Context: an optimization exercise on an open-source flow, tuned for small area, a short achievable clock period and few clock cycles per item. The choices shown serve that exercise and are no tape-out recipe.
Where RTL was checked, it was by simulation tests only, not by an equivalence proof against the original.
Some runs may be left out. An edit can pass the tests and still lose a function that they never use.
The RTL of runs 2, 3 and 9 was laid out without a check of its function.

### config.mk
export PLATFORM = sky130hd
export DESIGN_NAME = mproc
export DESIGN_NICKNAME = mproc
export VERILOG_FILES = /design/flow/design.v
export SDC_FILE = /design/flow/constraint.sdc
export NUM_CORES = 4
export LEC_CHECK = 0
export CAP_MARGIN = 20
export CORE_MARGIN = 2
export CORE_UTILIZATION = 40
export SLEW_MARGIN = 20
### constraint.sdc
create_clock -name core_clock -period 11.0 [get_ports {clk}]
set_input_delay 2.2000 -clock core_clock [delete_from_list [all_inputs] [get_ports {clk}]]
set_output_delay 2.2000 -clock core_clock [all_outputs]
set_load 0.01 [all_outputs]
### design.v
module invert (input wire i, output wire o);
   assign o = !i;
endmodule
module and2 (input wire i0, i1, output wire o);
  assign o = i0 & i1;
endmodule
module or2 (input wire i0, i1, output wire o);
  assign o = i0 | i1;
endmodule
module xor2 (input wire i0, i1, output wire o);
  assign o = i0 ^ i1;
endmodule
module nand2 (input wire i0, i1, output wire o);
   wire t;
   and2 and2_0 (i0, i1, t);
   invert invert_0 (t, o);
endmodule
module nor2 (input wire i0, i1, output wire o);
   wire t;
   or2 or2_0 (i0, i1, t);
   invert invert_0 (t, o);
endmodule
module xnor2 (input wire i0, i1, output wire o);
   wire t;
   xor2 xor2_0 (i0, i1, t);
   invert invert_0 (t, o);
endmodule
module and3 (input wire i0, i1, i2, output wire o);
   wire t;
   and2 and2_0 (i0, i1, t);
   and2 and2_1 (i2, t, o);
endmodule
module or3 (input wire i0, i1, i2, output wire o);
   wire t;
   or2 or2_0 (i0, i1, t);
   or2 or2_1 (i2, t, o);
endmodule
module nor3 (input wire i0, i1, i2, output wire o);
   wire t;
   or2 or2_0 (i0, i1, t);
   nor2 nor2_0 (i2, t, o);
endmodule
module nand3 (input wire i0, i1, i2, output wire o);
   wire t;
   and2 and2_0 (i0, i1, t);
   nand2 nand2_1 (i2, t, o);
endmodule
module xor3 (input wire i0, i1, i2, output wire o);
   wire t;
   xor2 xor2_0 (i0, i1, t);
   xor2 xor2_1 (i2, t, o);
endmodule
module xnor3 (input wire i0, i1, i2, output wire o);
   wire t;
   xor2 xor2_0 (i0, i1, t);
   xnor2 xnor2_0 (i2, t, o);
endmodule
module mux2 (input wire i0, i1, j, output wire o);
  assign o = (j==0)?i0:i1;
endmodule
module mux4 (input wire [0:3] i, input wire j1, j0, output wire o);
  wire  t0, t1;
  mux2 mux2_0 (i[0], i[1], j1, t0);
  mux2 mux2_1 (i[2], i[3], j1, t1);
  mux2 mux2_2 (t0, t1, j0, o);
endmodule
module mux8 (input wire [0:7] i, input wire j2, j1, j0, output wire o);
  wire  t0, t1;
  mux4 mux4_0 (i[0:3], j2, j1, t0);
  mux4 mux4_1 (i[4:7], j2, j1, t1);
  mux2 mux2_0 (t0, t1, j0, o);
endmodule
module demux2 (input wire i, j, output wire o0, o1);
  assign o0 = (j==0)?i:1'b0;
  assign o1 = (j==1)?i:1'b0;
endmodule
module demux4 (input wire i, j1, j0, output wire [0:3] o);
  wire  t0, t1;
  demux2 demux2_0 (i, j1, t0, t1);
  demux2 demux2_1 (t0, j0, o[0], o[1]);
  demux2 demux2_2 (t1, j0, o[2], o[3]);
endmodule
module demux8 (input wire i, j2, j1, j0, output wire [0:7] o);
  wire  t0, t1;
  demux2 demux2_0 (i, j2, t0, t1);
  demux4 demux4_0 (t0, j1, j0, o[0:3]);
  demux4 demux4_1 (t1, j1, j0, o[4:7]);
endmodule
module df (input wire clk, in, output wire out);
  reg df_out;
  always@(posedge clk) df_out <= in;
  assign out = df_out;
endmodule
module dfr (input wire clk, reset, in, output wire out);
  wire reset_, df_in;
  invert invert_0 (reset, reset_);
  and2 and2_0 (in, reset_, df_in);
  df df_0 (clk, df_in, out);
endmodule
module dfrl (input wire clk, reset, load, in, output wire out);
  wire _in;
  mux2 mux2_0(out, in, load, _in);
  dfr dfr_1(clk, reset, _in, out);
endmodule
module dfs (input wire clk, set, in, output wire out);
  wire dfr_in,dfr_out;
  invert invert_0(in, dfr_in);
  invert invert_1(dfr_out, out);
  dfr dfr_2(clk, set, dfr_in, dfr_out);
endmodule
module dfsl (input wire clk, set, load, in, output wire out);
  wire _in;
  mux2 mux2_0(out, in, load, _in);
  dfs dfs_1(clk, set, _in, out);
endmodule
module addsub (input wire addsub, i0, i1, cin, output wire sumdiff, cout);
  wire t;
  fa _i0 (i0, t, cin, sumdiff, cout);
  xor2 _i1 (i1, addsub, t);
endmodule
module fa (input wire i0, i1, cin, output wire sum, cout);
   wire t0, t1, t2;
   xor3 _i0 (i0, i1, cin, sum);
   and2 _i1 (i0, i1, t0);
   and2 _i2 (i1, cin, t1);
   and2 _i3 (cin, i0, t2);
   or3 _i4 (t0, t1, t2, cout);
endmodule
module alu_slice (input wire [1:0] op, input wire i0, i1, cin, output wire o, cout);
   wire t_sumdiff, t_and, t_or, t_andor;
   addsub _i0 (op[0], i0, i1, cin, t_sumdiff, cout);
   and2 _i1 (i0, i1, t_and);
   or2 _i2 (i0, i1, t_or);
   mux2 _i3 (t_and, t_or, op[0], t_andor);
   mux2 _i4 (t_sumdiff, t_andor, op[1], o);
endmodule
module alu (input wire [1:0] op, input wire [15:0] i0, i1,
    output wire [15:0] o, output wire cout);
   wire	[14:0] c;
   alu_slice _i0 (op, i0[0], i1[0], op[0] , o[0], c[0]);
   alu_slice _i1 (op, i0[1], i1[1], c[0], o[1], c[1]);
   alu_slice _i2 (op, i0[2], i1[2], c[1], o[2], c[2]);
   alu_slice _i3 (op, i0[3], i1[3], c[2], o[3], c[3]);
   alu_slice _i4 (op, i0[4], i1[4], c[3], o[4], c[4]);
   alu_slice _i5 (op, i0[5], i1[5], c[4], o[5], c[5]);
   alu_slice _i6 (op, i0[6], i1[6], c[5], o[6], c[6]);
   alu_slice _i7 (op, i0[7], i1[7], c[6], o[7], c[7]);
   alu_slice _i8 (op, i0[8], i1[8], c[7], o[8], c[8]);
   alu_slice _i9 (op, i0[9], i1[9], c[8], o[9], c[9]);
   alu_slice _i10 (op, i0[10], i1[10], c[9] , o[10], c[10]);
   alu_slice _i11 (op, i0[11], i1[11], c[10], o[11], c[11]);
   alu_slice _i12 (op, i0[12], i1[12], c[11], o[12], c[12]);
   alu_slice _i13 (op, i0[13], i1[13], c[12], o[13], c[13]);
   alu_slice _i14 (op, i0[14], i1[14], c[13], o[14], c[14]);
   alu_slice _i15 (op, i0[15], i1[15], c[14], o[15], cout);
endmodule
module pc_slice (input wire clk, reset, cin, load, inc, sub, offset,
  output wire cout, pc);
  wire in, inc_;
  invert invert_0 (inc, inc_);
  and2 and2_0 (offset, inc_, t);
  addsub addsub_0 (sub, pc, t, cin, in, cout);
  dfrl dfrl_0 (clk, reset, load, in, pc);
endmodule
module pc_slice0 (input wire clk, reset, cin, load, inc, sub, offset,
  output wire cout, pc);
  wire in;
  or2 or2_0 (offset, inc, t);
  addsub addsub_0 (sub, pc, t, cin, in, cout);
  dfrl dfrl_0 (clk, reset, load, in, pc);
endmodule
module pc (input wire clk, reset, inc, add, sub, input wire [15:0] offset,
  output wire [15:0] pc);
  wire load; wire [15:0] c;
  or3 or3_0 (inc, add, sub, load);
  pc_slice0 pc_slice_0 (clk, reset, sub, load, inc, sub, offset[0], c[0], pc[0]);
  pc_slice pc_slice_1 (clk, reset, c[0], load, inc, sub, offset[1], c[1], pc[1]);
  pc_slice pc_slice_2 (clk, reset, c[1], load, inc, sub, offset[2], c[2], pc[2]);
  pc_slice pc_slice_3 (clk, reset, c[2], load, inc, sub, offset[3], c[3], pc[3]);
  pc_slice pc_slice_4 (clk, reset, c[3], load, inc, sub, offset[4], c[4], pc[4]);
  pc_slice pc_slice_5 (clk, reset, c[4], load, inc, sub, offset[5], c[5], pc[5]);
  pc_slice pc_slice_6 (clk, reset, c[5], load, inc, sub, offset[6], c[6], pc[6]);
  pc_slice pc_slice_7 (clk, reset, c[6], load, inc, sub, offset[7], c[7], pc[7]);
  pc_slice pc_slice_8 (clk, reset, c[7], load, inc, sub, offset[8], c[8], pc[8]);
  pc_slice pc_slice_9 (clk, reset, c[8], load, inc, sub, offset[9], c[9], pc[9]);
  pc_slice pc_slice_10 (clk, reset, c[9], load, inc, sub, offset[10], c[10], pc[10]);
  pc_slice pc_slice_11 (clk, reset, c[10], load, inc, sub, offset[11], c[11], pc[11]);
  pc_slice pc_slice_12 (clk, reset, c[11], load, inc, sub, offset[12], c[12], pc[12]);
  pc_slice pc_slice_13 (clk, reset, c[12], load, inc, sub, offset[13], c[13], pc[13]);
  pc_slice pc_slice_14 (clk, reset, c[13], load, inc, sub, offset[14], c[14], pc[14]);
  pc_slice pc_slice_15 (clk, reset, c[14], load, inc, sub, offset[15], c[15], pc[15]);
endmodule
module reg_file_2_1 (input wire clk, reset, wr, rd_addr_a, rd_addr_b, wr_addr, d_in, output wire d_out_a, d_out_b);
  wire l0, l1, o0, o1;
  dfrl dfrl_0 (clk, reset, l0, d_in, o0);
  dfrl dfrl_1 (clk, reset, l1, d_in, o1);
  mux2 mux2_a (o0, o1, rd_addr_a, d_out_a);
  mux2 mux2_b (o0, o1, rd_addr_b, d_out_b);
  demux2 demux2_0 (wr, wr_addr, l0, l1);
endmodule
module _reg_file_2_1 (input wire clk, reset, wr, rd_addr_a, rd_addr_b, wr_addr, d_in, output wire d_out_a, d_out_b);
  wire l0, l1, o0, o1;
  dfsl dfsl_0 (clk, reset, l0, d_in, o0);
  dfrl dfrl_1 (clk, reset, l1, d_in, o1);
  mux2 mux2_a (o0, o1, rd_addr_a, d_out_a);
  mux2 mux2_b (o0, o1, rd_addr_b, d_out_b);
  demux2 demux2_0 (wr, wr_addr, l0, l1);
endmodule
module _reg_file_4_1 (input wire clk, reset, wr, input wire [1:0] rd_addr_a, rd_addr_b, wr_addr, input wire d_in, output wire d_out_a, d_out_b);
  wire wr0, wr1, o0_a, o0_b, o1_a, o1_b;
  _reg_file_2_1 reg_file_2_1_0 (clk, reset, wr0, rd_addr_a[0], rd_addr_b[0], wr_addr[0],
  d_in, o0_a, o0_b);
  reg_file_2_1 reg_file_2_1_1 (clk, reset, wr1, rd_addr_a[0], rd_addr_b[0], wr_addr[0],
  d_in, o1_a, o1_b);
  mux2 mux2_a (o0_a, o1_a, rd_addr_a[1], d_out_a);
  mux2 mux2_b (o0_b, o1_b, rd_addr_b[1], d_out_b);
  demux2 demux2_0 (wr, wr_addr[1], wr0, wr1);
endmodule
module reg_file_4_1 (input wire clk, reset, wr, input wire [1:0] rd_addr_a, rd_addr_b, wr_addr, input wire d_in, output wire d_out_a, d_out_b);
  wire wr0, wr1, o0_a, o0_b, o1_a, o1_b;
  reg_file_2_1 reg_file_2_1_0 (clk, reset, wr0, rd_addr_a[0], rd_addr_b[0], wr_addr[0],
  d_in, o0_a, o0_b);
  reg_file_2_1 reg_file_2_1_1 (clk, reset, wr1, rd_addr_a[0], rd_addr_b[0], wr_addr[0],
  d_in, o1_a, o1_b);
  mux2 mux2_a (o0_a, o1_a, rd_addr_a[1], d_out_a);
  mux2 mux2_b (o0_b, o1_b, rd_addr_b[1], d_out_b);
  demux2 demux2_0 (wr, wr_addr[1], wr0, wr1);
endmodule
module reg_file_8_1 (input wire clk, reset, wr, input wire [2:0] rd_addr_a, rd_addr_b, wr_addr, input wire d_in, output wire d_out_a, d_out_b);
  wire wr0, wr1, o0_a, o0_b, o1_a, o1_b;
  _reg_file_4_1 reg_file_4_1_0 (clk, reset, wr0, rd_addr_a[1:0], rd_addr_b[1:0], wr_addr[1:0],
  d_in, o0_a, o0_b);
  reg_file_4_1 reg_file_4_1_1 (clk, reset, wr1, rd_addr_a[1:0], rd_addr_b[1:0], wr_addr[1:0],
  d_in, o1_a, o1_b);
  mux2 mux2_a (o0_a, o1_a, rd_addr_a[2], d_out_a);
  mux2 mux2_b (o0_b, o1_b, rd_addr_b[2], d_out_b);
  demux2 demux2_0 (wr, wr_addr[2], wr0, wr1);
endmodule
module reg_file_8_4 (input wire clk, reset, wr, input wire [2:0] rd_addr_a, rd_addr_b, wr_addr, input wire [3:0] d_in, output wire [3:0] d_out_a, d_out_b);
  reg_file_8_1 reg_file_8_1_0 (clk, reset, wr, rd_addr_a, rd_addr_b, wr_addr,
  d_in[0], d_out_a[0], d_out_b[0]);
  reg_file_8_1 reg_file_8_1_1 (clk, reset, wr, rd_addr_a, rd_addr_b, wr_addr,
  d_in[1], d_out_a[1], d_out_b[1]);
  reg_file_8_1 reg_file_8_1_2 (clk, reset, wr, rd_addr_a, rd_addr_b, wr_addr,
  d_in[2], d_out_a[2], d_out_b[2]);
  reg_file_8_1 reg_file_8_1_3 (clk, reset, wr, rd_addr_a, rd_addr_b, wr_addr,
  d_in[3], d_out_a[3], d_out_b[3]);
endmodule
module reg_file (input wire clk, reset, wr, input wire [2:0] rd_addr_a, rd_addr_b, wr_addr, input wire [15:0] d_in, output wire [15:0] d_out_a, d_out_b);
  reg_file_8_4 reg_file_8_4_0 (clk, reset, wr, rd_addr_a, rd_addr_b, wr_addr,
  d_in[3:0], d_out_a[3:0], d_out_b[3:0]);
  reg_file_8_4 reg_file_8_4_1 (clk, reset, wr, rd_addr_a, rd_addr_b, wr_addr,
  d_in[7:4], d_out_a[7:4], d_out_b[7:4]);
  reg_file_8_4 reg_file_8_4_2 (clk, reset, wr, rd_addr_a, rd_addr_b, wr_addr,
  d_in[11:8], d_out_a[11:8], d_out_b[11:8]);
  reg_file_8_4 reg_file_8_4_3 (clk, reset, wr, rd_addr_a, rd_addr_b, wr_addr,
  d_in[15:12], d_out_a[15:12], d_out_b[15:12]);
endmodule
module mux2_4 (input wire [3:0] i0, i1, input wire j, output wire [3:0] o);
  mux2 mux2_0 (i0[0], i1[0], j, o[0]);
  mux2 mux2_1 (i0[1], i1[1], j, o[1]);
  mux2 mux2_2 (i0[2], i1[2], j, o[2]);
  mux2 mux2_3 (i0[3], i1[3], j, o[3]);
endmodule
module mux2_16 (input wire [15:0] i0, i1, input wire j, output wire [15:0] o);
  mux2_4 mux2_4_0 (i0[3:0], i1[3:0], j, o[3:0]);
  mux2_4 mux2_4_1 (i0[7:4], i1[7:4], j, o[7:4]);
  mux2_4 mux2_4_2 (i0[11:8], i1[11:8], j, o[11:8]);
  mux2_4 mux2_4_3 (i0[15:12], i1[15:12], j, o[15:12]);
endmodule
module reg_alu (input wire clk, reset, sel, wr, input wire [1:0] op, input wire [2:0] rd_addr_a,
  rd_addr_b, wr_addr, input wire [15:0] d_in, output wire [15:0] d_out_a, d_out_b, output wire cout,
  output wire [15:0] d_wr);
  wire [15:0] d_in_alu, d_in_reg; wire cout_0;
  alu alu_0 (op, d_out_a, d_out_b, d_in_alu, cout_0);
  reg_file reg_file_0 (clk, reset, wr, rd_addr_a, rd_addr_b, wr_addr, d_in_reg, d_out_a, d_out_b);
  mux2_16 mux2_16_0 (d_in, d_in_alu, sel, d_in_reg);
  dfr dfr_0 (clk, reset, cout_0, cout);
  assign d_wr = d_in_reg;
endmodule
module ir (input wire clk, reset, load, input wire [15:0] din, output wire [15:0] dout);
  dfrl dfrl_0 (clk, reset, load, din['h0], dout['h0]);
dfrl dfrl_1 (clk, reset, load, din['h1], dout['h1]);
 dfrl dfrl_2 (clk, reset, load, din['h2], dout['h2]);
dfrl dfrl_3 (clk, reset, load, din['h3], dout['h3]);
dfrl dfrl_4 (clk, reset, load, din['h4], dout['h4]);
dfrl dfrl_5 (clk, reset, load, din['h5], dout['h5]);
dfrl dfrl_6 (clk, reset, load, din['h6], dout['h6]);
dfrl dfrl_7 (clk, reset, load, din['h7], dout['h7]);
dfrl dfrl_8 (clk, reset, load, din['h8], dout['h8]);
dfrl dfrl_9 (clk, reset, load, din['h9], dout['h9]);
dfrl dfrl_a (clk, reset, load, din['ha], dout['ha]);
dfrl dfrl_b (clk, reset, load, din['hb], dout['hb]);
dfrl dfrl_c (clk, reset, load, din['hc], dout['hc]);
 dfrl dfrl_d (clk, reset, load, din['hd], dout['hd]);
dfrl dfrl_e (clk, reset, load, din['he], dout['he]);
 dfrl dfrl_f (clk, reset, load, din['hf], dout['hf]);
endmodule
module nor5 (input wire [0:4] i, output wire o);
wire t;
 or3 or3_0 (i[0], i[1], i[2], t);
 nor3 nor3_0 (t, i[3], i[4], o);
endmodule
module control_logic (input wire clk, reset, input wire [15:0] cur_ins, output wire [2:0] rd_addr_a, rd_addr_b, wr_addr, output wire [1:0] op, output wire pc_inc, load_ir, wr_reg);
wire t, alu_ins;
 dfsl fetch (clk, reset, 1'b1, wr_reg, pc_inc);
assign load_ir=pc_inc;
dfrl dec_exec (clk, reset, 1'b1, load_ir, t);
nor5 nor5_0 (cur_ins[15:11], alu_ins);
and2 and2_0 (t, alu_ins, wr_reg);
assign rd_addr_a = cur_ins[2:0];
assign rd_addr_b = cur_ins[5:3];
assign wr_addr = cur_ins[8:6];
assign op = cur_ins[10:9];
endmodule
module mproc (input wire clk, reset, input wire [15:0] ins, output wire [15:0] addr,
  output wire wb_en, output wire [2:0] wb_addr, output wire [15:0] wb_data, output wire cout);
  wire pc_inc, load_ir, wr_reg; wire [2:0] rd_addr_a, rd_addr_b, wr_addr; wire [1:0] op; wire [15:0] cur_ins, d_out_a, d_out_b;
  pc pc_0 (clk, reset, pc_inc, 1'b0, 1'b0, 16'b0, addr);
  ir ir_0 (clk, reset, load_ir, ins, cur_ins);
  control_logic control_logic_0 (clk, reset, cur_ins, rd_addr_a, rd_addr_b, wr_addr, op, pc_inc, load_ir, wr_reg);
  reg_alu reg_alu_0 (clk, reset, 1'b1, wr_reg, op, rd_addr_a, rd_addr_b, wr_addr, 16'b0, d_out_a, d_out_b, cout, wb_data);
  assign wb_en = wr_reg;
  assign wb_addr = wr_addr;
endmodule
### run.sh
#!/bin/bash
# synth_recipe.tcl (not shown) runs the flow's synth.tcl, then flattens the netlist and writes it again
# the make line also repeats each setting of config.mk as NAME=value (left out here)
make -C /OpenROAD-flow-scripts/flow DESIGN_CONFIG=/design/flow/config.mk WORK_HOME=/design/flow/orfs CLKGATE_MAP_FILE= SYNTH_SCRIPT=/design/flow/synth_recipe.tcl finish
==> run_1/met1.png <==
Drawn at 3 px/um.
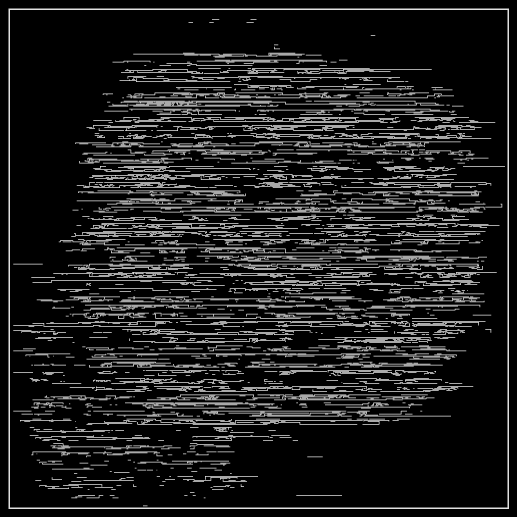
wire length on this layer: 14300 um
share of all routed wire: 45%
longest straight run: 65.8 um
wirelength, routed: 31.6 mm
via count: 8615
met1 Usage GRT: 31.2%

==> run_1/met2.png <==
Drawn at 2 px/um.
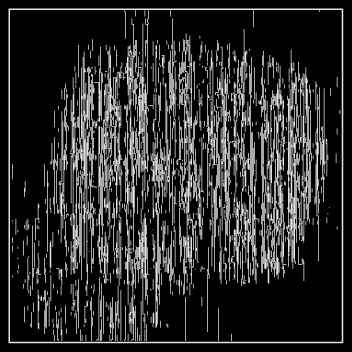
share of all routed wire: 46%
main direction: vertical
wire length on this layer: 14400 um

==> flow_summary.json, run 1 <==
{
  "status": "finished clean",
  "dr.pass1.iters": 5,
  "diodes": 0,
  "fin_util_pct": 45.2,
  "finalCritPeriodShare_pct": 96.5,
  "yosysSeqAreaShare_pct": 31.2,
  "hpwl_mm": 19.8,
  "cts_tree": "done",
  "drt-initial-drc-count": 814,
  "fin_crit_ns": 10.62,
  "drc": 0,
  "overflow": 0,
  "start_kind": "flip-flop",
  "min_delay_path_depth": 2,
  "cts.clk_slew.worst_paths_ns": 0.07,
  "cp_max_fo": 5,
  "fin_ws_ns": 0.384,
  "slew_viol_final": 0,
  "initial_utilization_pct": 40.4,
  "cts_buffers": 17,
  "fp.dieH_um": 166,
  "antenna_found_initial": 0,
  "r2r_setup_slack_ns": 2.37,
  "rows": 59,
  "critPathMostFrequentCell": "fa_1",
  "slowest_delay_ns": 0.54,
  "fin_nets": 1183,
  "grt_pass1_vias": 8401,
  "cp.required_ns": 8.80,
  "cts.sinks": 163,
  "h-tree-depth": 4,
  "end_kind": "primary output",
  "synth-edff-count": 0,
  "maxCapViolCount": 0,
  "drive_above_1_share_pct": 19.9,
  "fin_setup_tns_ns": 0,
  "tightest_slew_ns": 1.03,
  "core_area_mm2": 0.0259,
  "ys_warn_count": 3,
  "ys_async_sr_fraction_pct": 0,
  "io_buffers": 54,
  "io-pin-count": 55,
  "grt_max_degree": 99,
  "grt_setup_unrepaired": "no",
  "synthToLayoutAreaGrowth_pct": 11.8,
  "r2r_start": "ir_0.dfrl_5.dfr_1.df_0.df_out",
  "post_drt_wl_per_cell_um": 21.3,
  "fp.dieW_um": 166,
  "max_freq_ghz": 0.0942,
  "syn_area_mm2": 0.0105,
  "slowest_stage": "mux4_2",
  "insertion_delay_ns": 0.45,
  "crit_type": "flip-flop to primary output",
  "dieArea_mm2": 0.0275,
  "synth.distinct_cells": 54,
  "reg2reg_depth": 25,
  "synthesis.nets": 1209,
  "ys.flop_type": "dfxtp_1",
  "synth.avg_cell_area_um2": 9.02,
  "cts_setup_buffers": 0,
  "min_path_type": "flip-flop to flip-flop",
  "hold_slack_ns": 0.523,
  "ctsLongestPathBuffers": 2,
  "hold_viol_final": 0,
  "gp_congestion": 0.856,
  "grt_pass1_wl_mm": 49.3,
  "syn_inst": 1161,
  "ys_ff_latch": 163,
  "slew_headroom_pct": 31.2,
  "setup_viol": 0,
  "arrival_ns": 8.42,
  "skew_ns": 0.0193,
  "postRouteAntennaNets": 0,
  "post_drt_via_cell_ratio": 5.81,
  "path_cells": "mux4_2 -> mux2i_4 -> nand2_1 -> nand2_1 -> fa_1 -> fa_1 -> inv_1 -> fa_2 -> fa_1 -> fa_2 -> fa_2 -> fa_1 -> fa_1 -> fa_1 -> fa_2 -> fa_1 -> fa_2 -> fa_1 -> fa_1 -> inv_1 -> fa_1 -> inv_1 -> mux2i_1 -> clkbuf_2",
  "root_buffer": "clkbuf_16",
  "grt_usage_pct": 22.9,
  "pre_cts_ws_ns": 0.0961
}
Testbench counts for the RTL of run 1, summed over its fixed seeds: cycles 13,466, instrs 6,733.
==> run_1/met3.png <==
Drawn at 3 px/um.
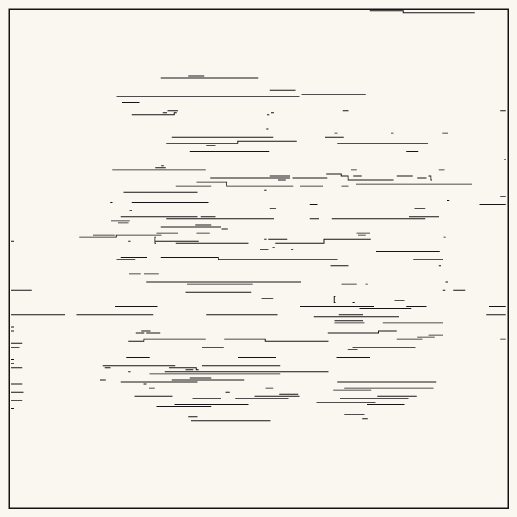
longest straight run: 60.7 um
wire length on this layer: 2060 um
nets with wire on the layer: 101
share of all routed wire: 6.5%

==> run_1/met4.png <==
Drawn at 3 px/um.
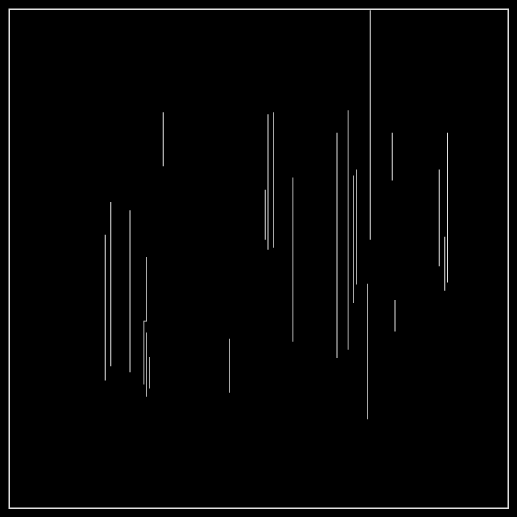
nets with wire on the layer: 15
wire length on this layer: 907 um
main direction: vertical
longest straight run: 79.6 um

[run 1: worst max-delay path: cells and delay by family (launching register included)]
kind | cells | cell delay, ns
flops | 1 | 0.41
simple gates | 2 | 0.17
buf+inv | 4 | 0.40
fa+ha+maj | 15 | 6.18
mux | 3 | 0.78
[run 1: Yosys cell counts (6+ instances only)]
cell type,instances,share of area (%)
dfxtp_1,163,31
o22ai_1,9,0.54
a211oi_2,79,9.4
maj3_4,8,1.1
mux4_2,10,2.2
nor2b_1,19,1.1
a22oi_1,9,0.64
buf_4,40,2.9
o21ai_1,21,1.0
o211ai_1,17,1.2
mux2_2,8,0.86
buf_2,20,0.96
inv_1,20,0.72
and2_1,6,0.36
o2bb2ai_1,8,0.67
o21a_1,10,0.72
fa_1,15,2.9
mux2i_1,116,11
o21ai_0,113,5.4
nand2b_1,12,0.72
nand2_1,166,5.9
buf_6,7,0.75
ha_1,15,1.8
buf_1,8,0.29
mux2_1,11,1.2
xnor2_1,10,0.84
clkbuf_1,63,2.3
nor2_1,66,2.4
a31oi_1,9,0.54
a211oi_1,49,3.5
[run 1: stage by stage]
stage,instance area (um^2),instances
5_1_grt,11700,1483
4_1_cts,11700,1483
6_report,11700,1483
2_1_floorplan,10500,1161
3_3_place_gp,11000,1450
3_5_place_dp,11000,1450
[run 1: per-layer routing]
layer	share of wire, %	track usage [%]	vias up	wire (um)
met5	0	0	-	0
met4	2.9	8.77	0	907
li1	-	-	4091	-
met1	45	31.2	4150	14300
met3	6.5	4.22	62	2060
met2	46	36.1	312	14400
[run 1: worst max path at each step]
stage / startpoint / endpoint / slack (ns) / cells past startpoint
CTS: ir_0.dfrl_5.dfr_1.df_0.df_out / wb_data[15] / 0.03 / 24
floorplan: ir_0.dfrl_5.dfr_1.df_0.df_out / wb_data[15] / 0.85 / 25
global placement: ir_0.dfrl_5.dfr_1.df_0.df_out / wb_data[15] / 0.14 / 24
global route: ir_0.dfrl_5.dfr_1.df_0.df_out / wb_data[15] / 0.01 / 24
detailed placement: ir_0.dfrl_5.dfr_1.df_0.df_out / wb_data[15] / 0.1 / 24
finish: ir_0.dfrl_5.dfr_1.df_0.df_out / wb_data[15] / 0.38 / 24
[run 1: cell type report]
class	count	area (um^2)
clock inverter	15	196
fill	2462	14200
tap	335	419
clock buffer	17	425
inverter	22	82.6
timing repair buffer	95	888
sequential	163	3270
multi-input combinational	836	6430
[run 1: layout by cell type (no fill, tap or decap), drive strengths merged, types with 10 or more instances in the layout]
cell and n:
clkdlybuf4s50 51, mux4 10, inv 29, fa 15, o21a 10, dfxtp 163
a22oi 13, nor2 67, o21ai 139, mux2i 116, a211oi 128, nand2b 12
ha 15, nand2 166, clkbuf 18, nor2b 19, xnor2 10, mux2 19
o211ai 22, buf 41
[run 1: repair_timing]
item	in CTS	in global routing
resized for setup	10	4
pin swaps	0	0
gates cloned	1	0
hold buffers	0	0
endpoints found under the setup margin	2	2
[run 1: cells by family (layout without fill, tap and decap cells)]
family                   Yosys count  count (layout)  share of synthesized area, %
flip-flops                       163             163                          31.2
AO/OA/AOI/OAI                    356             356                          27.0
AND/OR/NAND/NOR                  287             287                          11.7
adder cells (fa/ha/maj)           38              38                          5.71
XOR/XNOR                          10              10                         0.836
buffers and inverters            162             149                          8.29
multiplexers                     145             145                          15.3
==> run 1 -> run 2 <==
==> design.v (replaced) <==
module alu (input wire [1:0] op, input wire [15:0] i0, i1,
    output wire [15:0] o, output wire cout);
  wire [16:0] s = {1'b0, i0} + {1'b0, i1 ^ {16{op[0]}}} + {16'b0, op[0]};
  assign cout = s[16];
  assign o = op[1] ? (op[0] ? (i0 | i1) : (i0 & i1)) : s[15:0];
endmodule
module pc (input wire clk, reset, output reg [15:0] pc);
  always @(posedge clk)
    if (reset) pc <= 16'd0;
    else pc <= pc + 16'd1;
endmodule
module reg_alu (input wire clk, reset, ex, input wire [10:0] ir,
  output reg wb_en, output reg [2:0] wb_addr, output reg [15:0] wb_data, output reg cout);
  reg [15:0] r [0:7];
  reg c;
  wire [15:0] a = r[ir[2:0]];
  wire [15:0] b = r[ir[5:3]];
  wire [15:0] res;
  wire co;
  integer i;
  alu alu_0 (ir[10:9], a, b, res, co);
  always @(posedge clk) begin
    for (i = 0; i < 8; i = i + 1)
      if (reset) r[i] <= (i == 0) ? 16'hffff : 16'h0000;
      else if (ex && ir[8:6] == i) r[i] <= res;
    wb_en <= ex & ~reset;
    wb_addr <= ir[8:6];
    wb_data <= res;
    c <= co;
    cout <= c;
  end
endmodule
module mproc (input wire clk, reset, input wire [15:0] ins, output wire [15:0] addr,
  output wire wb_en, output wire [2:0] wb_addr, output wire [15:0] wb_data, output wire cout);
  wire [10:0] ir;
  wire halt_ir, ex;
  pc pc_0 (clk, reset, addr);
  ir ir_0 (clk, reset, ins, ir, halt_ir, ex);
  reg_alu reg_alu_0 (clk, reset, ex, ir, wb_en, wb_addr, wb_data, cout);
endmodule
module ir (input wire clk, reset, input wire [15:0] ins, output reg [10:0] ir,
  output reg halt_ir, output wire ex);
  reg valid, halted;
  always @(posedge clk) begin
    ir <= ins[10:0];
    halt_ir <= |ins[15:11];
    if (reset) begin
      valid <= 1'b0;
      halted <= 1'b0;
    end else begin
      valid <= 1'b1;
      if (valid & halt_ir) halted <= 1'b1;
    end
  end
  assign ex = valid & ~halt_ir & ~halted;
endmodule
==> flow_summary.json, run 2 <==
{
  "diodes": 0,
  "grt_pass1_vias": 7398,
  "dr.pass1.iters": 5,
  "finalCritPeriodShare_pct": 41.7,
  "grt_pass1_wl_mm": 41.6,
  "ys_warn_count": 4,
  "critPathMostFrequentCell": "nor2b_1",
  "post_drt_wl_per_cell_um": 18.8,
  "io-pin-count": 55,
  "status": "finished clean",
  "critPathTopFamily": "compound AO/OA/AOI/OAI gates",
  "insertion_delay_ns": 0.45,
  "syn_inst": 1042,
  "largest_register_ffs": 128,
  "skew_ns": 0.0130,
  "ys.flop_type": "dfxtp_1",
  "arrival_ns": 4.89,
  "fin_nets": 1087,
  "root_buffer": "clkbuf_16",
  "crit_type": "flip-flop to flip-flop",
  "cts_setup_buffers": 0,
  "cp_max_fo": 40,
  "path_cells": "buf_4 -> nor2b_1 -> a22oi_1 -> nor2_1 -> o32a_1 -> xnor2_1 -> inv_1 -> fa_1 -> nor2b_1 -> o21a_1 -> o21ai_0 -> a31oi_1 -> a211o_1 -> a211oi_1 -> o22ai_2 -> o22ai_1",
  "slew_viol_final": 0,
  "postRouteAntennaNets": 0,
  "ys_ff_latch": 180,
  "slew_headroom_pct": 35.1,
  "crit_start": "ir_0.ir[5]",
  "antenna_found_initial": 0,
  "r2r_start": "ir_0.ir[5]",
  "ctsLongestPathBuffers": 2,
  "initial_utilization_pct": 40.5,
  "setup_viol": 0,
  "final_common_cell": "dfxtp_1",
  "synthesis.nets": 1077,
  "fin_crit_ns": 4.59,
  "reg2reg_depth": 16,
  "cts.clk_slew.worst_paths_ns": 0.08,
  "synth-edff-count": 0,
  "min_path_type": "flip-flop to flip-flop",
  "rows": 56,
  "fp.dieW_um": 157,
  "slowest_delay_ns": 0.75,
  "yosysSeqAreaShare_pct": 38.3,
  "yosysMostFrequentCell": "dfxtp_1",
  "core_area_mm2": 0.0233,
  "max_freq_ghz": 0.218,
  "cts.sinks": 180,
  "fp.dieH_um": 157,
  "synth_top_area_share_pct": 38.3,
  "yosys-top-cells-count": "dfxtp_1, nor2_1, nand2_1",
  "cts_buffers": 17,
  "io_buffers": 54,
  "drc": 0,
  "grt_setup_unrepaired": "no",
  "worst-path-stages": 16,
  "cts_tree": "done",
  "synthToLayoutAreaGrowth_pct": 14.6,
  "grt_max_degree": 66,
  "tightest_slew_ns": 0.968,
  "hpwl_mm": 16.4,
  "synth.largest_area_cell": "dfxtp_1",
  "mostFrequentLayoutCells": "dfxtp_1, nor2_1, nand2_1, a21oi_1",
  "start_kind": "flip-flop",
  "worstPathBufferInverterCount": 2,
  "hold_viol_final": 0,
  "synth.avg_cell_area_um2": 9.03,
  "instances_no_fill": 1384,
  "endpoint": "reg_alu_0.r[7][14]",
  "rr_endpoint": "reg_alu_0.r[7][14]",
  "r2r_setup_slack_ns": 6.41,
  "end_kind": "flip-flop",
  "reg_top3": "reg_alu_0.r (128), pc_0.pc (16), reg_alu_0.wb_data (16)",
  "cts_resized": 0,
  "largest_register": "reg_alu_0.r",
  "ys_async_sr_fraction_pct": 0,
  "fin_setup_tns_ns": 0,
  "h-tree-depth": 4,
  "cp.required_ns": 11.30,
  "overflow": 0,
  "syn_area_mm2": 0.00941,
  "netlist_top_cells_area": "dfxtp_1, mux4_2, nor2_1",
  "synth.distinct_cells": 77,
  "placedCellCount": 1352,
  "drive_above_1_share_pct": 13.3,
  "post_drt_via_cell_ratio": 5.69,
  "slowest_stage": "nor2b_1",
  "holdCritStartpoint": "reg_alu_0.c",
  "gp_congestion": 0.948,
  "hold_buffers": 0,
  "drt-initial-drc-count": 590,
  "maxCapViolCount": 0,
  "grt_usage_pct": 21.5,
  "dieArea_mm2": 0.0248
}
run 2: cell types whose count changed after synthesis, moves of 15 or more:
cell,previous run,this run
a211oi_2,79,8
a21oi_1,4,66
a221oi_1,0,19
buf_4,40,4
clkbuf_1,63,47
dfxtp_1,163,180
inv_1,20,39
mux2i_1,116,36
mux4_2,10,26
nand2_1,166,68
nor2_1,66,124
nor3_1,1,17
o21ai_0,113,53
o21ai_1,21,6
run 2: how the worst min path moves through the flow:
stage | to | slack, ns | cells past startpoint
after floorplan | reg_alu_0.cout | 0.31 | 0
after CTS | reg_alu_0.cout | 0.33 | 0
after detailed placement | reg_alu_0.cout | 0.32 | 0
final | reg_alu_0.cout | 0.33 | 0
after global routing | reg_alu_0.cout | 0.35 | 0
after global placement | reg_alu_0.cout | 0.31 | 0
run 2: stage by stage:
| step | cell area (um^2) | utilization, % | setup WS, ns | hold WS [ns] |
|---|---|---|---|---|
| 2_1_floorplan | 9410 | - | 7.50 | 0.310 |
| 3_3_place_gp | 10200 | 43.7 | 6.60 | 0.312 |
| 4_1_cts | 10800 | 46.4 | 6.46 | 0.333 |
| 3_5_place_dp | 10200 | 43.7 | 6.49 | 0.316 |
| 5_1_grt | 10800 | 46.4 | 6.02 | 0.351 |
| 6_report | 10800 | 46.4 | 6.41 | 0.330 |
run 2: layout make-up:
type | instances | area [um^2]
fillers | 2244 | 12500
multi-input cells | 737 | 5310
flip-flops and latches | 180 | 3610
repair buffers | 73 | 681
clock buffers | 17 | 425
well taps | 319 | 399
clock inverters | 15 | 205
inverters | 43 | 161
run 2: logic make-up after synthesis:
group	share of synthesized area (%)
adder cells (fa/ha/maj)	3.95
multiplexers	12.6
AND/OR/NAND/NOR	13.9
AO/OA/AOI/OAI	22.7
flip-flops	38.3
XOR/XNOR	2.98
buffers and inverters	5.58
run 2: routing by layer:
| metal | GRT usage (%) | up-vias | routed length [um] |
|---|---|---|---|
| li1 | - | 3805 | - |
| met1 | 30.0 | 3784 | 12300 |
| met2 | 33.8 | 243 | 11800 |
| met3 | 3.47 | 44 | 1270 |
| met4 | 7.45 | 0 | 634 |
| met5 | 0 | - | 0 |
==> run_2/met1.png <==
Drawn at 4 px/um.
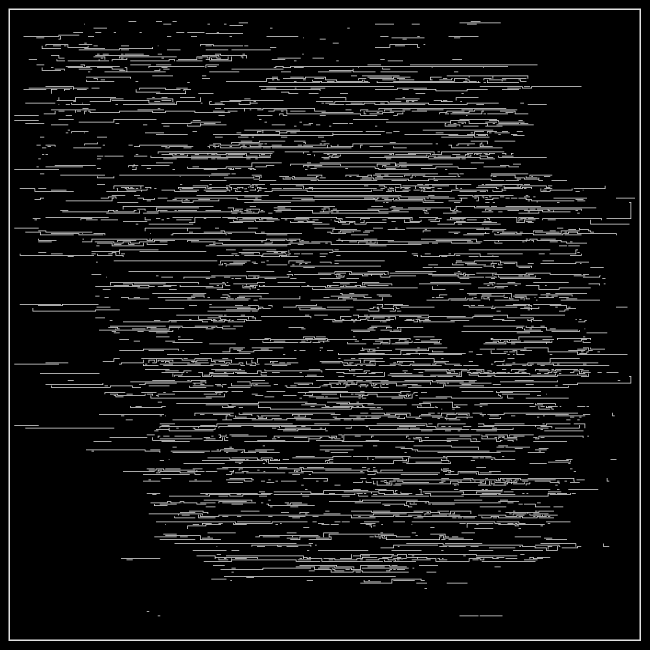
longest straight run: 54.3 um
wire length on this layer: 12300 um

==> run_2/met4.png <==
Drawn at 3 px/um.
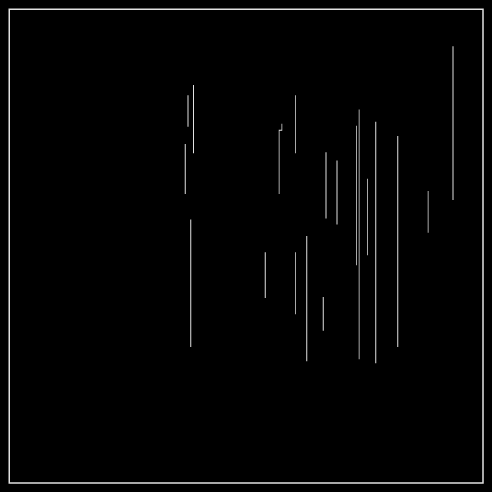
main direction: vertical
wire length on this layer: 634 um
nets with wire on the layer: 15
wirelength, routed: 26.0 mm
via count: 7876

==> run_2/met3.png <==
Drawn at 4 px/um.
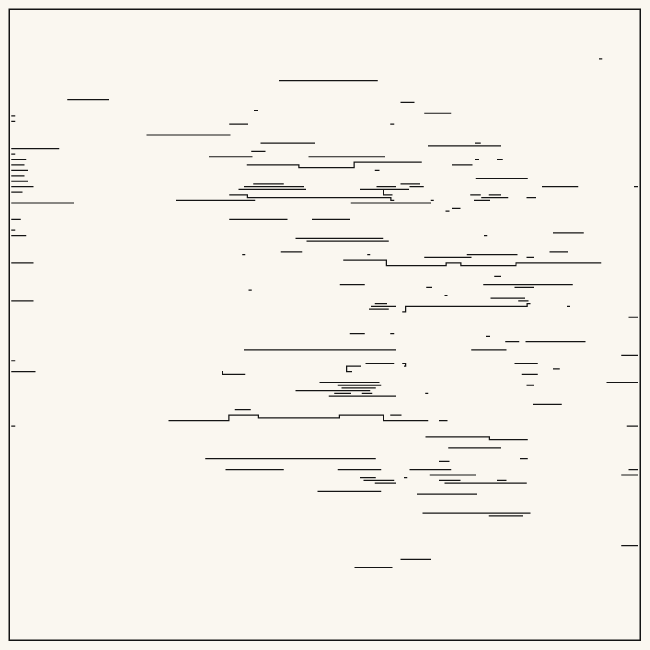
main direction: horizontal
longest straight run: 42.3 um
wire length on this layer: 1270 um

==> run 2 -> run 3 <==
--- a/design.v
+++ b/design.v
@@ -1,3 +1,9 @@
+module rf_bit (input wire clk, we, nwe, d, output reg q);
+  always @(posedge clk) q <= (q & nwe) | (d & we);
+endmodule
+module rd_bit (input wire [7:0] s, input wire [7:0] r, output wire o);
+  assign o = |(s & r);
+endmodule
 module alu (input wire [1:0] op, input wire [15:0] i0, i1,
     output wire [15:0] o, output wire cout);
   wire [16:0] s = {1'b0, i0} + {1'b0, i1 ^ {16{op[0]}}} + {16'b0, op[0]};
@@ -11,18 +17,31 @@
 endmodule
 module reg_alu (input wire clk, reset, ex, input wire [10:0] ir,
   output reg wb_en, output reg [2:0] wb_addr, output reg [15:0] wb_data, output reg cout);
-  reg [15:0] r [0:7];
+  wire [15:0] q [0:7];
   reg c;
-  wire [15:0] a = r[ir[2:0]];
-  wire [15:0] b = r[ir[5:3]];
-  wire [15:0] res;
+  wire [15:0] a, b, res, d0, dn;
   wire co;
-  integer i;
+  wire [7:0] sa, sb, we, nwe;
+  assign sa = 8'd1 << ir[2:0];
+  assign sb = 8'd1 << ir[5:3];
+  assign we = ({8{ex}} & (8'd1 << ir[8:6])) | {8{reset}};
+  assign nwe = ~we;
+  assign d0 = res | {16{reset}};
+  assign dn = res & ~{16{reset}};
+  genvar i, j;
+  generate
+    for (i = 0; i < 8; i = i + 1) begin : g_reg
+      for (j = 0; j < 16; j = j + 1) begin : g_bit
+        rf_bit u (clk, we[i], nwe[i], (i == 0) ? d0[j] : dn[j], q[i][j]);
+      end
+    end
+    for (j = 0; j < 16; j = j + 1) begin : g_rd
+      rd_bit ua (sa, {q[7][j], q[6][j], q[5][j], q[4][j], q[3][j], q[2][j], q[1][j], q[0][j]}, a[j]);
+      rd_bit ub (sb, {q[7][j], q[6][j], q[5][j], q[4][j], q[3][j], q[2][j], q[1][j], q[0][j]}, b[j]);
+    end
+  endgenerate
   alu alu_0 (ir[10:9], a, b, res, co);
   always @(posedge clk) begin
-    for (i = 0; i < 8; i = i + 1)
-      if (reset) r[i] <= (i == 0) ? 16'hffff : 16'h0000;
-      else if (ex && ir[8:6] == i) r[i] <= res;
     wb_en <= ex & ~reset;
     wb_addr <= ir[8:6];
     wb_data <= res;
==> flow/run.sh (new file) <==
#!/bin/bash
MARGIN=$(cat flow/margin.txt)
bash standard.sh SETUP_SLACK_MARGIN=$MARGIN finish > standard.log 2>&1
==> flow/margin.txt (new file) <==
7.6
==> standard.sh (new file) <==
#!/bin/bash
# synth_recipe.tcl (not shown) runs the flow's synth.tcl, then flattens the netlist and writes it again
# the make line also repeats each setting of config.mk as NAME=value (left out here)
make -C /OpenROAD-flow-scripts/flow DESIGN_CONFIG=/design/flow/config.mk WORK_HOME=/design/flow/orfs CLKGATE_MAP_FILE= SYNTH_SCRIPT=/design/flow/synth_recipe.tcl "${@:-finish}"
--- a/config.mk
+++ b/config.mk
@@ -9,3 +9,4 @@
 export CORE_MARGIN = 2
 export CORE_UTILIZATION = 40
 export SLEW_MARGIN = 20
+export SYNTH_HIERARCHICAL = 1
removed: run.sh
==> run_3/met4.png <==
Drawn at 3 px/um.
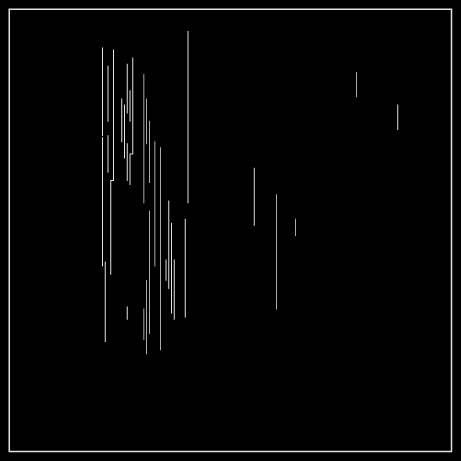
longest straight run: 67.3 um
nets with wire on the layer: 26
wire length on this layer: 840 um
share of all routed wire: 3.0%
wirelength, routed: 28.2 mm
via count: 7925

==> run_3/final_clocks.png <==
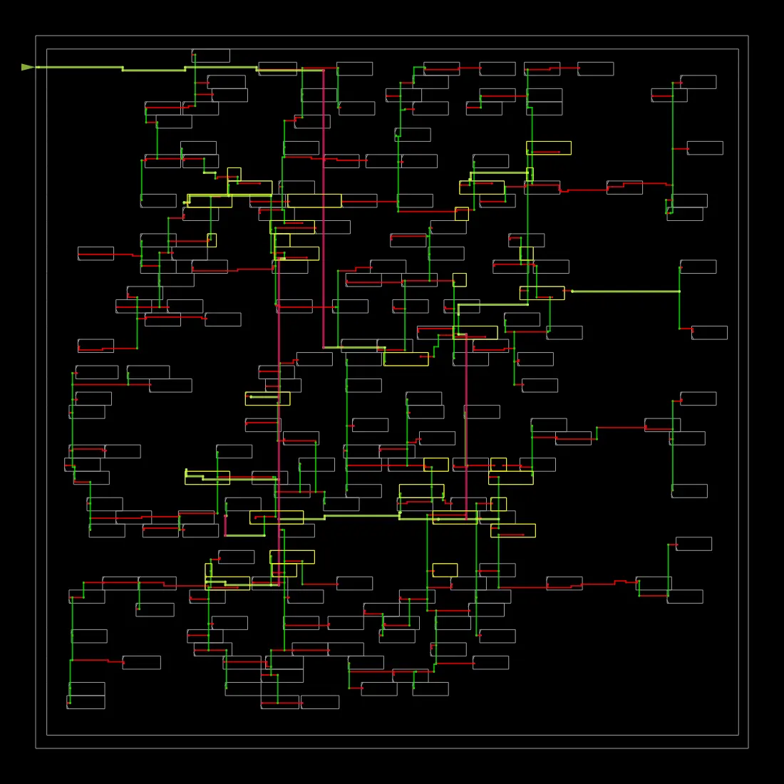
CTS buffer count: 17

==> flow_summary.json, run 3 <==
{
  "status": "finished clean",
  "cp_max_fo": 6,
  "grt_setup_unrepaired": "yes",
  "grt_use_met1_pct": 36.8,
  "yosysMostFrequentCell": "dfxtp_1",
  "hpwl_mm": 16.0,
  "synthToLayoutAreaGrowth_pct": 33.4,
  "yosysSeqAreaShare_pct": 44.1,
  "final_common_cell": "dfxtp_1",
  "largest_register_ffs": 128,
  "hold_viol_final": 0,
  "ys_async_sr_fraction_pct": 0,
  "syn_area_mm2": 0.00817,
  "fillers": 1767,
  "largest_register": "reg_alu_0.g.g_bit.u.q",
  "drc": 0,
  "setup_viol": 0,
  "io_buffers": 54,
  "postRouteAntennaNets": 0,
  "grt.busiest_layer": "met2",
  "cts_tree": "done",
  "syn_inst": 805,
  "fin_setup_tns_ns": 0,
  "mostFrequentLayoutCells": "dfxtp_1, a22o_1, a22oi_1, buf_4, dlygate4sd2_1",
  "arrival_ns": 3.95,
  "root_buffer": "clkbuf_16",
  "slew_viol_final": 0,
  "instances_no_fill": 1243,
  "rows": 52,
  "grt_pass1_wl_mm": 43.1,
  "min_delay_path_depth": 0,
  "fin_crit_ns": 3.62,
  "synth.avg_cell_area_um2": 10.1,
  "cp.required_ns": 11.33,
  "cts.clk_slew.worst_paths_ns": 0.07,
  "drt-initial-drc-count": 881,
  "synth-edff-count": 0,
  "dr.pass1.iters": 6,
  "reg_top3": "reg_alu_0.g.g_bit.u.q (128), pc_0.pc (16), reg_alu_0.wb_data (16)",
  "post_drt_wl_per_cell_um": 22.7,
  "initial_utilization_pct": 40.5,
  "ys_warn_count": 10,
  "grt_max_degree": 68,
  "crit_type": "flip-flop to flip-flop",
  "skew_ns": 0.00820,
  "tightest_slew_ns": 0.672,
  "drive_above_1_share_pct": 25.3,
  "ctsLongestPathBuffers": 2,
  "start_kind": "flip-flop",
  "core_area_mm2": 0.0202,
  "met3_usage_pct": 6.24,
  "grt_pass1_vias": 7363,
  "hold_buffers": 0,
  "synth.distinct_cells": 64,
  "slew_headroom_pct": 55.2,
  "finalCritPeriodShare_pct": 32.9,
  "dieArea_mm2": 0.0216,
  "maxCapViolCount": 0,
  "yosys-top-cells-count": "dfxtp_1, a22o_1, a22oi_1",
  "synth_top_area_share_pct": 44.1,
  "overflow": 0,
  "max_freq_ghz": 0.276,
  "antenna_found_initial": 0,
  "ys.flop_type": "dfxtp_1",
  "insertion_delay_ns": 0.43,
  "io-pin-count": 55,
  "met2_usage_pct": 37.8,
  "gp_congestion": 0.816,
  "fp.dieH_um": 147,
  "diodes": 0,
  "grt_usage_pct": 25.7,
  "fin_nets": 995,
  "h-tree-depth": 4,
  "reg2reg_depth": 13,
  "placedCellCount": 1128,
  "synth.largest_area_cell": "dfxtp_1",
  "end_kind": "flip-flop",
  "synthesis.nets": 840,
  "cts.sinks": 180,
  "fp.dieW_um": 147,
  "ys_ff_latch": 180,
  "post_drt_via_cell_ratio": 6.38,
  "netlist_top_cells_area": "dfxtp_1, a22o_1, a22oi_1",
  "min_path_type": "flip-flop to flip-flop"
}
==> run_3/met2.png <==
Drawn at 2 px/um.
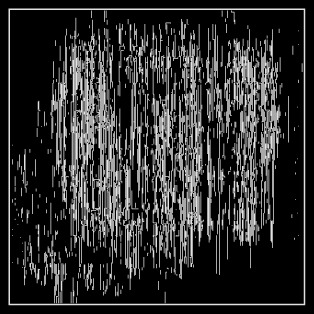
main direction: vertical
nets with wire on the layer: 850

==> run 3: per-layer routing <==
metal / vias to the layer above / wire length [um]
met4: 0 / 839
met1: 3840 / 12600
met3: 77 / 2760
met5: - / 0
met2: 457 / 12100
li1: 3551 / -
==> run 3: worst paths after layout <==
check	start	slack, ns	to
worst max-delay path	ir_0.ir[4]	7.38	reg_alu_0.g_reg[0].g_bit[14].u.q
worst min-delay path	reg_alu_0.c	0.33	reg_alu_0.cout
worst max register to register	ir_0.ir[4]	7.38	reg_alu_0.g_reg[0].g_bit[14].u.q
worst min register to register	reg_alu_0.c	0.33	reg_alu_0.cout
==> run 3: worst max-delay path, cell delays in order, from the launching register on <==
cell,delay (ns)
dfxtp_4,0.38
buf_6,0.14
and3b_4,0.26
buf_4,0.16
a22oi_1,0.19
nand4_1,0.25
xor2_1,0.22
ha_1,0.29
a21o_1,0.23
o41a_1,0.41
a2111o_1,0.40
and3_4,0.18
or2_4,0.22
a22o_1,0.19
==> run 3: cells by family (layout without fill, tap and decap cells) <==
family | after synthesis | in the layout | synth area share (%)
adder cells (fa/ha/maj) | 28 | 28 | 4.04
XOR/XNOR | 33 | 33 | 3.54
buffers and inverters | 26 | 193 | 1.55
AO/OA/AOI/OAI | 339 | 339 | 32.5
AND/OR/NAND/NOR | 196 | 197 | 13.9
flip-flops | 180 | 180 | 44.1
multiplexers | 3 | 3 | 0.429
==> run 3: repair_timing <==
| item | CTS | global route |
|---|---|---|
| pin swaps | 30 | 54 |
| setup buffers | 66 | 16 |
| endpoints found under the hold margin | 0 | 0 |
| gates resized for setup | 135 | 30 |
| endpoints found under the setup margin | 171 | 117 |
| gates cloned | 1 | 0 |
==> run 3: layout make-up <==
type,count,area [um^2],share of cell area (%)
Multi-Input combinational cell,600,4960,45.5
Sequential cell,180,3630,33.3
Timing Repair Buffer,154,1350,12.3
Clock buffer,22,474,4.35
Tap cell,270,338,3.10
Clock inverter,10,121,1.11
Inverter,7,26.3,0.241
==> run 3: per-stage QoR <==
| step | instance area (um^2) | utilization [%] | hold slack (ns) | worst slack [ns] |
|---|---|---|---|---|
| 6_report | 10900 | 54.1 | 0.329 | 7.38 |
| 5_1_grt | 10900 | 54.1 | 0.334 | 7.27 |
| 4_1_cts | 10600 | 52.7 | 0.332 | 7.44 |
| 3_5_place_dp | 9190 | 45.6 | 0.315 | 6.59 |
| 3_3_place_gp | 9190 | 45.6 | 0.311 | 6.66 |
| 2_1_floorplan | 8280 | - | 0.310 | 7.51 |
==> run 3: per-module statistics from Yosys (local to each module, per instance), excerpt <==
module	cell area (um^2)	cells inside	copies in the design	flip-flops and latches
alu	1350	192	1	0
ir	313	21	1	14
pc	699	76	1	16
rd_bit	36.3	5	32	0
reg_alu	968	100	1	22
rf_bit	28.8	2	128	1
==> run 3 -> run 4 <==
==> design.v (replaced) <==
module rf_bit (input wire clk, we, nwe, d, output reg q);
  always @(posedge clk) q <= (q & nwe) | (d & we);
endmodule
module rf_bit_s (input wire clk, we, nwe, s, d, output reg q);
  always @(posedge clk) q <= (q & nwe) | (d & we) | s;
endmodule
module rd_bit (input wire [7:0] s, input wire [7:0] r, output wire o);
  assign o = |(s & r);
endmodule
module alu (input wire [1:0] op, input wire [15:0] i0, i1,
    output wire [15:0] o, output wire cout);
  wire [16:0] s = {1'b0, i0} + {1'b0, i1 ^ {16{op[0]}}} + {16'b0, op[0]};
  assign cout = s[16];
  assign o = op[1] ? (op[0] ? (i0 | i1) : (i0 & i1)) : s[15:0];
endmodule
module pc (input wire clk, reset, output reg [15:0] pc);
  always @(posedge clk)
    if (reset) pc <= 16'd0;
    else pc <= pc + 16'd1;
endmodule
module reg_alu (input wire clk, reset, ex, input wire [7:0] sa, sb, input wire [2:0] d,
  input wire [1:0] op, output reg wb_en, output reg [2:0] wb_addr, output reg [15:0] wb_data,
  output reg cout);
  wire [15:0] q [0:7];
  reg c;
  wire [15:0] a, b, res;
  wire co;
  wire [7:0] wr, we, nwe;
  assign wr = {8{ex}} & (8'd1 << d);
  assign we = wr & ~{8{reset}};
  assign nwe = ~(wr | {8{reset}});
  genvar i, j;
  generate
    for (j = 0; j < 16; j = j + 1) begin : g_bit0
      rf_bit_s u (clk, we[0], nwe[0], reset, res[j], q[0][j]);
    end
    for (i = 1; i < 8; i = i + 1) begin : g_reg
      for (j = 0; j < 16; j = j + 1) begin : g_bit
        rf_bit u (clk, we[i], nwe[i], res[j], q[i][j]);
      end
    end
    for (j = 0; j < 16; j = j + 1) begin : g_rd
      rd_bit ua (sa, {q[7][j], q[6][j], q[5][j], q[4][j], q[3][j], q[2][j], q[1][j], q[0][j]}, a[j]);
      rd_bit ub (sb, {q[7][j], q[6][j], q[5][j], q[4][j], q[3][j], q[2][j], q[1][j], q[0][j]}, b[j]);
    end
  endgenerate
  alu alu_0 (op, a, b, res, co);
  always @(posedge clk) begin
    wb_en <= ex & ~reset;
    wb_addr <= d;
    wb_data <= res;
    c <= co;
    cout <= c;
  end
endmodule
module mproc (input wire clk, reset, input wire [15:0] ins, output wire [15:0] addr,
  output wire wb_en, output wire [2:0] wb_addr, output wire [15:0] wb_data, output wire cout);
  wire [7:0] sa, sb;
  wire [2:0] d;
  wire [1:0] op;
  wire ex;
  pc pc_0 (clk, reset, addr);
  ir ir_0 (clk, reset, ins, sa, sb, d, op, ex);
  reg_alu reg_alu_0 (clk, reset, ex, sa, sb, d, op, wb_en, wb_addr, wb_data, cout);
endmodule
module ir (input wire clk, reset, input wire [15:0] ins, output reg [7:0] sa, sb,
  output reg [2:0] d, output reg [1:0] op, output wire ex);
  reg valid, halted, halt_ir;
  always @(posedge clk) begin
    sa <= 8'd1 << ins[2:0];
    sb <= 8'd1 << ins[5:3];
    d <= ins[8:6];
    op <= ins[10:9];
    halt_ir <= |ins[15:11];
    if (reset) begin
      valid <= 1'b0;
      halted <= 1'b0;
    end else begin
      valid <= 1'b1;
      if (valid & halt_ir) halted <= 1'b1;
    end
  end
  assign ex = valid & ~halt_ir & ~halted;
endmodule
==> flow/run.sh (replaced) <==
#!/bin/bash
# Layout flow: the standard synthesis unchanged, then the standard ORFS
# steps with these changes (all from flow/params.sh):
#  - repair_timing is asked to leave a setup margin (SETUP_SLACK_MARGIN); the
#    design is still laid out and signed off at the design's clock period,
#    the margin only makes the resizer work harder;
#  - ports are buffered with plain buffers, and delay cells are not used as
#    buffers;
#  - optional extra ORFS settings (EXTRA).
set -uo pipefail
source flow/params.sh
bash standard.sh synth > synth.log 2>&1 || exit 1
export DONT_USE_CELLS="$EXTRA_DONT_USE"
bash standard.sh SETUP_SLACK_MARGIN=$MARGIN "BUFFER_PORTS_ARGS=$BUFFER_PORTS_ARGS" $EXTRA finish > layout.log 2>&1
==> flow/params.sh (new file) <==
MARGIN=7.8
BUFFER_PORTS_ARGS="-buffer_cell sky130_fd_sc_hd__buf_2"
EXTRA_DONT_USE="sky130_fd_sc_hd__dlygate4sd1_1 sky130_fd_sc_hd__dlygate4sd2_1 sky130_fd_sc_hd__dlygate4sd3_1 sky130_fd_sc_hd__clkdlybuf4s15_1 sky130_fd_sc_hd__clkdlybuf4s15_2 sky130_fd_sc_hd__clkdlybuf4s18_1 sky130_fd_sc_hd__clkdlybuf4s18_2 sky130_fd_sc_hd__clkdlybuf4s25_1 sky130_fd_sc_hd__clkdlybuf4s25_2 sky130_fd_sc_hd__clkdlybuf4s50_1 sky130_fd_sc_hd__clkdlybuf4s50_2 sky130_fd_sc_hd__dlymetal6s2s_1 sky130_fd_sc_hd__dlymetal6s4s_1 sky130_fd_sc_hd__dlymetal6s6s_1"
EXTRA=""
removed: flow/margin.txt
==> run_4/met1.png <==
Drawn at 4 px/um.
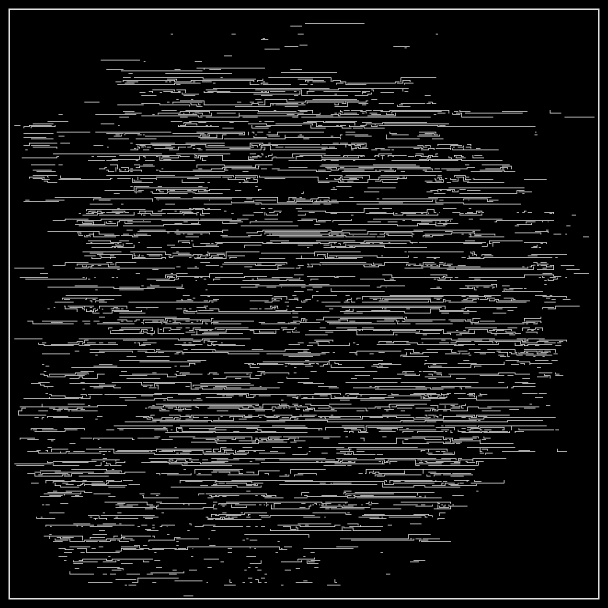
main direction: horizontal
wire length on this layer: 11600 um
share of all routed wire: 44%
nets with wire on the layer: 855
via count: 7448
wirelength, routed: 26.5 mm

==> run_4/met2.png <==
Drawn at 2 px/um.
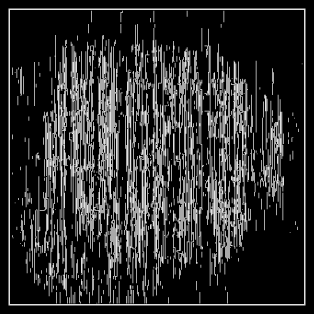
nets with wire on the layer: 765
longest straight run: 65.6 um
share of all routed wire: 46%
main direction: vertical
global-route met2 utilization: 38.8%

==> flow_summary.json, run 4 <==
{
  "crit_start": "ir_0.sb[0]",
  "synthToLayoutAreaGrowth_pct": 22.0,
  "yosys-top-cells-count": "dfxtp_1, a22oi_1, a22o_1",
  "hold_buffers": 0,
  "min_path_type": "flip-flop to flip-flop",
  "syn_inst": 787,
  "max_freq_ghz": 0.309,
  "postRouteAntennaNets": 0,
  "insertion_delay_ns": 0.44,
  "seq_area_mm2": 0.00387,
  "synth_top_area_share_pct": 46.5,
  "grt_pass1_wl_mm": 40.4,
  "overflow": 0,
  "grt_pass1_vias": 7009,
  "critPathTopFamily": "compound AO/OA/AOI/OAI gates",
  "slew_viol_final": 0,
  "hpwl_mm": 15.8,
  "antenna_found_initial": 0,
  "end_kind": "flip-flop",
  "yosysMostFrequentCell": "dfxtp_1",
  "diodes": 0,
  "cts.sinks": 190,
  "slowest_stage": "dfxtp_4",
  "drt-initial-drc-count": 773,
  "met3_usage_pct": 4.35,
  "cp_max_fo": 16,
  "drc": 0,
  "netlist_top_cells_area": "dfxtp_1, a22o_1, a22oi_1",
  "fin_nets": 917,
  "r2r_start": "ir_0.sb[0]",
  "grt_use_met1_pct": 33.1,
  "hold_viol_final": 0,
  "fp.dieW_um": 147,
  "largest_register_ffs": 112,
  "mostFrequentLayoutCells": "dfxtp_1, a22oi_1, a22o_1, buf_2, nand4_1",
  "fin_crit_ns": 3.23,
  "largest_register": "reg_alu_0.g.g_bit.u.q",
  "finalCritPeriodShare_pct": 29.4,
  "drive_above_1_share_pct": 21.8,
  "post_drt_wl_per_cell_um": 22.8,
  "multi_input_area_mm2": 0.00452,
  "synth.distinct_cells": 65,
  "crit_type": "flip-flop to flip-flop",
  "tightest_slew_ns": 0.808,
  "yosysSeqAreaShare_pct": 46.5,
  "maxCapViolCount": 0,
  "ctsLongestPathBuffers": 2,
  "slowest_delay_ns": 0.44,
  "worstPathBufferInverterCount": 0,
  "core_area_mm2": 0.0202,
  "path_cells": "a22oi_1 -> nand4_1 -> xor2_1 -> ha_1 -> a21oi_1 -> nor2_1 -> o41a_1 -> a2111o_1 -> and3_2 -> a221o_1",
  "skew_ns": 0.0102,
  "cts.clk_slew.worst_paths_ns": 0.07,
  "cp.required_ns": 11.33,
  "grt_setup_unrepaired": "yes",
  "arrival_ns": 3.56,
  "ys_warn_count": 11,
  "holdCritStartpoint": "reg_alu_0.c",
  "fillers": 1889,
  "io_buffers": 54,
  "gp_congestion": 0.844,
  "h-tree-depth": 4,
  "grt_usage_pct": 24.3,
  "status": "finished clean",
  "initial_utilization_pct": 40.5,
  "synth.avg_cell_area_um2": 10.4,
  "setup_viol": 0,
  "dieArea_mm2": 0.0216,
  "cts_buffers": 17,
  "fin_setup_tns_ns": 0,
  "post_drt_via_cell_ratio": 6.39,
  "synth-edff-count": 0,
  "final_common_cell": "dfxtp_1",
  "cts_tree": "done",
  "rows": 52,
  "start_kind": "flip-flop",
  "grt_max_degree": 50,
  "dr.pass1.iters": 5,
  "synth.largest_area_cell": "dfxtp_1",
  "slew_headroom_pct": 45.9,
  "ys_ff_latch": 190,
  "syn_area_mm2": 0.00818,
  "grt.busiest_layer": "met2",
  "fp.dieH_um": 147,
  "root_buffer": "clkbuf_16",
  "io-pin-count": 55,
  "ys_async_sr_fraction_pct": 0,
  "ys.flop_type": "dfxtp_1",
  "synthesis.nets": 822
}
Testbench counts for the RTL of run 4, summed over its fixed seeds: cycles 6,861, instrs 6,733.
==> run_4/met3.png <==
Drawn at 4 px/um.
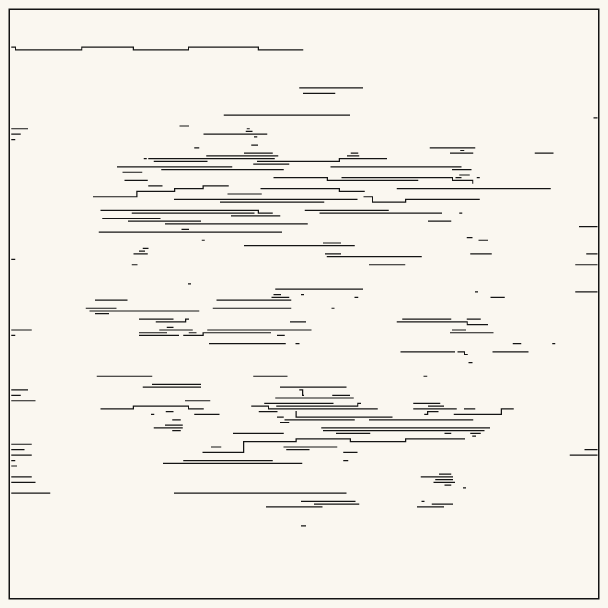
main direction: horizontal
nets with wire on the layer: 104

## run 4: changes by cell type after synthesis, moves of 4 or more
cell / previous run / this run
nor2b_1: 21 / 11
a22o_1: 128 / 112
nor4_1: 1 / 5
a21oi_1: 21 / 27
dfxtp_1: 180 / 190
or2_1: 10 / 0
or2_2: 7 / 1
xnor2_1: 10 / 3
clkbuf_1: 11 / 7
a221o_1: 0 / 16
## run 4: worst reg2reg max path, stage by stage, from the launching register on
cell and delay, ns:
dfxtp_4 0.44, a22oi_1 0.25, nand4_1 0.18, xor2_1 0.19
ha_1 0.36, a21oi_1 0.19, nor2_1 0.10, o41a_1 0.43
a2111o_1 0.39, and3_2 0.26, a221o_1 0.33
## run 4: metrics by stage
stage | area, um^2 | setup slack [ns] | std cells | hold WS, ns | utilization (%)
5_1_grt | 9970 | 7.68 | 1165 | 0.337 | 49.4
4_1_cts | 9900 | 7.80 | 1159 | 0.331 | 49.1
6_report | 9970 | 7.77 | 1165 | 0.329 | 49.4
3_3_place_gp | 8880 | 6.70 | 1110 | 0.313 | 44.1
3_5_place_dp | 8890 | 6.70 | 1110 | 0.316 | 44.1
2_1_floorplan | 8230 | 7.72 | 787 | 0.310 | -
## run 4: path summary, 6_finish.rpt
path                               to  slack, ns  depth (start not counted)
max          reg_alu_0.g_bit0[14].u.q       7.77                         10
min                    reg_alu_0.cout       0.33                          0
max reg2reg  reg_alu_0.g_bit0[14].u.q       7.77                         10
min reg2reg            reg_alu_0.cout       0.33                          0
## run 4: per-module statistics from Yosys (local to each module, per instance), excerpt
| module | cells | area [um^2] |
|---|---|---|
| rf_bit | 2 | 28.8 |
| rd_bit | 5 | 36.3 |
| alu | 192 | 1350 |
| ir | 48 | 636 |
| pc | 80 | 722 |
| rf_bit_s | 2 | 30.0 |
| reg_alu | 51 | 606 |
## run 4: timing repair
| action | CTS | global route |
|---|---|---|
| pin swaps | 11 | 5 |
| setup buffers | 17 | 6 |
| gates resized for setup | 70 | 9 |
| endpoints found under the setup margin | 153 | 49 |
| gates cloned | 0 | 0 |
| endpoints found under the hold margin | 0 | 0 |
## run 4: area by class of cell
class	count	share of cell area, %
multi-input cells	576	45.3
flip-flops and latches	190	38.9
repair buffers	90	6.11
clock buffers	20	4.58
well taps	270	3.39
clock inverters	12	1.48
inverters	7	0.263
## run 4: logic make-up (layout without fill, tap and decap cells)
| group | count (synthesis) | in the layout | share of synthesized area [%] |
|---|---|---|---|
| AOI/OAI and AO/OA | 345 | 345 | 32.9 |
| xor gates and xnor gates | 24 | 24 | 2.57 |
| adders and majority gates | 28 | 28 | 4.04 |
| buffers and inverters | 21 | 129 | 1.10 |
| DFF | 190 | 190 | 46.5 |
| muxes | 6 | 6 | 0.796 |
| and+or+nand+nor | 173 | 173 | 12.1 |
## run 4: per-layer routing
| layer | vias to the layer above | routed length, um |
|---|---|---|
| met4 | 0 | 729 |
| met2 | 347 | 12100 |
| met1 | 3617 | 11600 |
| li1 | 3421 | - |
| met3 | 63 | 2130 |
| met5 | - | 0 |
==> run 4 -> run 5 <==
--- a/flow/run.sh
+++ b/flow/run.sh
@@ -11,4 +11,4 @@
 source flow/params.sh
 bash standard.sh synth > synth.log 2>&1 || exit 1
 export DONT_USE_CELLS="$EXTRA_DONT_USE"
-bash standard.sh SETUP_SLACK_MARGIN=$MARGIN "BUFFER_PORTS_ARGS=$BUFFER_PORTS_ARGS" $EXTRA finish > layout.log 2>&1
+bash standard.sh SETUP_SLACK_MARGIN=$MARGIN "BUFFER_PORTS_ARGS=$BUFFER_PORTS_ARGS" "${EXTRA[@]}" finish > layout.log 2>&1
==> flow/params.sh (replaced) <==
MARGIN=7.8
BUFFER_PORTS_ARGS="-buffer_cell sky130_fd_sc_hd__buf_2"
EXTRA_DONT_USE="sky130_fd_sc_hd__dlygate4sd1_1 sky130_fd_sc_hd__dlygate4sd2_1 sky130_fd_sc_hd__dlygate4sd3_1 sky130_fd_sc_hd__clkdlybuf4s15_1 sky130_fd_sc_hd__clkdlybuf4s15_2 sky130_fd_sc_hd__clkdlybuf4s18_1 sky130_fd_sc_hd__clkdlybuf4s18_2 sky130_fd_sc_hd__clkdlybuf4s25_1 sky130_fd_sc_hd__clkdlybuf4s25_2 sky130_fd_sc_hd__clkdlybuf4s50_1 sky130_fd_sc_hd__clkdlybuf4s50_2 sky130_fd_sc_hd__dlymetal6s2s_1 sky130_fd_sc_hd__dlymetal6s4s_1 sky130_fd_sc_hd__dlymetal6s6s_1"
EXTRA=("CTS_BUF_LIST=sky130_fd_sc_hd__clkbuf_4 sky130_fd_sc_hd__clkbuf_8")
==> flow_summary.json, run 5 <==
{
  "syn_inst": 787,
  "max_freq_ghz": 0.310,
  "diodes": 0,
  "post_drt_wl_per_cell_um": 22.8,
  "synthToLayoutAreaGrowth_pct": 25.2,
  "ys_async_sr_fraction_pct": 0,
  "overflow": 0,
  "yosysMostFrequentCell": "dfxtp_1",
  "instances_no_fill": 1199,
  "fin_nets": 951,
  "grt_max_degree": 50,
  "h-tree-depth": 4,
  "ctsLongestPathBuffers": 2,
  "r2r_setup_slack_ns": 7.78,
  "final_area_mm2": 0.0102,
  "io-pin-count": 55,
  "synth-edff-count": 0,
  "cp.required_ns": 11.38,
  "grt_pass1_wl_mm": 41.1,
  "rows": 52,
  "status": "finished clean",
  "post_drt_via_cell_ratio": 6.39,
  "netlist_top_cells_area": "dfxtp_1, a22o_1, a22oi_1",
  "syn_area_mm2": 0.00818,
  "fin_ws_ns": 7.78,
  "crit_type": "flip-flop to flip-flop",
  "hold_viol_final": 0,
  "antenna_found_initial": 0,
  "yosys-top-cells-count": "dfxtp_1, a22oi_1, a22o_1",
  "crit_start": "ir_0.sb[0]",
  "cts.clk_slew.worst_paths_ns": 0.10,
  "final_common_cell": "dfxtp_1",
  "fin_setup_tns_ns": 0,
  "fp.dieW_um": 147,
  "fin_crit_ns": 3.22,
  "ys_warn_count": 11,
  "pre_cts_ws_ns": 6.70,
  "hpwl_mm": 15.8,
  "slew_headroom_pct": 47.8,
  "placed_area_mm2": 0.00889,
  "tightest_slew_ns": 0.779,
  "slew_viol_final": 0,
  "r2r_start": "ir_0.sb[0]",
  "initial_utilization_pct": 40.5,
  "fillers": 1863,
  "drt-initial-drc-count": 746,
  "drc": 0,
  "rr_endpoint": "reg_alu_0.g_bit0[13].u.q",
  "postRouteAntennaNets": 0,
  "synth.avg_cell_area_um2": 10.4,
  "drive_above_1_share_pct": 26.8,
  "start_kind": "flip-flop",
  "largest_register": "reg_alu_0.g.g_bit.u.q",
  "mostFrequentLayoutCells": "dfxtp_1, a22oi_1, a22o_1, buf_4, buf_2",
  "arrival_ns": 3.60,
  "synth.largest_area_cell": "dfxtp_1",
  "synth.distinct_cells": 65,
  "cp_max_fo": 6,
  "cts_buffers": 17,
  "grt_setup_unrepaired": "yes",
  "dr.pass1.iters": 6,
  "grt_usage_pct": 24.7,
  "endpoint": "reg_alu_0.g_bit0[13].u.q",
  "grt_pass1_vias": 7147,
  "ys.flop_type": "dfxtp_1",
  "core_area_mm2": 0.0202,
  "reg2reg_depth": 12,
  "root_buffer": "clkbuf_8",
  "hold_slack_ns": 0.335,
  "setup_viol": 0,
  "io_buffers": 54,
  "placedCellCount": 1110,
  "synthesis.nets": 822,
  "end_kind": "flip-flop",
  "cts_tree": "done",
  "ys_ff_latch": 190,
  "hold_buffers": 0,
  "dieArea_mm2": 0.0216,
  "skew_ns": 0.0172,
  "min_path_type": "flip-flop to flip-flop",
  "finalCritPeriodShare_pct": 29.3,
  "gp_congestion": 0.844,
  "synth_top_area_share_pct": 46.5,
  "yosysSeqAreaShare_pct": 46.5,
  "largest_register_ffs": 112,
  "fp.dieH_um": 147,
  "maxCapViolCount": 0
}
==> run 5: cell counts after synthesis <==
Identical to the previous run, type by type.
==> run 5: cell families after synthesis <==
family / after synthesis / share of synthesized area [%]
AO/OA/AOI/OAI: 345 / 32.9
flip-flops: 190 / 46.5
buffers and inverters: 21 / 1.10
AND/OR/NAND/NOR: 173 / 12.1
multiplexers: 6 / 0.796
adder cells (fa/ha/maj): 28 / 4.04
XOR/XNOR: 24 / 2.57
==> run 5: cell type report <==
cell class	count	area (um^2)	share of cell area (%)
timing repair buffer	124	953	9.31
inverter	7	26.3	0.257
clock inverter	12	148	1.44
tap	270	338	3.30
sequential	190	3890	38.0
multi-input combinational	576	4610	45.1
clock buffer	20	269	2.63
==> run 5: stage by stage <==
stage | util, %
finish | 50.8
global route | 50.8
CTS | 48.8
detailed placement | 44.1
global placement | 44.1
floorplan | -
==> run 5: worst min path at each step <==
stage | from | depth (start not counted) | end | slack [ns]
after global placement | reg_alu_0.c | 0 | reg_alu_0.cout | 0.31
after detailed placement | reg_alu_0.c | 0 | reg_alu_0.cout | 0.32
final | reg_alu_0.c | 0 | reg_alu_0.cout | 0.33
after CTS | reg_alu_0.c | 0 | reg_alu_0.cout | 0.34
after floorplan | reg_alu_0.c | 0 | reg_alu_0.cout | 0.31
after global routing | reg_alu_0.c | 0 | reg_alu_0.cout | 0.34
==> run 5: worst max-delay path, stage by stage (launching register included) <==
cell and delay (ns):
dfxtp_4 0.39, buf_6 0.16, a22oi_2 0.20, nand4_1 0.19
xor2_2 0.21, ha_4 0.28, a211o_1 0.31, a21o_1 0.22
a31oi_4 0.30, o2111a_1 0.28, a211oi_2 0.06, buf_4 0.18
a221o_1 0.31
==> run 5: what timing repair did <==
action | 4_1_cts | 5_1_grt
buffers inserted | 34 | 22
gates resized for setup | 77 | 42
gates cloned | 0 | 1
pin swaps | 11 | 17
endpoints found under the setup margin | 156 | 113
==> run 5: metal layers <==
metal | wire length (um) | track usage (%)
met2 | 12600 | 39.5
met5 | 0 | 0
met1 | 11700 | 33.5
met4 | 840 | 9.28
met3 | 2250 | 4.53
==> run 5: per-module statistics from Yosys (local to each module, per instance), a selection <==
module / cells inside / flip-flops and latches
ir: 48 / 24
rf_bit_s: 2 / 1
pc: 80 / 16
alu: 192 / 0
rf_bit: 2 / 1
reg_alu: 51 / 22
rd_bit: 5 / 0
==> run_5/met3.png <==
Drawn at 4 px/um.
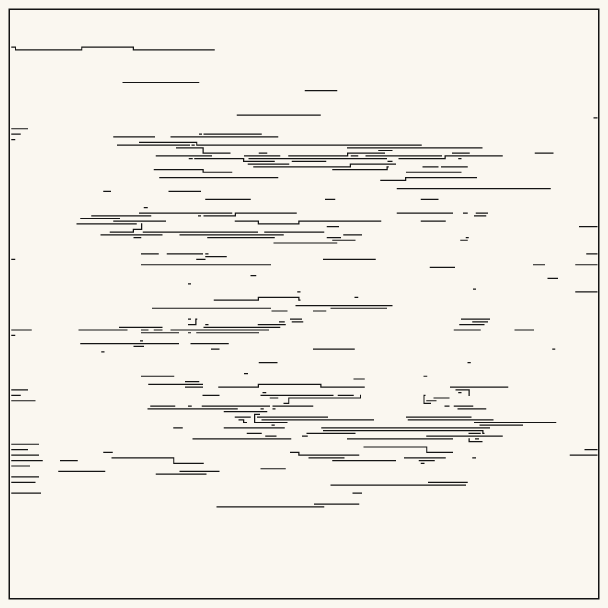
share of all routed wire: 8.2%
wire length on this layer: 2250 um
nets with wire on the layer: 119
main direction: horizontal
longest straight run: 56.1 um

==> run_5/met2.png <==
Drawn at 2 px/um.
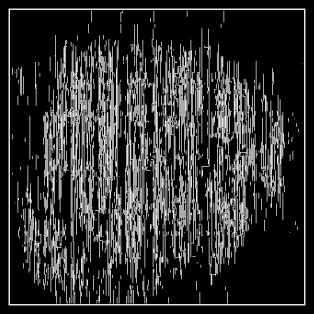
nets with wire on the layer: 803
main direction: vertical
wirelength, routed: 27.4 mm
via count: 7657
global-route met2 utilization: 39.5%

==> run_5/final_clocks.png <==
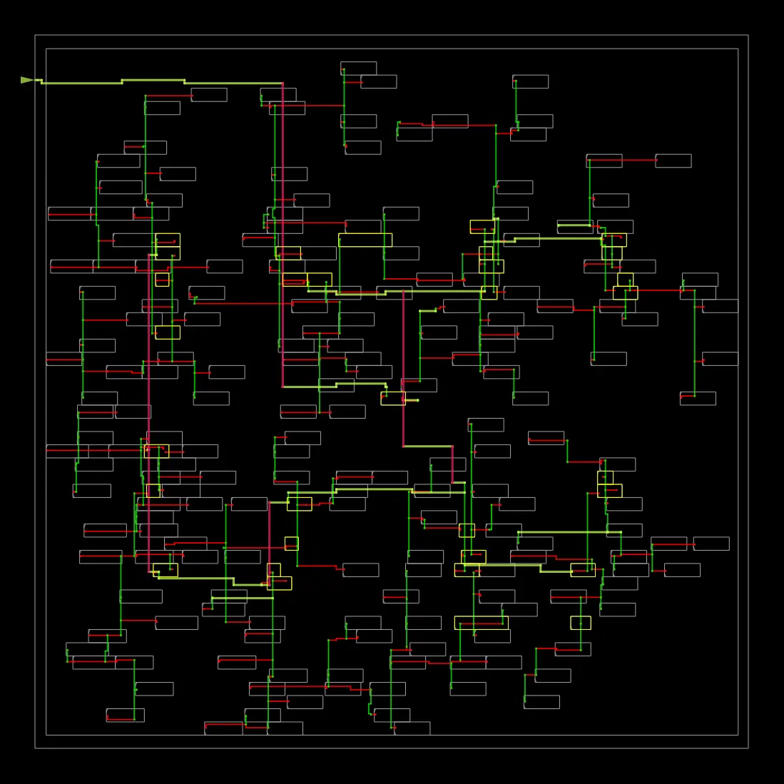
Seq cells: 190
clk latency of the worst-skew pair: 0.49 ns
clock sink count: 190

==> run 5 -> run 6 <==
==> flow/params.sh (replaced) <==
MARGIN=7.8
BUFFER_PORTS_ARGS="-buffer_cell sky130_fd_sc_hd__buf_2"
EXTRA_DONT_USE="sky130_fd_sc_hd__dlygate4sd1_1 sky130_fd_sc_hd__dlygate4sd2_1 sky130_fd_sc_hd__dlygate4sd3_1 sky130_fd_sc_hd__clkdlybuf4s15_1 sky130_fd_sc_hd__clkdlybuf4s15_2 sky130_fd_sc_hd__clkdlybuf4s18_1 sky130_fd_sc_hd__clkdlybuf4s18_2 sky130_fd_sc_hd__clkdlybuf4s25_1 sky130_fd_sc_hd__clkdlybuf4s25_2 sky130_fd_sc_hd__clkdlybuf4s50_1 sky130_fd_sc_hd__clkdlybuf4s50_2 sky130_fd_sc_hd__dlymetal6s2s_1 sky130_fd_sc_hd__dlymetal6s4s_1 sky130_fd_sc_hd__dlymetal6s6s_1"
EXTRA=("CTS_CLUSTER_SIZE=50" "CTS_CLUSTER_DIAMETER=200")
==> flow_summary.json, run 6 <==
{
  "cts_buffers": 17,
  "placedCellCount": 1110,
  "diodes": 0,
  "ys_warn_count": 11,
  "drt-initial-drc-count": 773,
  "grt_max_degree": 50,
  "hpwl_mm": 15.8,
  "final_common_cell": "dfxtp_1",
  "cp.required_ns": 11.33,
  "skew_ns": 0.0102,
  "fin_ws_ns": 7.77,
  "syn_area_mm2": 0.00818,
  "tightest_slew_ns": 0.808,
  "synth.avg_cell_area_um2": 10.4,
  "drive_above_1_share_pct": 21.8,
  "instances_no_fill": 1165,
  "slowest_stage": "dfxtp_4",
  "drt-total-wl_mm": 26.5,
  "gp_congestion": 0.844,
  "postRouteAntennaNets": 0,
  "arrival_ns": 3.56,
  "slowest_delay_ns": 0.44,
  "pre_cts_ws_ns": 6.70,
  "status": "finished clean",
  "cts_tree": "done",
  "seq_area_mm2": 0.00387,
  "core_area_mm2": 0.0202,
  "h-tree-depth": 4,
  "fin_nets": 917,
  "ctsLongestPathBuffers": 2,
  "via_count": 7448,
  "fin_crit_ns": 3.23,
  "grt_setup_unrepaired": "yes",
  "post_drt_wl_per_cell_um": 22.8,
  "yosysMostFrequentCell": "dfxtp_1",
  "synth.largest_area_cell": "dfxtp_1",
  "start_kind": "flip-flop",
  "hold_viol_final": 0,
  "ys_async_sr_fraction_pct": 0,
  "fp.dieH_um": 147,
  "dr.pass1.iters": 5,
  "min_path_type": "flip-flop to flip-flop",
  "grt_pass1_wl_mm": 40.4,
  "synthToLayoutAreaGrowth_pct": 22.0,
  "io_buffers": 54,
  "yosysSeqAreaShare_pct": 46.5,
  "crit_type": "flip-flop to flip-flop",
  "cts.clk_slew.worst_paths_ns": 0.07,
  "largest_register": "reg_alu_0.g.g_bit.u.q",
  "fp.dieW_um": 147,
  "synth-edff-count": 0,
  "syn_inst": 787,
  "post_drt_via_cell_ratio": 6.39,
  "cp_max_fo": 16,
  "yosys-top-cells-count": "dfxtp_1, a22oi_1, a22o_1",
  "synth_top_area_share_pct": 46.5,
  "slew_headroom_pct": 45.9,
  "maxCapViolCount": 0,
  "grt_pass1_vias": 7009,
  "largest_register_ffs": 112,
  "synthesis.nets": 822,
  "end_kind": "flip-flop",
  "fin_setup_tns_ns": 0,
  "ys_ff_latch": 190,
  "netlist_top_cells_area": "dfxtp_1, a22o_1, a22oi_1",
  "path_cells": "a22oi_1 -> nand4_1 -> xor2_1 -> ha_1 -> a21oi_1 -> nor2_1 -> o41a_1 -> a2111o_1 -> and3_2 -> a221o_1",
  "hold_buffers": 0,
  "overflow": 0,
  "hold_slack_ns": 0.329,
  "root_buffer": "clkbuf_16",
  "synth.distinct_cells": 65,
  "cts.sinks": 190,
  "multi_input_area_mm2": 0.00452,
  "antenna_found_initial": 0,
  "dieArea_mm2": 0.0216,
  "slew_viol_final": 0,
  "rows": 52,
  "max_freq_ghz": 0.309,
  "initial_utilization_pct": 40.5,
  "setup_viol": 0,
  "io-pin-count": 55,
  "fillers": 1889,
  "finalCritPeriodShare_pct": 29.4,
  "ys.flop_type": "dfxtp_1",
  "mostFrequentLayoutCells": "dfxtp_1, a22oi_1, a22o_1, buf_2, nand4_1"
}
==> run 6: worst paths after layout <==
path / cells past startpoint / from / slack [ns] / end
min reg2reg: 0 / reg_alu_0.c / 0.33 / reg_alu_0.cout
max: 10 / ir_0.sb[0] / 7.77 / reg_alu_0.g_bit0[14].u.q
min: 0 / reg_alu_0.c / 0.33 / reg_alu_0.cout
max reg2reg: 10 / ir_0.sb[0] / 7.77 / reg_alu_0.g_bit0[14].u.q
==> run 6: kinds of logic after synthesis <==
logic type	Yosys count	synth area share [%]
multiplexers	6	0.796
XOR/XNOR	24	2.57
adder cells (fa/ha/maj)	28	4.04
AND/OR/NAND/NOR	173	12.1
AO/OA/AOI/OAI	345	32.9
flip-flops	190	46.5
buffers and inverters	21	1.10
==> run 6: worst max-delay path, delay by kind of cell (launching register included) <==
family | cells | cell delay (ns)
xor+xnor | 1 | 0.19
flops | 1 | 0.44
simple gates | 3 | 0.54
compound gates | 5 | 1.57
fa+ha+maj | 1 | 0.36
==> run 6: timing repair <==
action / 4_1_cts / 5_1_grt
endpoints found under the setup margin: 153 / 49
gates resized for setup: 70 / 9
pin swaps: 11 / 5
buffers inserted: 17 / 6
gates cloned: 0 / 0
==> run 6: metrics by stage <==
step	cell area, um^2	util, %
after global routing	9970	49.4
after floorplan	8230	-
after CTS	9900	49.1
after global placement	8880	44.1
after detailed placement	8890	44.1
final	9970	49.4
==> run 6: cell type report <==
class                      instances  share of cell area [%]
multi-input combinational        576                    45.3
clock inverter                    12                    1.48
tap                              270                    3.39
timing repair buffer              90                    6.11
clock buffer                      20                    4.58
sequential                       190                    38.9
inverter                           7                   0.263
==> run 6: modules after synthesis, one instance, submodules excluded, excerpt <==
module    cells inside  flops+latches  cell area, um^2  copies in the design
reg_alu             51             22              606                     1
rd_bit               5              0             36.3                    32
rf_bit               2              1             28.8                   112
alu                192              0             1350                     1
pc                  80             16              722                     1
rf_bit_s             2              1             30.0                    16
ir                  48             24              636                     1
==> run 6: routing by layer <==
layer / share of wire [%] / GRT usage, % / up-vias
met5: 0 / 0 / -
met4: 2.7 / 8.85 / 0
met3: 8.0 / 4.35 / 63
met2: 46 / 38.8 / 347
met1: 44 / 33.1 / 3617
li1: - / - / 3421
==> run_6/final_clocks.png <==
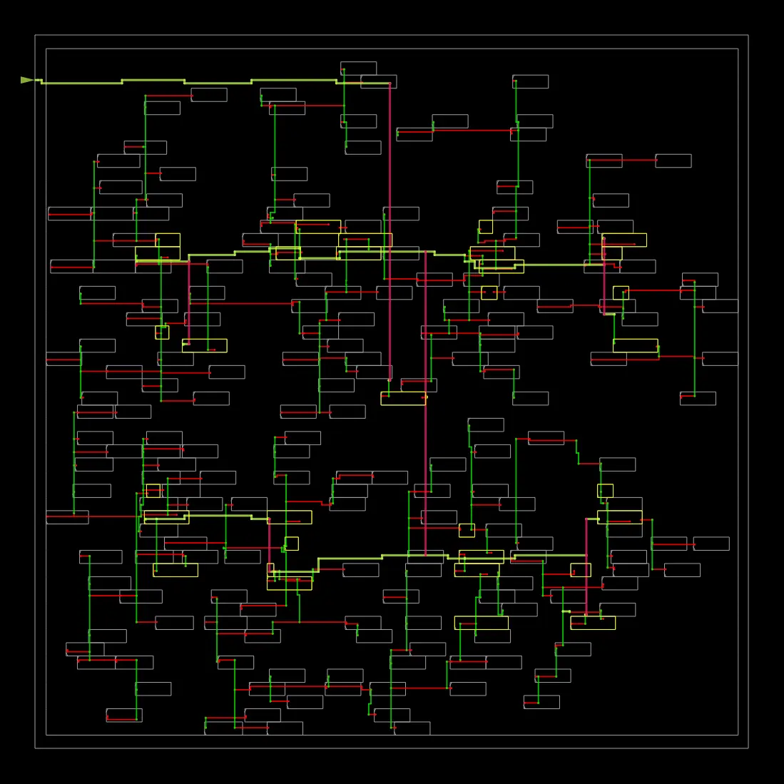
clk latency of the worst-skew pair: 0.44 ns
CLK BUF: 20

==> run_6/met4.png <==
Drawn at 3 px/um.
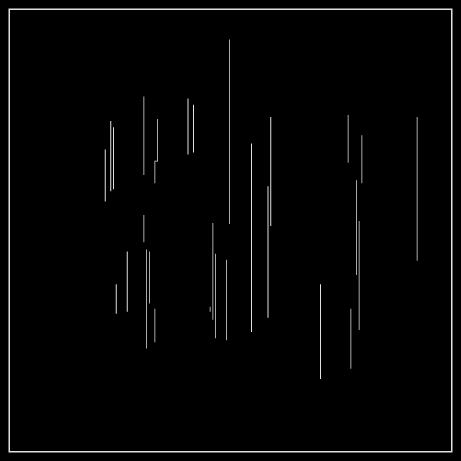
main direction: vertical
wire length on this layer: 729 um
nets with wire on the layer: 17
share of all routed wire: 2.8%
longest straight run: 62.6 um

==> run 6 -> run 7 <==
==> flow/params.sh (replaced) <==
MARGIN=7.8
BUFFER_PORTS_ARGS="-buffer_cell sky130_fd_sc_hd__buf_2"
EXTRA_DONT_USE="sky130_fd_sc_hd__dlygate4sd1_1 sky130_fd_sc_hd__dlygate4sd2_1 sky130_fd_sc_hd__dlygate4sd3_1 sky130_fd_sc_hd__clkdlybuf4s15_1 sky130_fd_sc_hd__clkdlybuf4s15_2 sky130_fd_sc_hd__clkdlybuf4s18_1 sky130_fd_sc_hd__clkdlybuf4s18_2 sky130_fd_sc_hd__clkdlybuf4s25_1 sky130_fd_sc_hd__clkdlybuf4s25_2 sky130_fd_sc_hd__clkdlybuf4s50_1 sky130_fd_sc_hd__clkdlybuf4s50_2 sky130_fd_sc_hd__dlymetal6s2s_1 sky130_fd_sc_hd__dlymetal6s4s_1 sky130_fd_sc_hd__dlymetal6s6s_1"
EXTRA=()
==> flow_summary.json, run 7 <==
{
  "status": "finished clean",
  "rr_endpoint": "reg_alu_0.g_bit0[14].u.q",
  "gp_congestion": 0.844,
  "cp_max_fo": 16,
  "final_area_mm2": 0.00997,
  "diodes": 0,
  "post_drt_via_cell_ratio": 6.39,
  "end_kind": "flip-flop",
  "placed_area_mm2": 0.00889,
  "ctsLongestPathBuffers": 2,
  "tightest_slew_ns": 0.808,
  "h-tree-depth": 4,
  "fin_crit_ns": 3.23,
  "ys_async_sr_fraction_pct": 0,
  "crit_type": "flip-flop to flip-flop",
  "min_delay_path_depth": 0,
  "dr.pass1.iters": 5,
  "ys.flop_type": "dfxtp_1",
  "drt-initial-drc-count": 773,
  "largest_register_ffs": 112,
  "cts.clk_slew.worst_paths_ns": 0.07,
  "cts_buffers": 17,
  "setup_viol": 0,
  "yosysMostFrequentCell": "dfxtp_1",
  "min_path_type": "flip-flop to flip-flop",
  "hold_buffers": 0,
  "synth-edff-count": 0,
  "finalCritPeriodShare_pct": 29.4,
  "dieArea_mm2": 0.0216,
  "synth.avg_cell_area_um2": 10.4,
  "yosys-top-cells-count": "dfxtp_1, a22oi_1, a22o_1",
  "syn_inst": 787,
  "mostFrequentLayoutCells": "dfxtp_1, a22oi_1, a22o_1, buf_2, nand4_1",
  "drt-total-wl_mm": 26.5,
  "fillers": 1889,
  "post_drt_wl_per_cell_um": 22.8,
  "synthToLayoutAreaGrowth_pct": 22.0,
  "yosysSeqAreaShare_pct": 46.5,
  "holdCritStartpoint": "reg_alu_0.c",
  "synth.distinct_cells": 65,
  "fp.dieH_um": 147,
  "max_freq_ghz": 0.309,
  "cts.sinks": 190,
  "overflow": 0,
  "grt_setup_unrepaired": "yes",
  "io-pin-count": 55,
  "netlist_top_cells_area": "dfxtp_1, a22o_1, a22oi_1",
  "hold_viol_final": 0,
  "reg2reg_depth": 10,
  "slew_headroom_pct": 45.9,
  "grt_max_degree": 50,
  "cts_tree": "done",
  "rows": 52,
  "drive_above_1_share_pct": 21.8,
  "synth.largest_area_cell": "dfxtp_1",
  "fp.dieW_um": 147,
  "grt_pass1_vias": 7009,
  "hold_end": "reg_alu_0.cout",
  "io_buffers": 54,
  "ys_warn_count": 11,
  "largest_register": "reg_alu_0.g.g_bit.u.q",
  "fin_setup_tns_ns": 0,
  "insertion_delay_ns": 0.44,
  "arrival_ns": 3.56,
  "synth_top_area_share_pct": 46.5,
  "root_buffer": "clkbuf_16",
  "postRouteAntennaNets": 0,
  "hpwl_mm": 15.8,
  "syn_area_mm2": 0.00818,
  "final_common_cell": "dfxtp_1",
  "skew_ns": 0.0102,
  "r2r_setup_slack_ns": 7.77,
  "r2r_start": "ir_0.sb[0]",
  "antenna_found_initial": 0,
  "ys_ff_latch": 190,
  "core_area_mm2": 0.0202,
  "via_count": 7448,
  "slew_viol_final": 0,
  "maxCapViolCount": 0,
  "cp.required_ns": 11.33,
  "start_kind": "flip-flop",
  "grt_pass1_wl_mm": 40.4
}
[run 7: worst max-delay path by stage]
stage / cells after the start / to / from
3_5_place_dp: 4 / reg_alu_0.g_reg[2].g_bit[4].u.q / reset
2_1_floorplan: 3 / reg_alu_0.g_reg[3].g_bit[0].u.q / reset
6_report: 10 / reg_alu_0.g_bit0[14].u.q / ir_0.sb[0]
3_3_place_gp: 4 / reg_alu_0.g_reg[2].g_bit[8].u.q / reset
5_1_grt: 10 / reg_alu_0.g_bit0[14].u.q / ir_0.sb[2]
4_1_cts: 10 / reg_alu_0.g_bit0[14].u.q / ir_0.sb[0]
[run 7: per-stage QoR]
step                hold slack, ns  std cells  setup WS (ns)  util, %
global route                 0.337       1165           7.68     49.4
detailed placement           0.316       1110           6.70     44.1
finish                       0.329       1165           7.77     49.4
global placement             0.313       1110           6.70     44.1
floorplan                    0.310        787           7.72        -
CTS                          0.331       1159           7.80     49.1
[run 7: per-module statistics from Yosys, one instance, submodules excluded, a selection]
module    flops+latches  copies in the design  cells
alu                   0                     1    192
pc                   16                     1     80
ir                   24                     1     48
reg_alu              22                     1     51
rd_bit                0                    32      5
rf_bit_s              1                    16      2
rf_bit                1                   112      2
[run 7: worst max-delay path, cell delays in order (launching register included)]
cell      delay, ns
dfxtp_4        0.44
a22oi_1        0.24
nand4_1        0.18
xor2_1         0.19
ha_1           0.36
a21oi_1        0.18
nor2_1         0.10
o41a_1         0.43
a2111o_1       0.39
and3_2         0.26
a221o_1        0.33
[run 7: layer usage]
metal | wire [um] | global-route usage, % | share of wire (%) | vias to the layer above
met5 | 0 | 0 | 0 | -
met2 | 12100 | 38.8 | 46 | 347
met4 | 729 | 8.85 | 2.7 | 0
met3 | 2130 | 4.35 | 8.0 | 63
met1 | 11600 | 33.1 | 44 | 3617
li1 | - | - | - | 3421
[run 7: kinds of logic (layout without fill, tap and decap cells)]
group / after synthesis / in the layout / share of synthesized area (%)
compound gates: 345 / 345 / 32.9
xor+xnor: 24 / 24 / 2.57
fa+ha+maj: 28 / 28 / 4.04
buf+inv: 21 / 129 / 1.10
flops: 190 / 190 / 46.5
mux: 6 / 6 / 0.796
simple gates: 173 / 173 / 12.1
[run 7: area by class of cell]
type	instances	area (um^2)	area share [%]
multi-input combinational	576	4520	45.3
sequential	190	3870	38.9
timing repair buffer	90	609	6.11
clock buffer	20	457	4.58
tap	270	338	3.39
clock inverter	12	148	1.48
inverter	7	26.3	0.263
[run 7: timing repair]
item,4_1_cts,5_1_grt
setup buffers,17,6
resized for setup,70,9
pin swaps,11,5
hold endpoints to repair,0,0
setup endpoints to repair,153,49
==> run 7 -> run 8 <==
==> flow/params.sh (replaced) <==
MARGIN=7.8
BUFFER_PORTS_ARGS="-buffer_cell sky130_fd_sc_hd__buf_2"
EXTRA_DONT_USE="sky130_fd_sc_hd__dlygate4sd1_1 sky130_fd_sc_hd__dlygate4sd2_1 sky130_fd_sc_hd__dlygate4sd3_1 sky130_fd_sc_hd__clkdlybuf4s15_1 sky130_fd_sc_hd__clkdlybuf4s15_2 sky130_fd_sc_hd__clkdlybuf4s18_1 sky130_fd_sc_hd__clkdlybuf4s18_2 sky130_fd_sc_hd__clkdlybuf4s25_1 sky130_fd_sc_hd__clkdlybuf4s25_2 sky130_fd_sc_hd__clkdlybuf4s50_1 sky130_fd_sc_hd__clkdlybuf4s50_2 sky130_fd_sc_hd__dlymetal6s2s_1 sky130_fd_sc_hd__dlymetal6s4s_1 sky130_fd_sc_hd__dlymetal6s6s_1"
EXTRA=("CTS_CLUSTER_SIZE=30" "CTS_CLUSTER_DIAMETER=100")
==> flow_summary.json, run 8 <==
{
  "cp_max_fo": 16,
  "maxCapViolCount": 0,
  "path_cells": "a22oi_1 -> nand4_1 -> xor2_1 -> ha_1 -> a21oi_1 -> nor2_1 -> o41a_1 -> a2111o_1 -> and3_2 -> a221o_1",
  "synth.avg_cell_area_um2": 10.4,
  "r2r_setup_slack_ns": 7.77,
  "io-pin-count": 55,
  "start_kind": "flip-flop",
  "pre_cts_ws_ns": 6.70,
  "post_drt_wl_per_cell_um": 22.8,
  "ys_ff_latch": 190,
  "netlist_top_cells_area": "dfxtp_1, a22o_1, a22oi_1",
  "drive_above_1_share_pct": 21.8,
  "rows": 52,
  "overflow": 0,
  "max_freq_ghz": 0.309,
  "syn_inst": 787,
  "gp_congestion": 0.844,
  "drt-total-wl_mm": 26.5,
  "h-tree-depth": 4,
  "status": "finished clean",
  "root_buffer": "clkbuf_16",
  "final_common_cell": "dfxtp_1",
  "synth_top_family_by_area": "compound AO/OA/AOI/OAI gates",
  "synth_compound_area_share_pct": 32.9,
  "cts_buffers": 17,
  "dr.pass1.iters": 5,
  "ys_async_sr_fraction_pct": 0,
  "fin_crit_ns": 3.23,
  "slew_viol_final": 0,
  "yosysSeqAreaShare_pct": 46.5,
  "hold_buffers": 0,
  "grt_max_degree": 50,
  "drt-initial-drc-count": 773,
  "hold_slack_ns": 0.329,
  "slowest_delay_ns": 0.44,
  "core_area_mm2": 0.0202,
  "end_kind": "flip-flop",
  "reg2reg_depth": 10,
  "r2r_start": "ir_0.sb[0]",
  "synthMuxAreaShare_pct": 0.796,
  "hold_end": "reg_alu_0.cout",
  "cts_tree": "done",
  "synth_top_area_share_pct": 46.5,
  "via_count": 7448,
  "fp.dieH_um": 147,
  "min_path_type": "flip-flop to flip-flop",
  "mostFrequentLayoutCells": "dfxtp_1, a22oi_1, a22o_1, buf_2, nand4_1",
  "holdCritStartpoint": "reg_alu_0.c",
  "grt_pass1_vias": 7009,
  "cts.clk_slew.worst_paths_ns": 0.07,
  "postRouteAntennaNets": 0,
  "slowest_stage": "dfxtp_4",
  "cp.required_ns": 11.33,
  "yosys.area_share.xor_xnor_pct": 2.57,
  "io_buffers": 54,
  "slew_headroom_pct": 45.9,
  "diodes": 0,
  "yosysMostFrequentCell": "dfxtp_1",
  "dieArea_mm2": 0.0216,
  "insertion_delay_ns": 0.44,
  "ys_warn_count": 11,
  "post_drt_via_cell_ratio": 6.39,
  "grt_pass1_wl_mm": 40.4,
  "ys.flop_type": "dfxtp_1"
}
==> run 8: worst max path at each step <==
stage	start	endpoint	slack, ns	cells after the start
6_report	ir_0.sb[0]	reg_alu_0.g_bit0[14].u.q	7.77	10
3_5_place_dp	reset	reg_alu_0.g_reg[2].g_bit[4].u.q	6.70	4
4_1_cts	ir_0.sb[0]	reg_alu_0.g_bit0[14].u.q	7.80	10
5_1_grt	ir_0.sb[2]	reg_alu_0.g_bit0[14].u.q	7.68	10
3_3_place_gp	reset	reg_alu_0.g_reg[2].g_bit[8].u.q	6.70	4
2_1_floorplan	reset	reg_alu_0.g_reg[3].g_bit[0].u.q	7.72	3
==> run 8: per-module statistics from Yosys (local to each module, per instance), a selection <==
module | area [um^2] | times used | cells inside
reg_alu | 606 | 1 | 51
ir | 636 | 1 | 48
rf_bit | 28.8 | 112 | 2
rd_bit | 36.3 | 32 | 5
rf_bit_s | 30.0 | 16 | 2
pc | 722 | 1 | 80
alu | 1350 | 1 | 192
==> run 8: stage by stage <==
step           cells  instance area [um^2]  utilization (%)
6_report        1165                  9970             49.4
4_1_cts         1159                  9900             49.1
2_1_floorplan    787                  8230                -
3_3_place_gp    1110                  8880             44.1
5_1_grt         1165                  9970             49.4
3_5_place_dp    1110                  8890             44.1
==> run 8: area by class of cell <==
type,count,area (um^2)
Timing Repair Buffer,90,609
Multi-Input combinational cell,576,4520
Clock buffer,20,457
Inverter,7,26.3
Sequential cell,190,3870
Clock inverter,12,148
Fill cell,1889,10200
Tap cell,270,338
==> run 8: worst max-delay path, delay by kind of cell, from the launching register on <==
| kind | cells | cell delay, ns |
|---|---|---|
| compound gates | 5 | 1.57 |
| xor+xnor | 1 | 0.19 |
| flops | 1 | 0.44 |
| simple gates | 3 | 0.54 |
| fa+ha+maj | 1 | 0.36 |
==> run 8: cell families (layout without fill, tap and decap cells) <==
kind of cell | count (synthesis) | in the layout
xor gates and xnor gates | 24 | 24
and+or+nand+nor | 173 | 173
AOI/OAI and AO/OA | 345 | 345
buffers and inverters | 21 | 129
DFF | 190 | 190
muxes | 6 | 6
adders and majority gates | 28 | 28
==> run 8: repair_timing <==
item                       4_1_cts  5_1_grt
resized for setup               70        9
setup buffers                   17        6
setup endpoints to repair      153       49
pin swaps                       11        5
==> run 8: per-layer routing <==
layer,up-vias,wire length (um),track usage (%)
met3,63,2130,4.35
met4,0,729,8.85
met1,3617,11600,33.1
met2,347,12100,38.8
met5,-,0,0
li1,3421,-,-
## Run 9: large edit since run 8, in outline
design.v: 84 -> 477 lines; modules unchanged: 7
  g_inv: new, 3 lines
  g_nand2: new, 3 lines
  g_nor2: new, 3 lines
  g_andn: new, 3 lines
  g_xor2: new, 3 lines
  g_xnor2: new, 3 lines
  g_aoi21: new, 3 lines
  g_oai21: new, 3 lines
  alu_y: new, 3 lines
  alu: edited, 6 -> 372 lines
==> module g_andn as of run 9 <==
module g_andn (input wire a, b, output wire y);
  assign y = a & ~b;
endmodule
==> module g_xnor2 as of run 9 <==
module g_xnor2 (input wire a, b, output wire y);
  assign y = ~(a ^ b);
endmodule
==> module g_nor2 as of run 9 <==
module g_nor2 (input wire a, b, output wire y);
  assign y = ~(a | b);
endmodule
==> module g_nand2 as of run 9 <==
module g_nand2 (input wire a, b, output wire y);
  assign y = ~(a & b);
endmodule
==> module g_inv as of run 9 <==
module g_inv (input wire a, output wire y);
  assign y = ~a;
endmodule
==> module g_aoi21 as of run 9 <==
module g_aoi21 (input wire a1, a2, b1, output wire y);
  assign y = ~((a1 & a2) | b1);
endmodule
==> module g_xor2 as of run 9 <==
module g_xor2 (input wire a, b, output wire y);
  assign y = a ^ b;
endmodule
==> module alu_y as of run 9 <==
module alu_y (input wire a, b, input wire [1:0] op, output wire y);
  assign y = op[1] ? ((a & b) | (op[0] & (a | b))) : (a ^ b ^ op[0]);
endmodule
==> module g_oai21 as of run 9 <==
module g_oai21 (input wire a1, a2, b1, output wire y);
  assign y = ~((a1 | a2) & b1);
endmodule
==> flow/params.sh (replaced) <==
MARGIN=7.8
BUFFER_PORTS_ARGS="-buffer_cell sky130_fd_sc_hd__buf_2"
EXTRA_DONT_USE="sky130_fd_sc_hd__dlygate4sd1_1 sky130_fd_sc_hd__dlygate4sd2_1 sky130_fd_sc_hd__dlygate4sd3_1 sky130_fd_sc_hd__clkdlybuf4s15_1 sky130_fd_sc_hd__clkdlybuf4s15_2 sky130_fd_sc_hd__clkdlybuf4s18_1 sky130_fd_sc_hd__clkdlybuf4s18_2 sky130_fd_sc_hd__clkdlybuf4s25_1 sky130_fd_sc_hd__clkdlybuf4s25_2 sky130_fd_sc_hd__clkdlybuf4s50_1 sky130_fd_sc_hd__clkdlybuf4s50_2 sky130_fd_sc_hd__dlymetal6s2s_1 sky130_fd_sc_hd__dlymetal6s4s_1 sky130_fd_sc_hd__dlymetal6s6s_1"
EXTRA=()
==> run_9/met1.png <==
Drawn at 4 px/um.
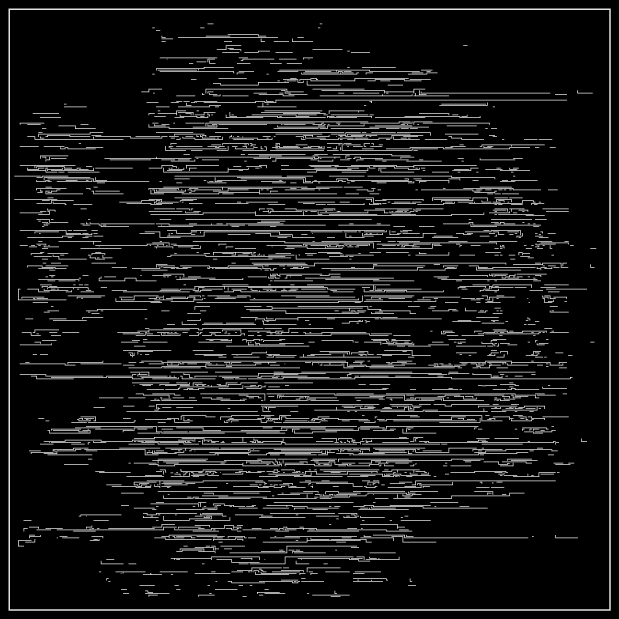
longest straight run: 72.7 um
wire length on this layer: 12100 um

==> run_9/met4.png <==
Drawn at 3 px/um.
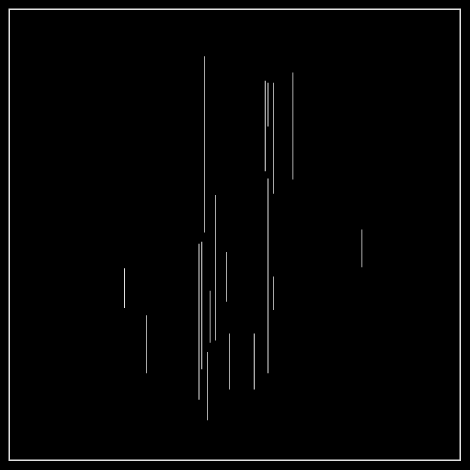
nets with wire on the layer: 15
wire length on this layer: 529 um
longest straight run: 64.6 um
main direction: vertical
wirelength, routed: 25.5 mm
via count: 7263

==> run_9/final_clocks.png <==
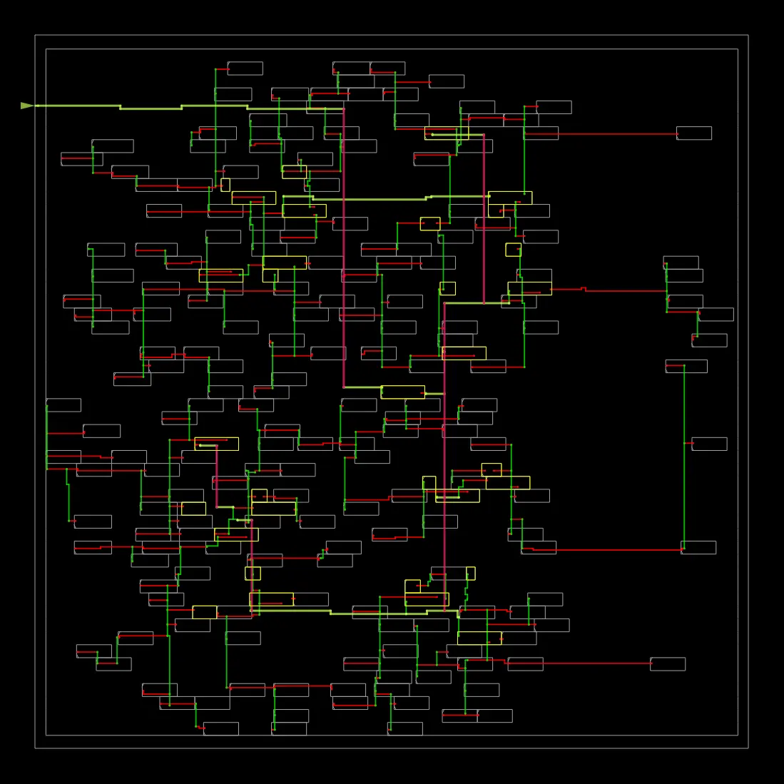
final clock skew: 0.00944 ns

==> flow_summary.json, run 9 <==
{
  "syn_area_mm2": 0.00851,
  "grt_setup_unrepaired": "yes",
  "synthToLayoutAreaGrowth_pct": 21.6,
  "fillers": 1927,
  "yosys-top-cells-count": "dfxtp_1, a22oi_1, a22o_1",
  "syn_inst": 803,
  "drt-initial-drc-count": 696,
  "slew_headroom_pct": 30.9,
  "cts_buffers": 17,
  "status": "finished clean",
  "antenna_found_initial": 0,
  "io_buffers": 54,
  "drive_above_1_share_pct": 24.8,
  "root_buffer": "clkbuf_16",
  "synth-edff-count": 0,
  "ys_warn_count": 11,
  "netlist_top_cells_area": "dfxtp_1, a22o_1, a22oi_1",
  "ys.flop_type": "dfxtp_1",
  "synthesis.nets": 838,
  "post_drt_via_cell_ratio": 6.17,
  "fin_nets": 924,
  "synth_top_area_share_pct": 44.7,
  "yosys.area_share.xor_xnor_pct": 5.25,
  "ys_ff_latch": 190,
  "insertion_delay_ns": 0.44,
  "overflow": 0,
  "gp_congestion": 0.855,
  "worstPathBufferInverterCount": 1,
  "placedCellCount": 1130,
  "diodes": 0,
  "largest_register": "reg_alu_0.g.g_bit.u.q",
  "slew_viol_final": 0,
  "largest_register_ffs": 112,
  "synth_top_family_by_area": "compound AO/OA/AOI/OAI gates",
  "hold_slack_ns": 0.328,
  "arrival_ns": 0.98,
  "grt_max_degree": 50,
  "critPathTopFamily": "flip-flops",
  "synthMuxAreaShare_pct": 3.35,
  "fp.dieH_um": 150,
  "maxCapViolCount": 0,
  "tightest_slew_ns": 1.04,
  "placed_area_mm2": 0.00919,
  "yosysMostFrequentCell": "dfxtp_1",
  "mostFrequentLayoutCells": "dfxtp_1, a22oi_1, a22o_1, buf_2, nor2_1",
  "start_kind": "flip-flop",
  "instances_no_fill": 1177,
  "synth_compound_area_share_pct": 30.5,
  "dr.pass1.iters": 5,
  "io-pin-count": 55,
  "yosysSeqAreaShare_pct": 44.7,
  "synth.avg_cell_area_um2": 10.6,
  "rows": 53,
  "cts_tree": "done",
  "final_common_cell": "dfxtp_1",
  "path_cells": "buf_2",
  "cp_max_fo": 6,
  "cp.required_ns": 8.80,
  "fp.dieW_um": 150,
  "final_area_mm2": 0.0103,
  "drc": 0,
  "hpwl_mm": 16.9,
  "fin_setup_tns_ns": 0,
  "max_freq_ghz": 0.315,
  "synth.distinct_cells": 43,
  "finalCritPeriodShare_pct": 28.9,
  "synth-simple-area-share_pct": 11.7,
  "hold_viol_final": 0,
  "h-tree-depth": 4,
  "slowest_delay_ns": 0.40,
  "core_area_mm2": 0.0210,
  "end_kind": "primary output",
  "fin_crit_ns": 3.18,
  "setup_viol": 0,
  "slowest_stage": "dfxtp_4",
  "ys_async_sr_fraction_pct": 0,
  "crit_type": "flip-flop to primary output",
  "min_path_type": "flip-flop to flip-flop",
  "synth.largest_area_cell": "dfxtp_1",
  "grt_pass1_vias": 6975,
  "cts.clk_slew.worst_paths_ns": 0.07,
  "dieArea_mm2": 0.0225,
  "postRouteAntennaNets": 0,
  "synthAdderAreaFrac_pct": 3.91,
  "initial_utilization_pct": 40.6,
  "post_drt_wl_per_cell_um": 21.7,
  "grt_pass1_wl_mm": 39.7,
  "cts.sinks": 190,
  "grt_usage_pct": 23.0,
  "ctsLongestPathBuffers": 2
}
run 9: cell types whose count changed in the layout (fill, tap and decap cells not counted), moves of 18 or more:
cell     before  now
o21ai_1       2   29
buf_4        31   10
nor2_1       26   44
o21ai_0      22    4
a21oi_2       0   25
run 9: cells by family after synthesis:
logic type | after synthesis
xor+xnor | 51
simple gates | 180
buf+inv | 12
mux | 20
flops | 190
fa+ha+maj | 17
compound gates | 333
run 9: metrics by stage:
step,worst slack (ns),util [%]
2_1_floorplan,7.72,-
3_3_place_gp,6.85,43.9
3_5_place_dp,6.84,43.9
4_1_cts,7.80,48.3
5_1_grt,7.66,49.4
6_report,7.82,49.4
run 9: per-module statistics from Yosys, one instance, submodules excluded, a selection:
module    area (um^2)  flops+latches  cells  copies in the design
g_nand2          3.75              0      1                    30
alu_y            35.0              0      2                    16
rf_bit           28.8              1      2                   112
pc                722             16     80                     1
rf_bit_s         30.0              1      2                    16
rd_bit           36.3              0      5                    32
g_andn           13.8              0      1                     6
g_xor2           8.76              0      1                    32
g_nor2           3.75              0      1                    34
g_inv            3.75              0      1                     4
g_oai21          5.00              0      1                    30
g_xnor2          8.76              0      1                    16
g_aoi21          8.76              0      1                    24
reg_alu           606             22     51                     1
ir                636             24     48                     1
run 9: final timing paths:
check              startpoint                       end  slack, ns  depth (start not counted)
setup / recovery   pc_0.pc[2]                   addr[2]       7.82                          1
hold / removal    reg_alu_0.c            reg_alu_0.cout       0.33                          0
setup reg to reg   ir_0.sb[0]  reg_alu_0.g_bit0[13].u.q       7.87                         11
hold reg to reg   reg_alu_0.c            reg_alu_0.cout       0.33                          0
run 9: layout make-up:
cell class / count / area [um^2] / share of cell area, %
tap: 275 / 344 / 3.33
clock buffer: 20 / 467 / 4.51
clock inverter: 12 / 101 / 0.980
inverter: 7 / 26.3 / 0.254
sequential: 190 / 3860 / 37.3
timing repair buffer: 71 / 492 / 4.75
multi-input combinational: 602 / 5060 / 48.9
run 9: timing repair:
item                                    in CTS  in global routing
buffers inserted                            10                  4
hold buffers                                 0                  0
endpoints found under the setup margin     153                133
cloned                                       0                  1
gates resized for setup                     54                 23
pin swaps                                    7                 10
run 9: layer usage:
layer / track usage, % / up-vias / wire length [um]
li1: - / 3345 / -
met1: 33.0 / 3577 / 12100
met2: 34.8 / 296 / 11200
met3: 4.88 / 45 / 1750
met4: 6.93 / 0 / 529
met5: 0 / - / 0
--- run 10: outline of the changes from run 9 ---
design.v: 477 -> 520 lines; modules unchanged: 14
  g_maj3: new, 3 lines
  g_a2bb2oi: new, 3 lines
  alu: edited, 372 -> 406 lines
  pc: edited, 5 -> 11 lines
  removed: alu_y
==> module pc as of run 10 <==
module pc (input wire clk, reset, output reg [15:0] cnt);
  wire [16:0] c;
  assign c[0] = 1'b1;
  genvar i;
  generate
    for (i = 0; i < 16; i = i + 1) begin : g
      assign c[i+1] = c[i] & cnt[i];
    end
  endgenerate
  always @(posedge clk) cnt <= (cnt ^ c[15:0]) & ~{16{reset}};
endmodule
==> module g_a2bb2oi as of run 10 <==
module g_a2bb2oi (input wire a1, a2, b1, b2, output wire y);
  assign y = ~((~a1 & ~a2) | (b1 & b2));
endmodule
==> module g_maj3 as of run 10 <==
module g_maj3 (input wire a, b, c, output wire y);
  assign y = (a & b) | (c & (a | b));
endmodule
==> flow_summary.json, run 10 <==
{
  "cts_buffers": 17,
  "rows": 52,
  "holdCritStartpoint": "reg_alu_0.c",
  "fp.dieW_um": 147,
  "hpwl_mm": 16.4,
  "initial_utilization_pct": 40.7,
  "yosysMostFrequentCell": "dfxtp_1",
  "dieArea_mm2": 0.0217,
  "ys.flop_type": "dfxtp_1",
  "drt-initial-drc-count": 714,
  "worstPathBufferInverterCount": 0,
  "cp_max_fo": 16,
  "synthToLayoutAreaGrowth_pct": 22.4,
  "fillers": 1873,
  "cts.clk_slew.worst_paths_ns": 0.07,
  "synth_top_area_share_pct": 46.2,
  "fin_crit_ns": 3.16,
  "met2_usage_pct": 37.9,
  "gp_congestion": 0.898,
  "io_buffers": 54,
  "finalCritPeriodShare_pct": 28.7,
  "min_path_type": "flip-flop to flip-flop",
  "r2r_start": "ir_0.sb[6]",
  "final_common_cell": "dfxtp_1",
  "ctsLongestPathBuffers": 2,
  "maxCapViolCount": 0,
  "core_area_mm2": 0.0202,
  "placed_area_mm2": 0.00893,
  "critPathTopFamily": "compound AO/OA/AOI/OAI gates",
  "met2_length_mm": 11.9,
  "fin_setup_tns_ns": 0,
  "status": "finished clean",
  "cts.sinks": 190,
  "synth-edff-count": 0,
  "antenna_found_initial": 0,
  "netlist_top_cells_area": "dfxtp_1, a22o_1, a22oi_1",
  "wl_met1_mm": 10.9,
  "largest_register": "reg_alu_0.g.g_bit.u.q",
  "overflow": 0,
  "multi_input_area_mm2": 0.00479,
  "post_drt_wl_per_cell_um": 22.7,
  "dr.pass1.iters": 6,
  "grt_pass1_wl_mm": 39.9,
  "diodes": 0,
  "cp.required_ns": 11.32,
  "post_drt_via_cell_ratio": 6.23,
  "io-pin-count": 55,
  "path_cells": "a22oi_1 -> nand4_1 -> xor2_1 -> xnor2_1 -> nor2_1 -> a21oi_2 -> o21ai_1 -> a21oi_2 -> nor2_1 -> xnor2_4 -> a221o_1"
}
Testbench counts for the RTL of run 10, summed over its fixed seeds: cycles 6,861, instrs 6,733.
==> run 10: cell count changes in the layout (fill, tap and decap cells not counted), moves of 7 or more <==
cell	delta
dfxtp_2	-13
ha_1	+9
nor2_1	-7
dfxtp_1	+11
buf_4	+7
xnor2_1	-7
xor2_4	-9
maj3_2	+16
xnor2_2	+12
a2bb2oi_2	+16
fa_1	-16
mux2_4	-16
nor2b_2	+7
==> run 10: through the flow <==
stage,hold slack (ns),instances,util (%),worst slack [ns]
after floorplan,0.310,773,-,7.72
after global placement,0.341,1099,44.1,6.85
after detailed placement,0.334,1099,44.1,6.82
after CTS,0.351,1144,48.8,7.82
after global routing,0.360,1147,49.8,7.79
final,0.342,1147,49.8,7.84
==> run 10: worst register-to-register path: cells and delay by family, from the launching register on <==
family	cells	cell delay [ns]
AOI/OAI and AO/OA	5	1.13
xor gates and xnor gates	3	0.90
and+or+nand+nor	3	0.54
DFF	1	0.47
==> run 10: cells by family (layout without fill, tap and decap cells) <==
| logic type | count (synthesis) | count (layout) | synth area share, % |
|---|---|---|---|
| flip-flops | 190 | 190 | 46.2 |
| XOR/XNOR | 49 | 49 | 5.22 |
| buffers and inverters | 10 | 114 | 0.593 |
| AO/OA/AOI/OAI | 335 | 335 | 33.5 |
| adder cells (fa/ha/maj) | 30 | 30 | 4.32 |
| AND/OR/NAND/NOR | 159 | 159 | 10.1 |
==> run 10: layout make-up <==
cell class,count,area share [%]
clock buffers,18,4.36
multi-input cells,573,47.5
flip-flops and latches,190,38.2
clock inverters,14,1.35
repair buffers,76,5.01
inverters,6,0.224
well taps,270,3.35
==> run 10: repair_timing <==
item                                    4_1_cts  5_1_grt
endpoints found under the setup margin      143      106
setup buffers                                13        3
hold buffers                                  0        0
gates cloned                                  0        0
hold endpoints to repair                      0        0
gates resized for setup                      45       31
pin swaps                                     8        3
==> run 10: final timing paths <==
check	slack, ns	cells after the start	to
worst min register to register	0.34	0	reg_alu_0.cout
worst min-delay path	0.34	0	reg_alu_0.cout
worst max-delay path	7.84	11	reg_alu_0.g_bit0[13].u.q
worst max register to register	7.84	11	reg_alu_0.g_bit0[13].u.q
==> run_10/final_clocks.png <==
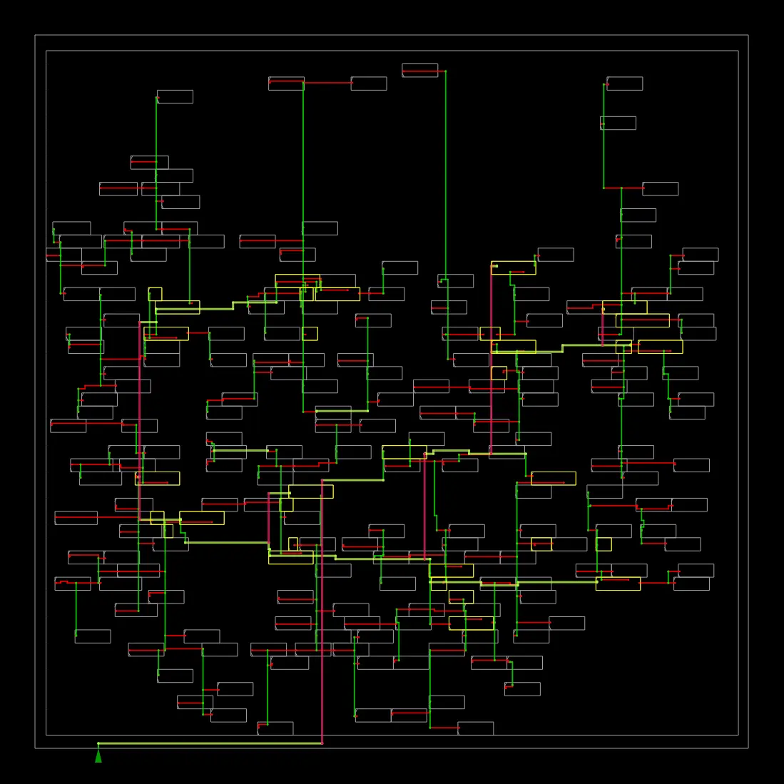
final clock skew: 0.00932 ns
CLK BUF: 18

==> run_10/met3.png <==
Drawn at 4 px/um.
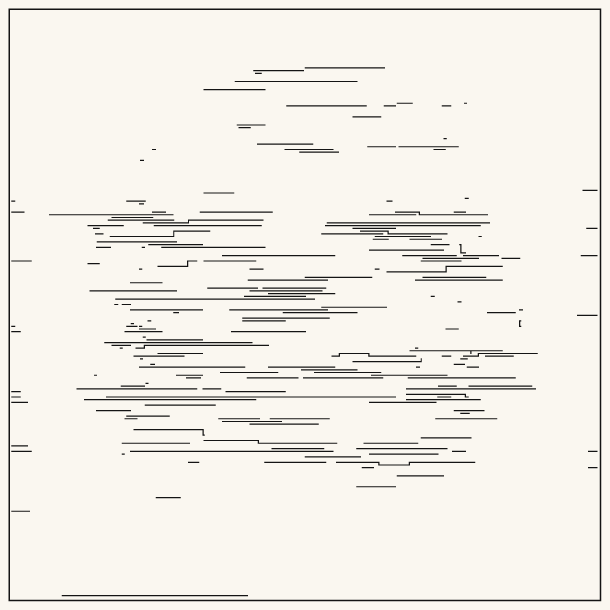
longest straight run: 72.2 um
share of all routed wire: 9.1%
main direction: horizontal
wire length on this layer: 2370 um
via count: 7150
Global Route met3 Usage: 4.63%
wirelength, routed: 26.0 mm

==> run_10/met1.png <==
Drawn at 4 px/um.
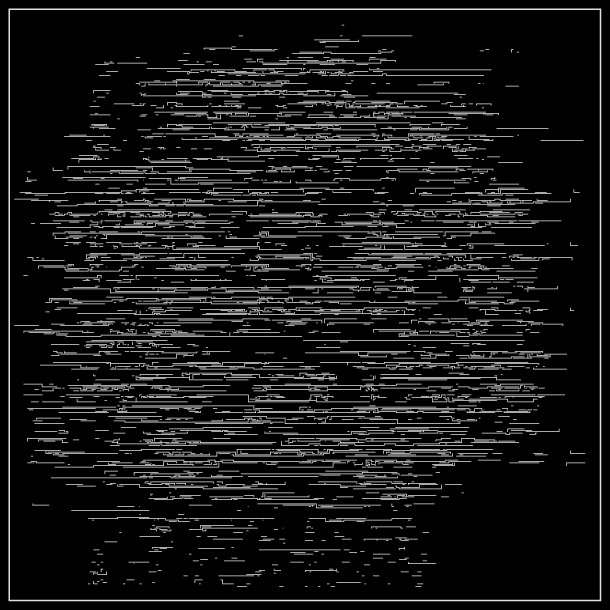
share of all routed wire: 42%
wire length on this layer: 10900 um
nets with wire on the layer: 848

separate check: timing with driven ports:
How much do the figures lean on ideal ports? The routed layouts below were timed once more, with nothing changed but the port constraints.
Step 1: set_driving_cell puts a clkbuf_16 on clk and a buf_2 on each other input, an assumption about the parent block.
Step 2 times the ports against the registers' clock, not the clock port: input delays grow and output delays shrink by t, the midpoint of the rising clock arrivals with the driver on.
Slacks: ideal / step 1 / step 2; pairs: ideal / step 1.
| run | t (ns) | slack for setup (ns) | worst hold slack (ns) | clock arrival spread, ns | worst slew at a driven data input, ns |
|---|---|---|---|---|---|
| run 1 | 0.487 | 0.384 / 0.337 / 0.824 | 0.523 / 0.523 / 0.523 | 0.019 / 0.020 | 0.04 |
| run 2 | 0.487 | 6.409 / 6.409 / 6.409 | 0.330 / 0.330 / 0.330 | 0.013 / 0.013 | 0.03 |
| run 3 | 0.476 | 7.380 / 7.380 / 7.223 | 0.329 / 0.329 / 0.329 | 0.008 / 0.008 | 0.04 |
| run 4 | 0.482 | 7.768 / 7.768 / 7.380 | 0.329 / 0.329 / 0.329 | 0.011 / 0.010 | 0.04 |
| run 5 | 0.520 | 7.779 / 7.779 / 7.368 | 0.335 / 0.335 / 0.335 | 0.017 / 0.018 | 0.04 |
| run 6 | 0.482 | 7.768 / 7.768 / 7.380 | 0.329 / 0.329 / 0.329 | 0.011 / 0.010 | 0.04 |
| run 7 | 0.482 | 7.768 / 7.768 / 7.380 | 0.329 / 0.329 / 0.329 | 0.011 / 0.010 | 0.04 |
| run 8 | 0.482 | 7.768 / 7.768 / 7.380 | 0.329 / 0.329 / 0.329 | 0.011 / 0.010 | 0.04 |
| run 9 | 0.479 | 7.822 / 7.776 / 7.403 | 0.328 / 0.328 / 0.328 | 0.009 / 0.009 | 0.04 |
| run 10 | 0.475 | 7.842 / 7.806 / 7.395 | 0.342 / 0.342 / 0.342 | 0.010 / 0.009 | 0.04 |
After both steps every run listed still meets setup and hold. The setup slack of run 10, which loses most, moves by -0.036 ns with the drivers and by -0.447 ns with both steps.
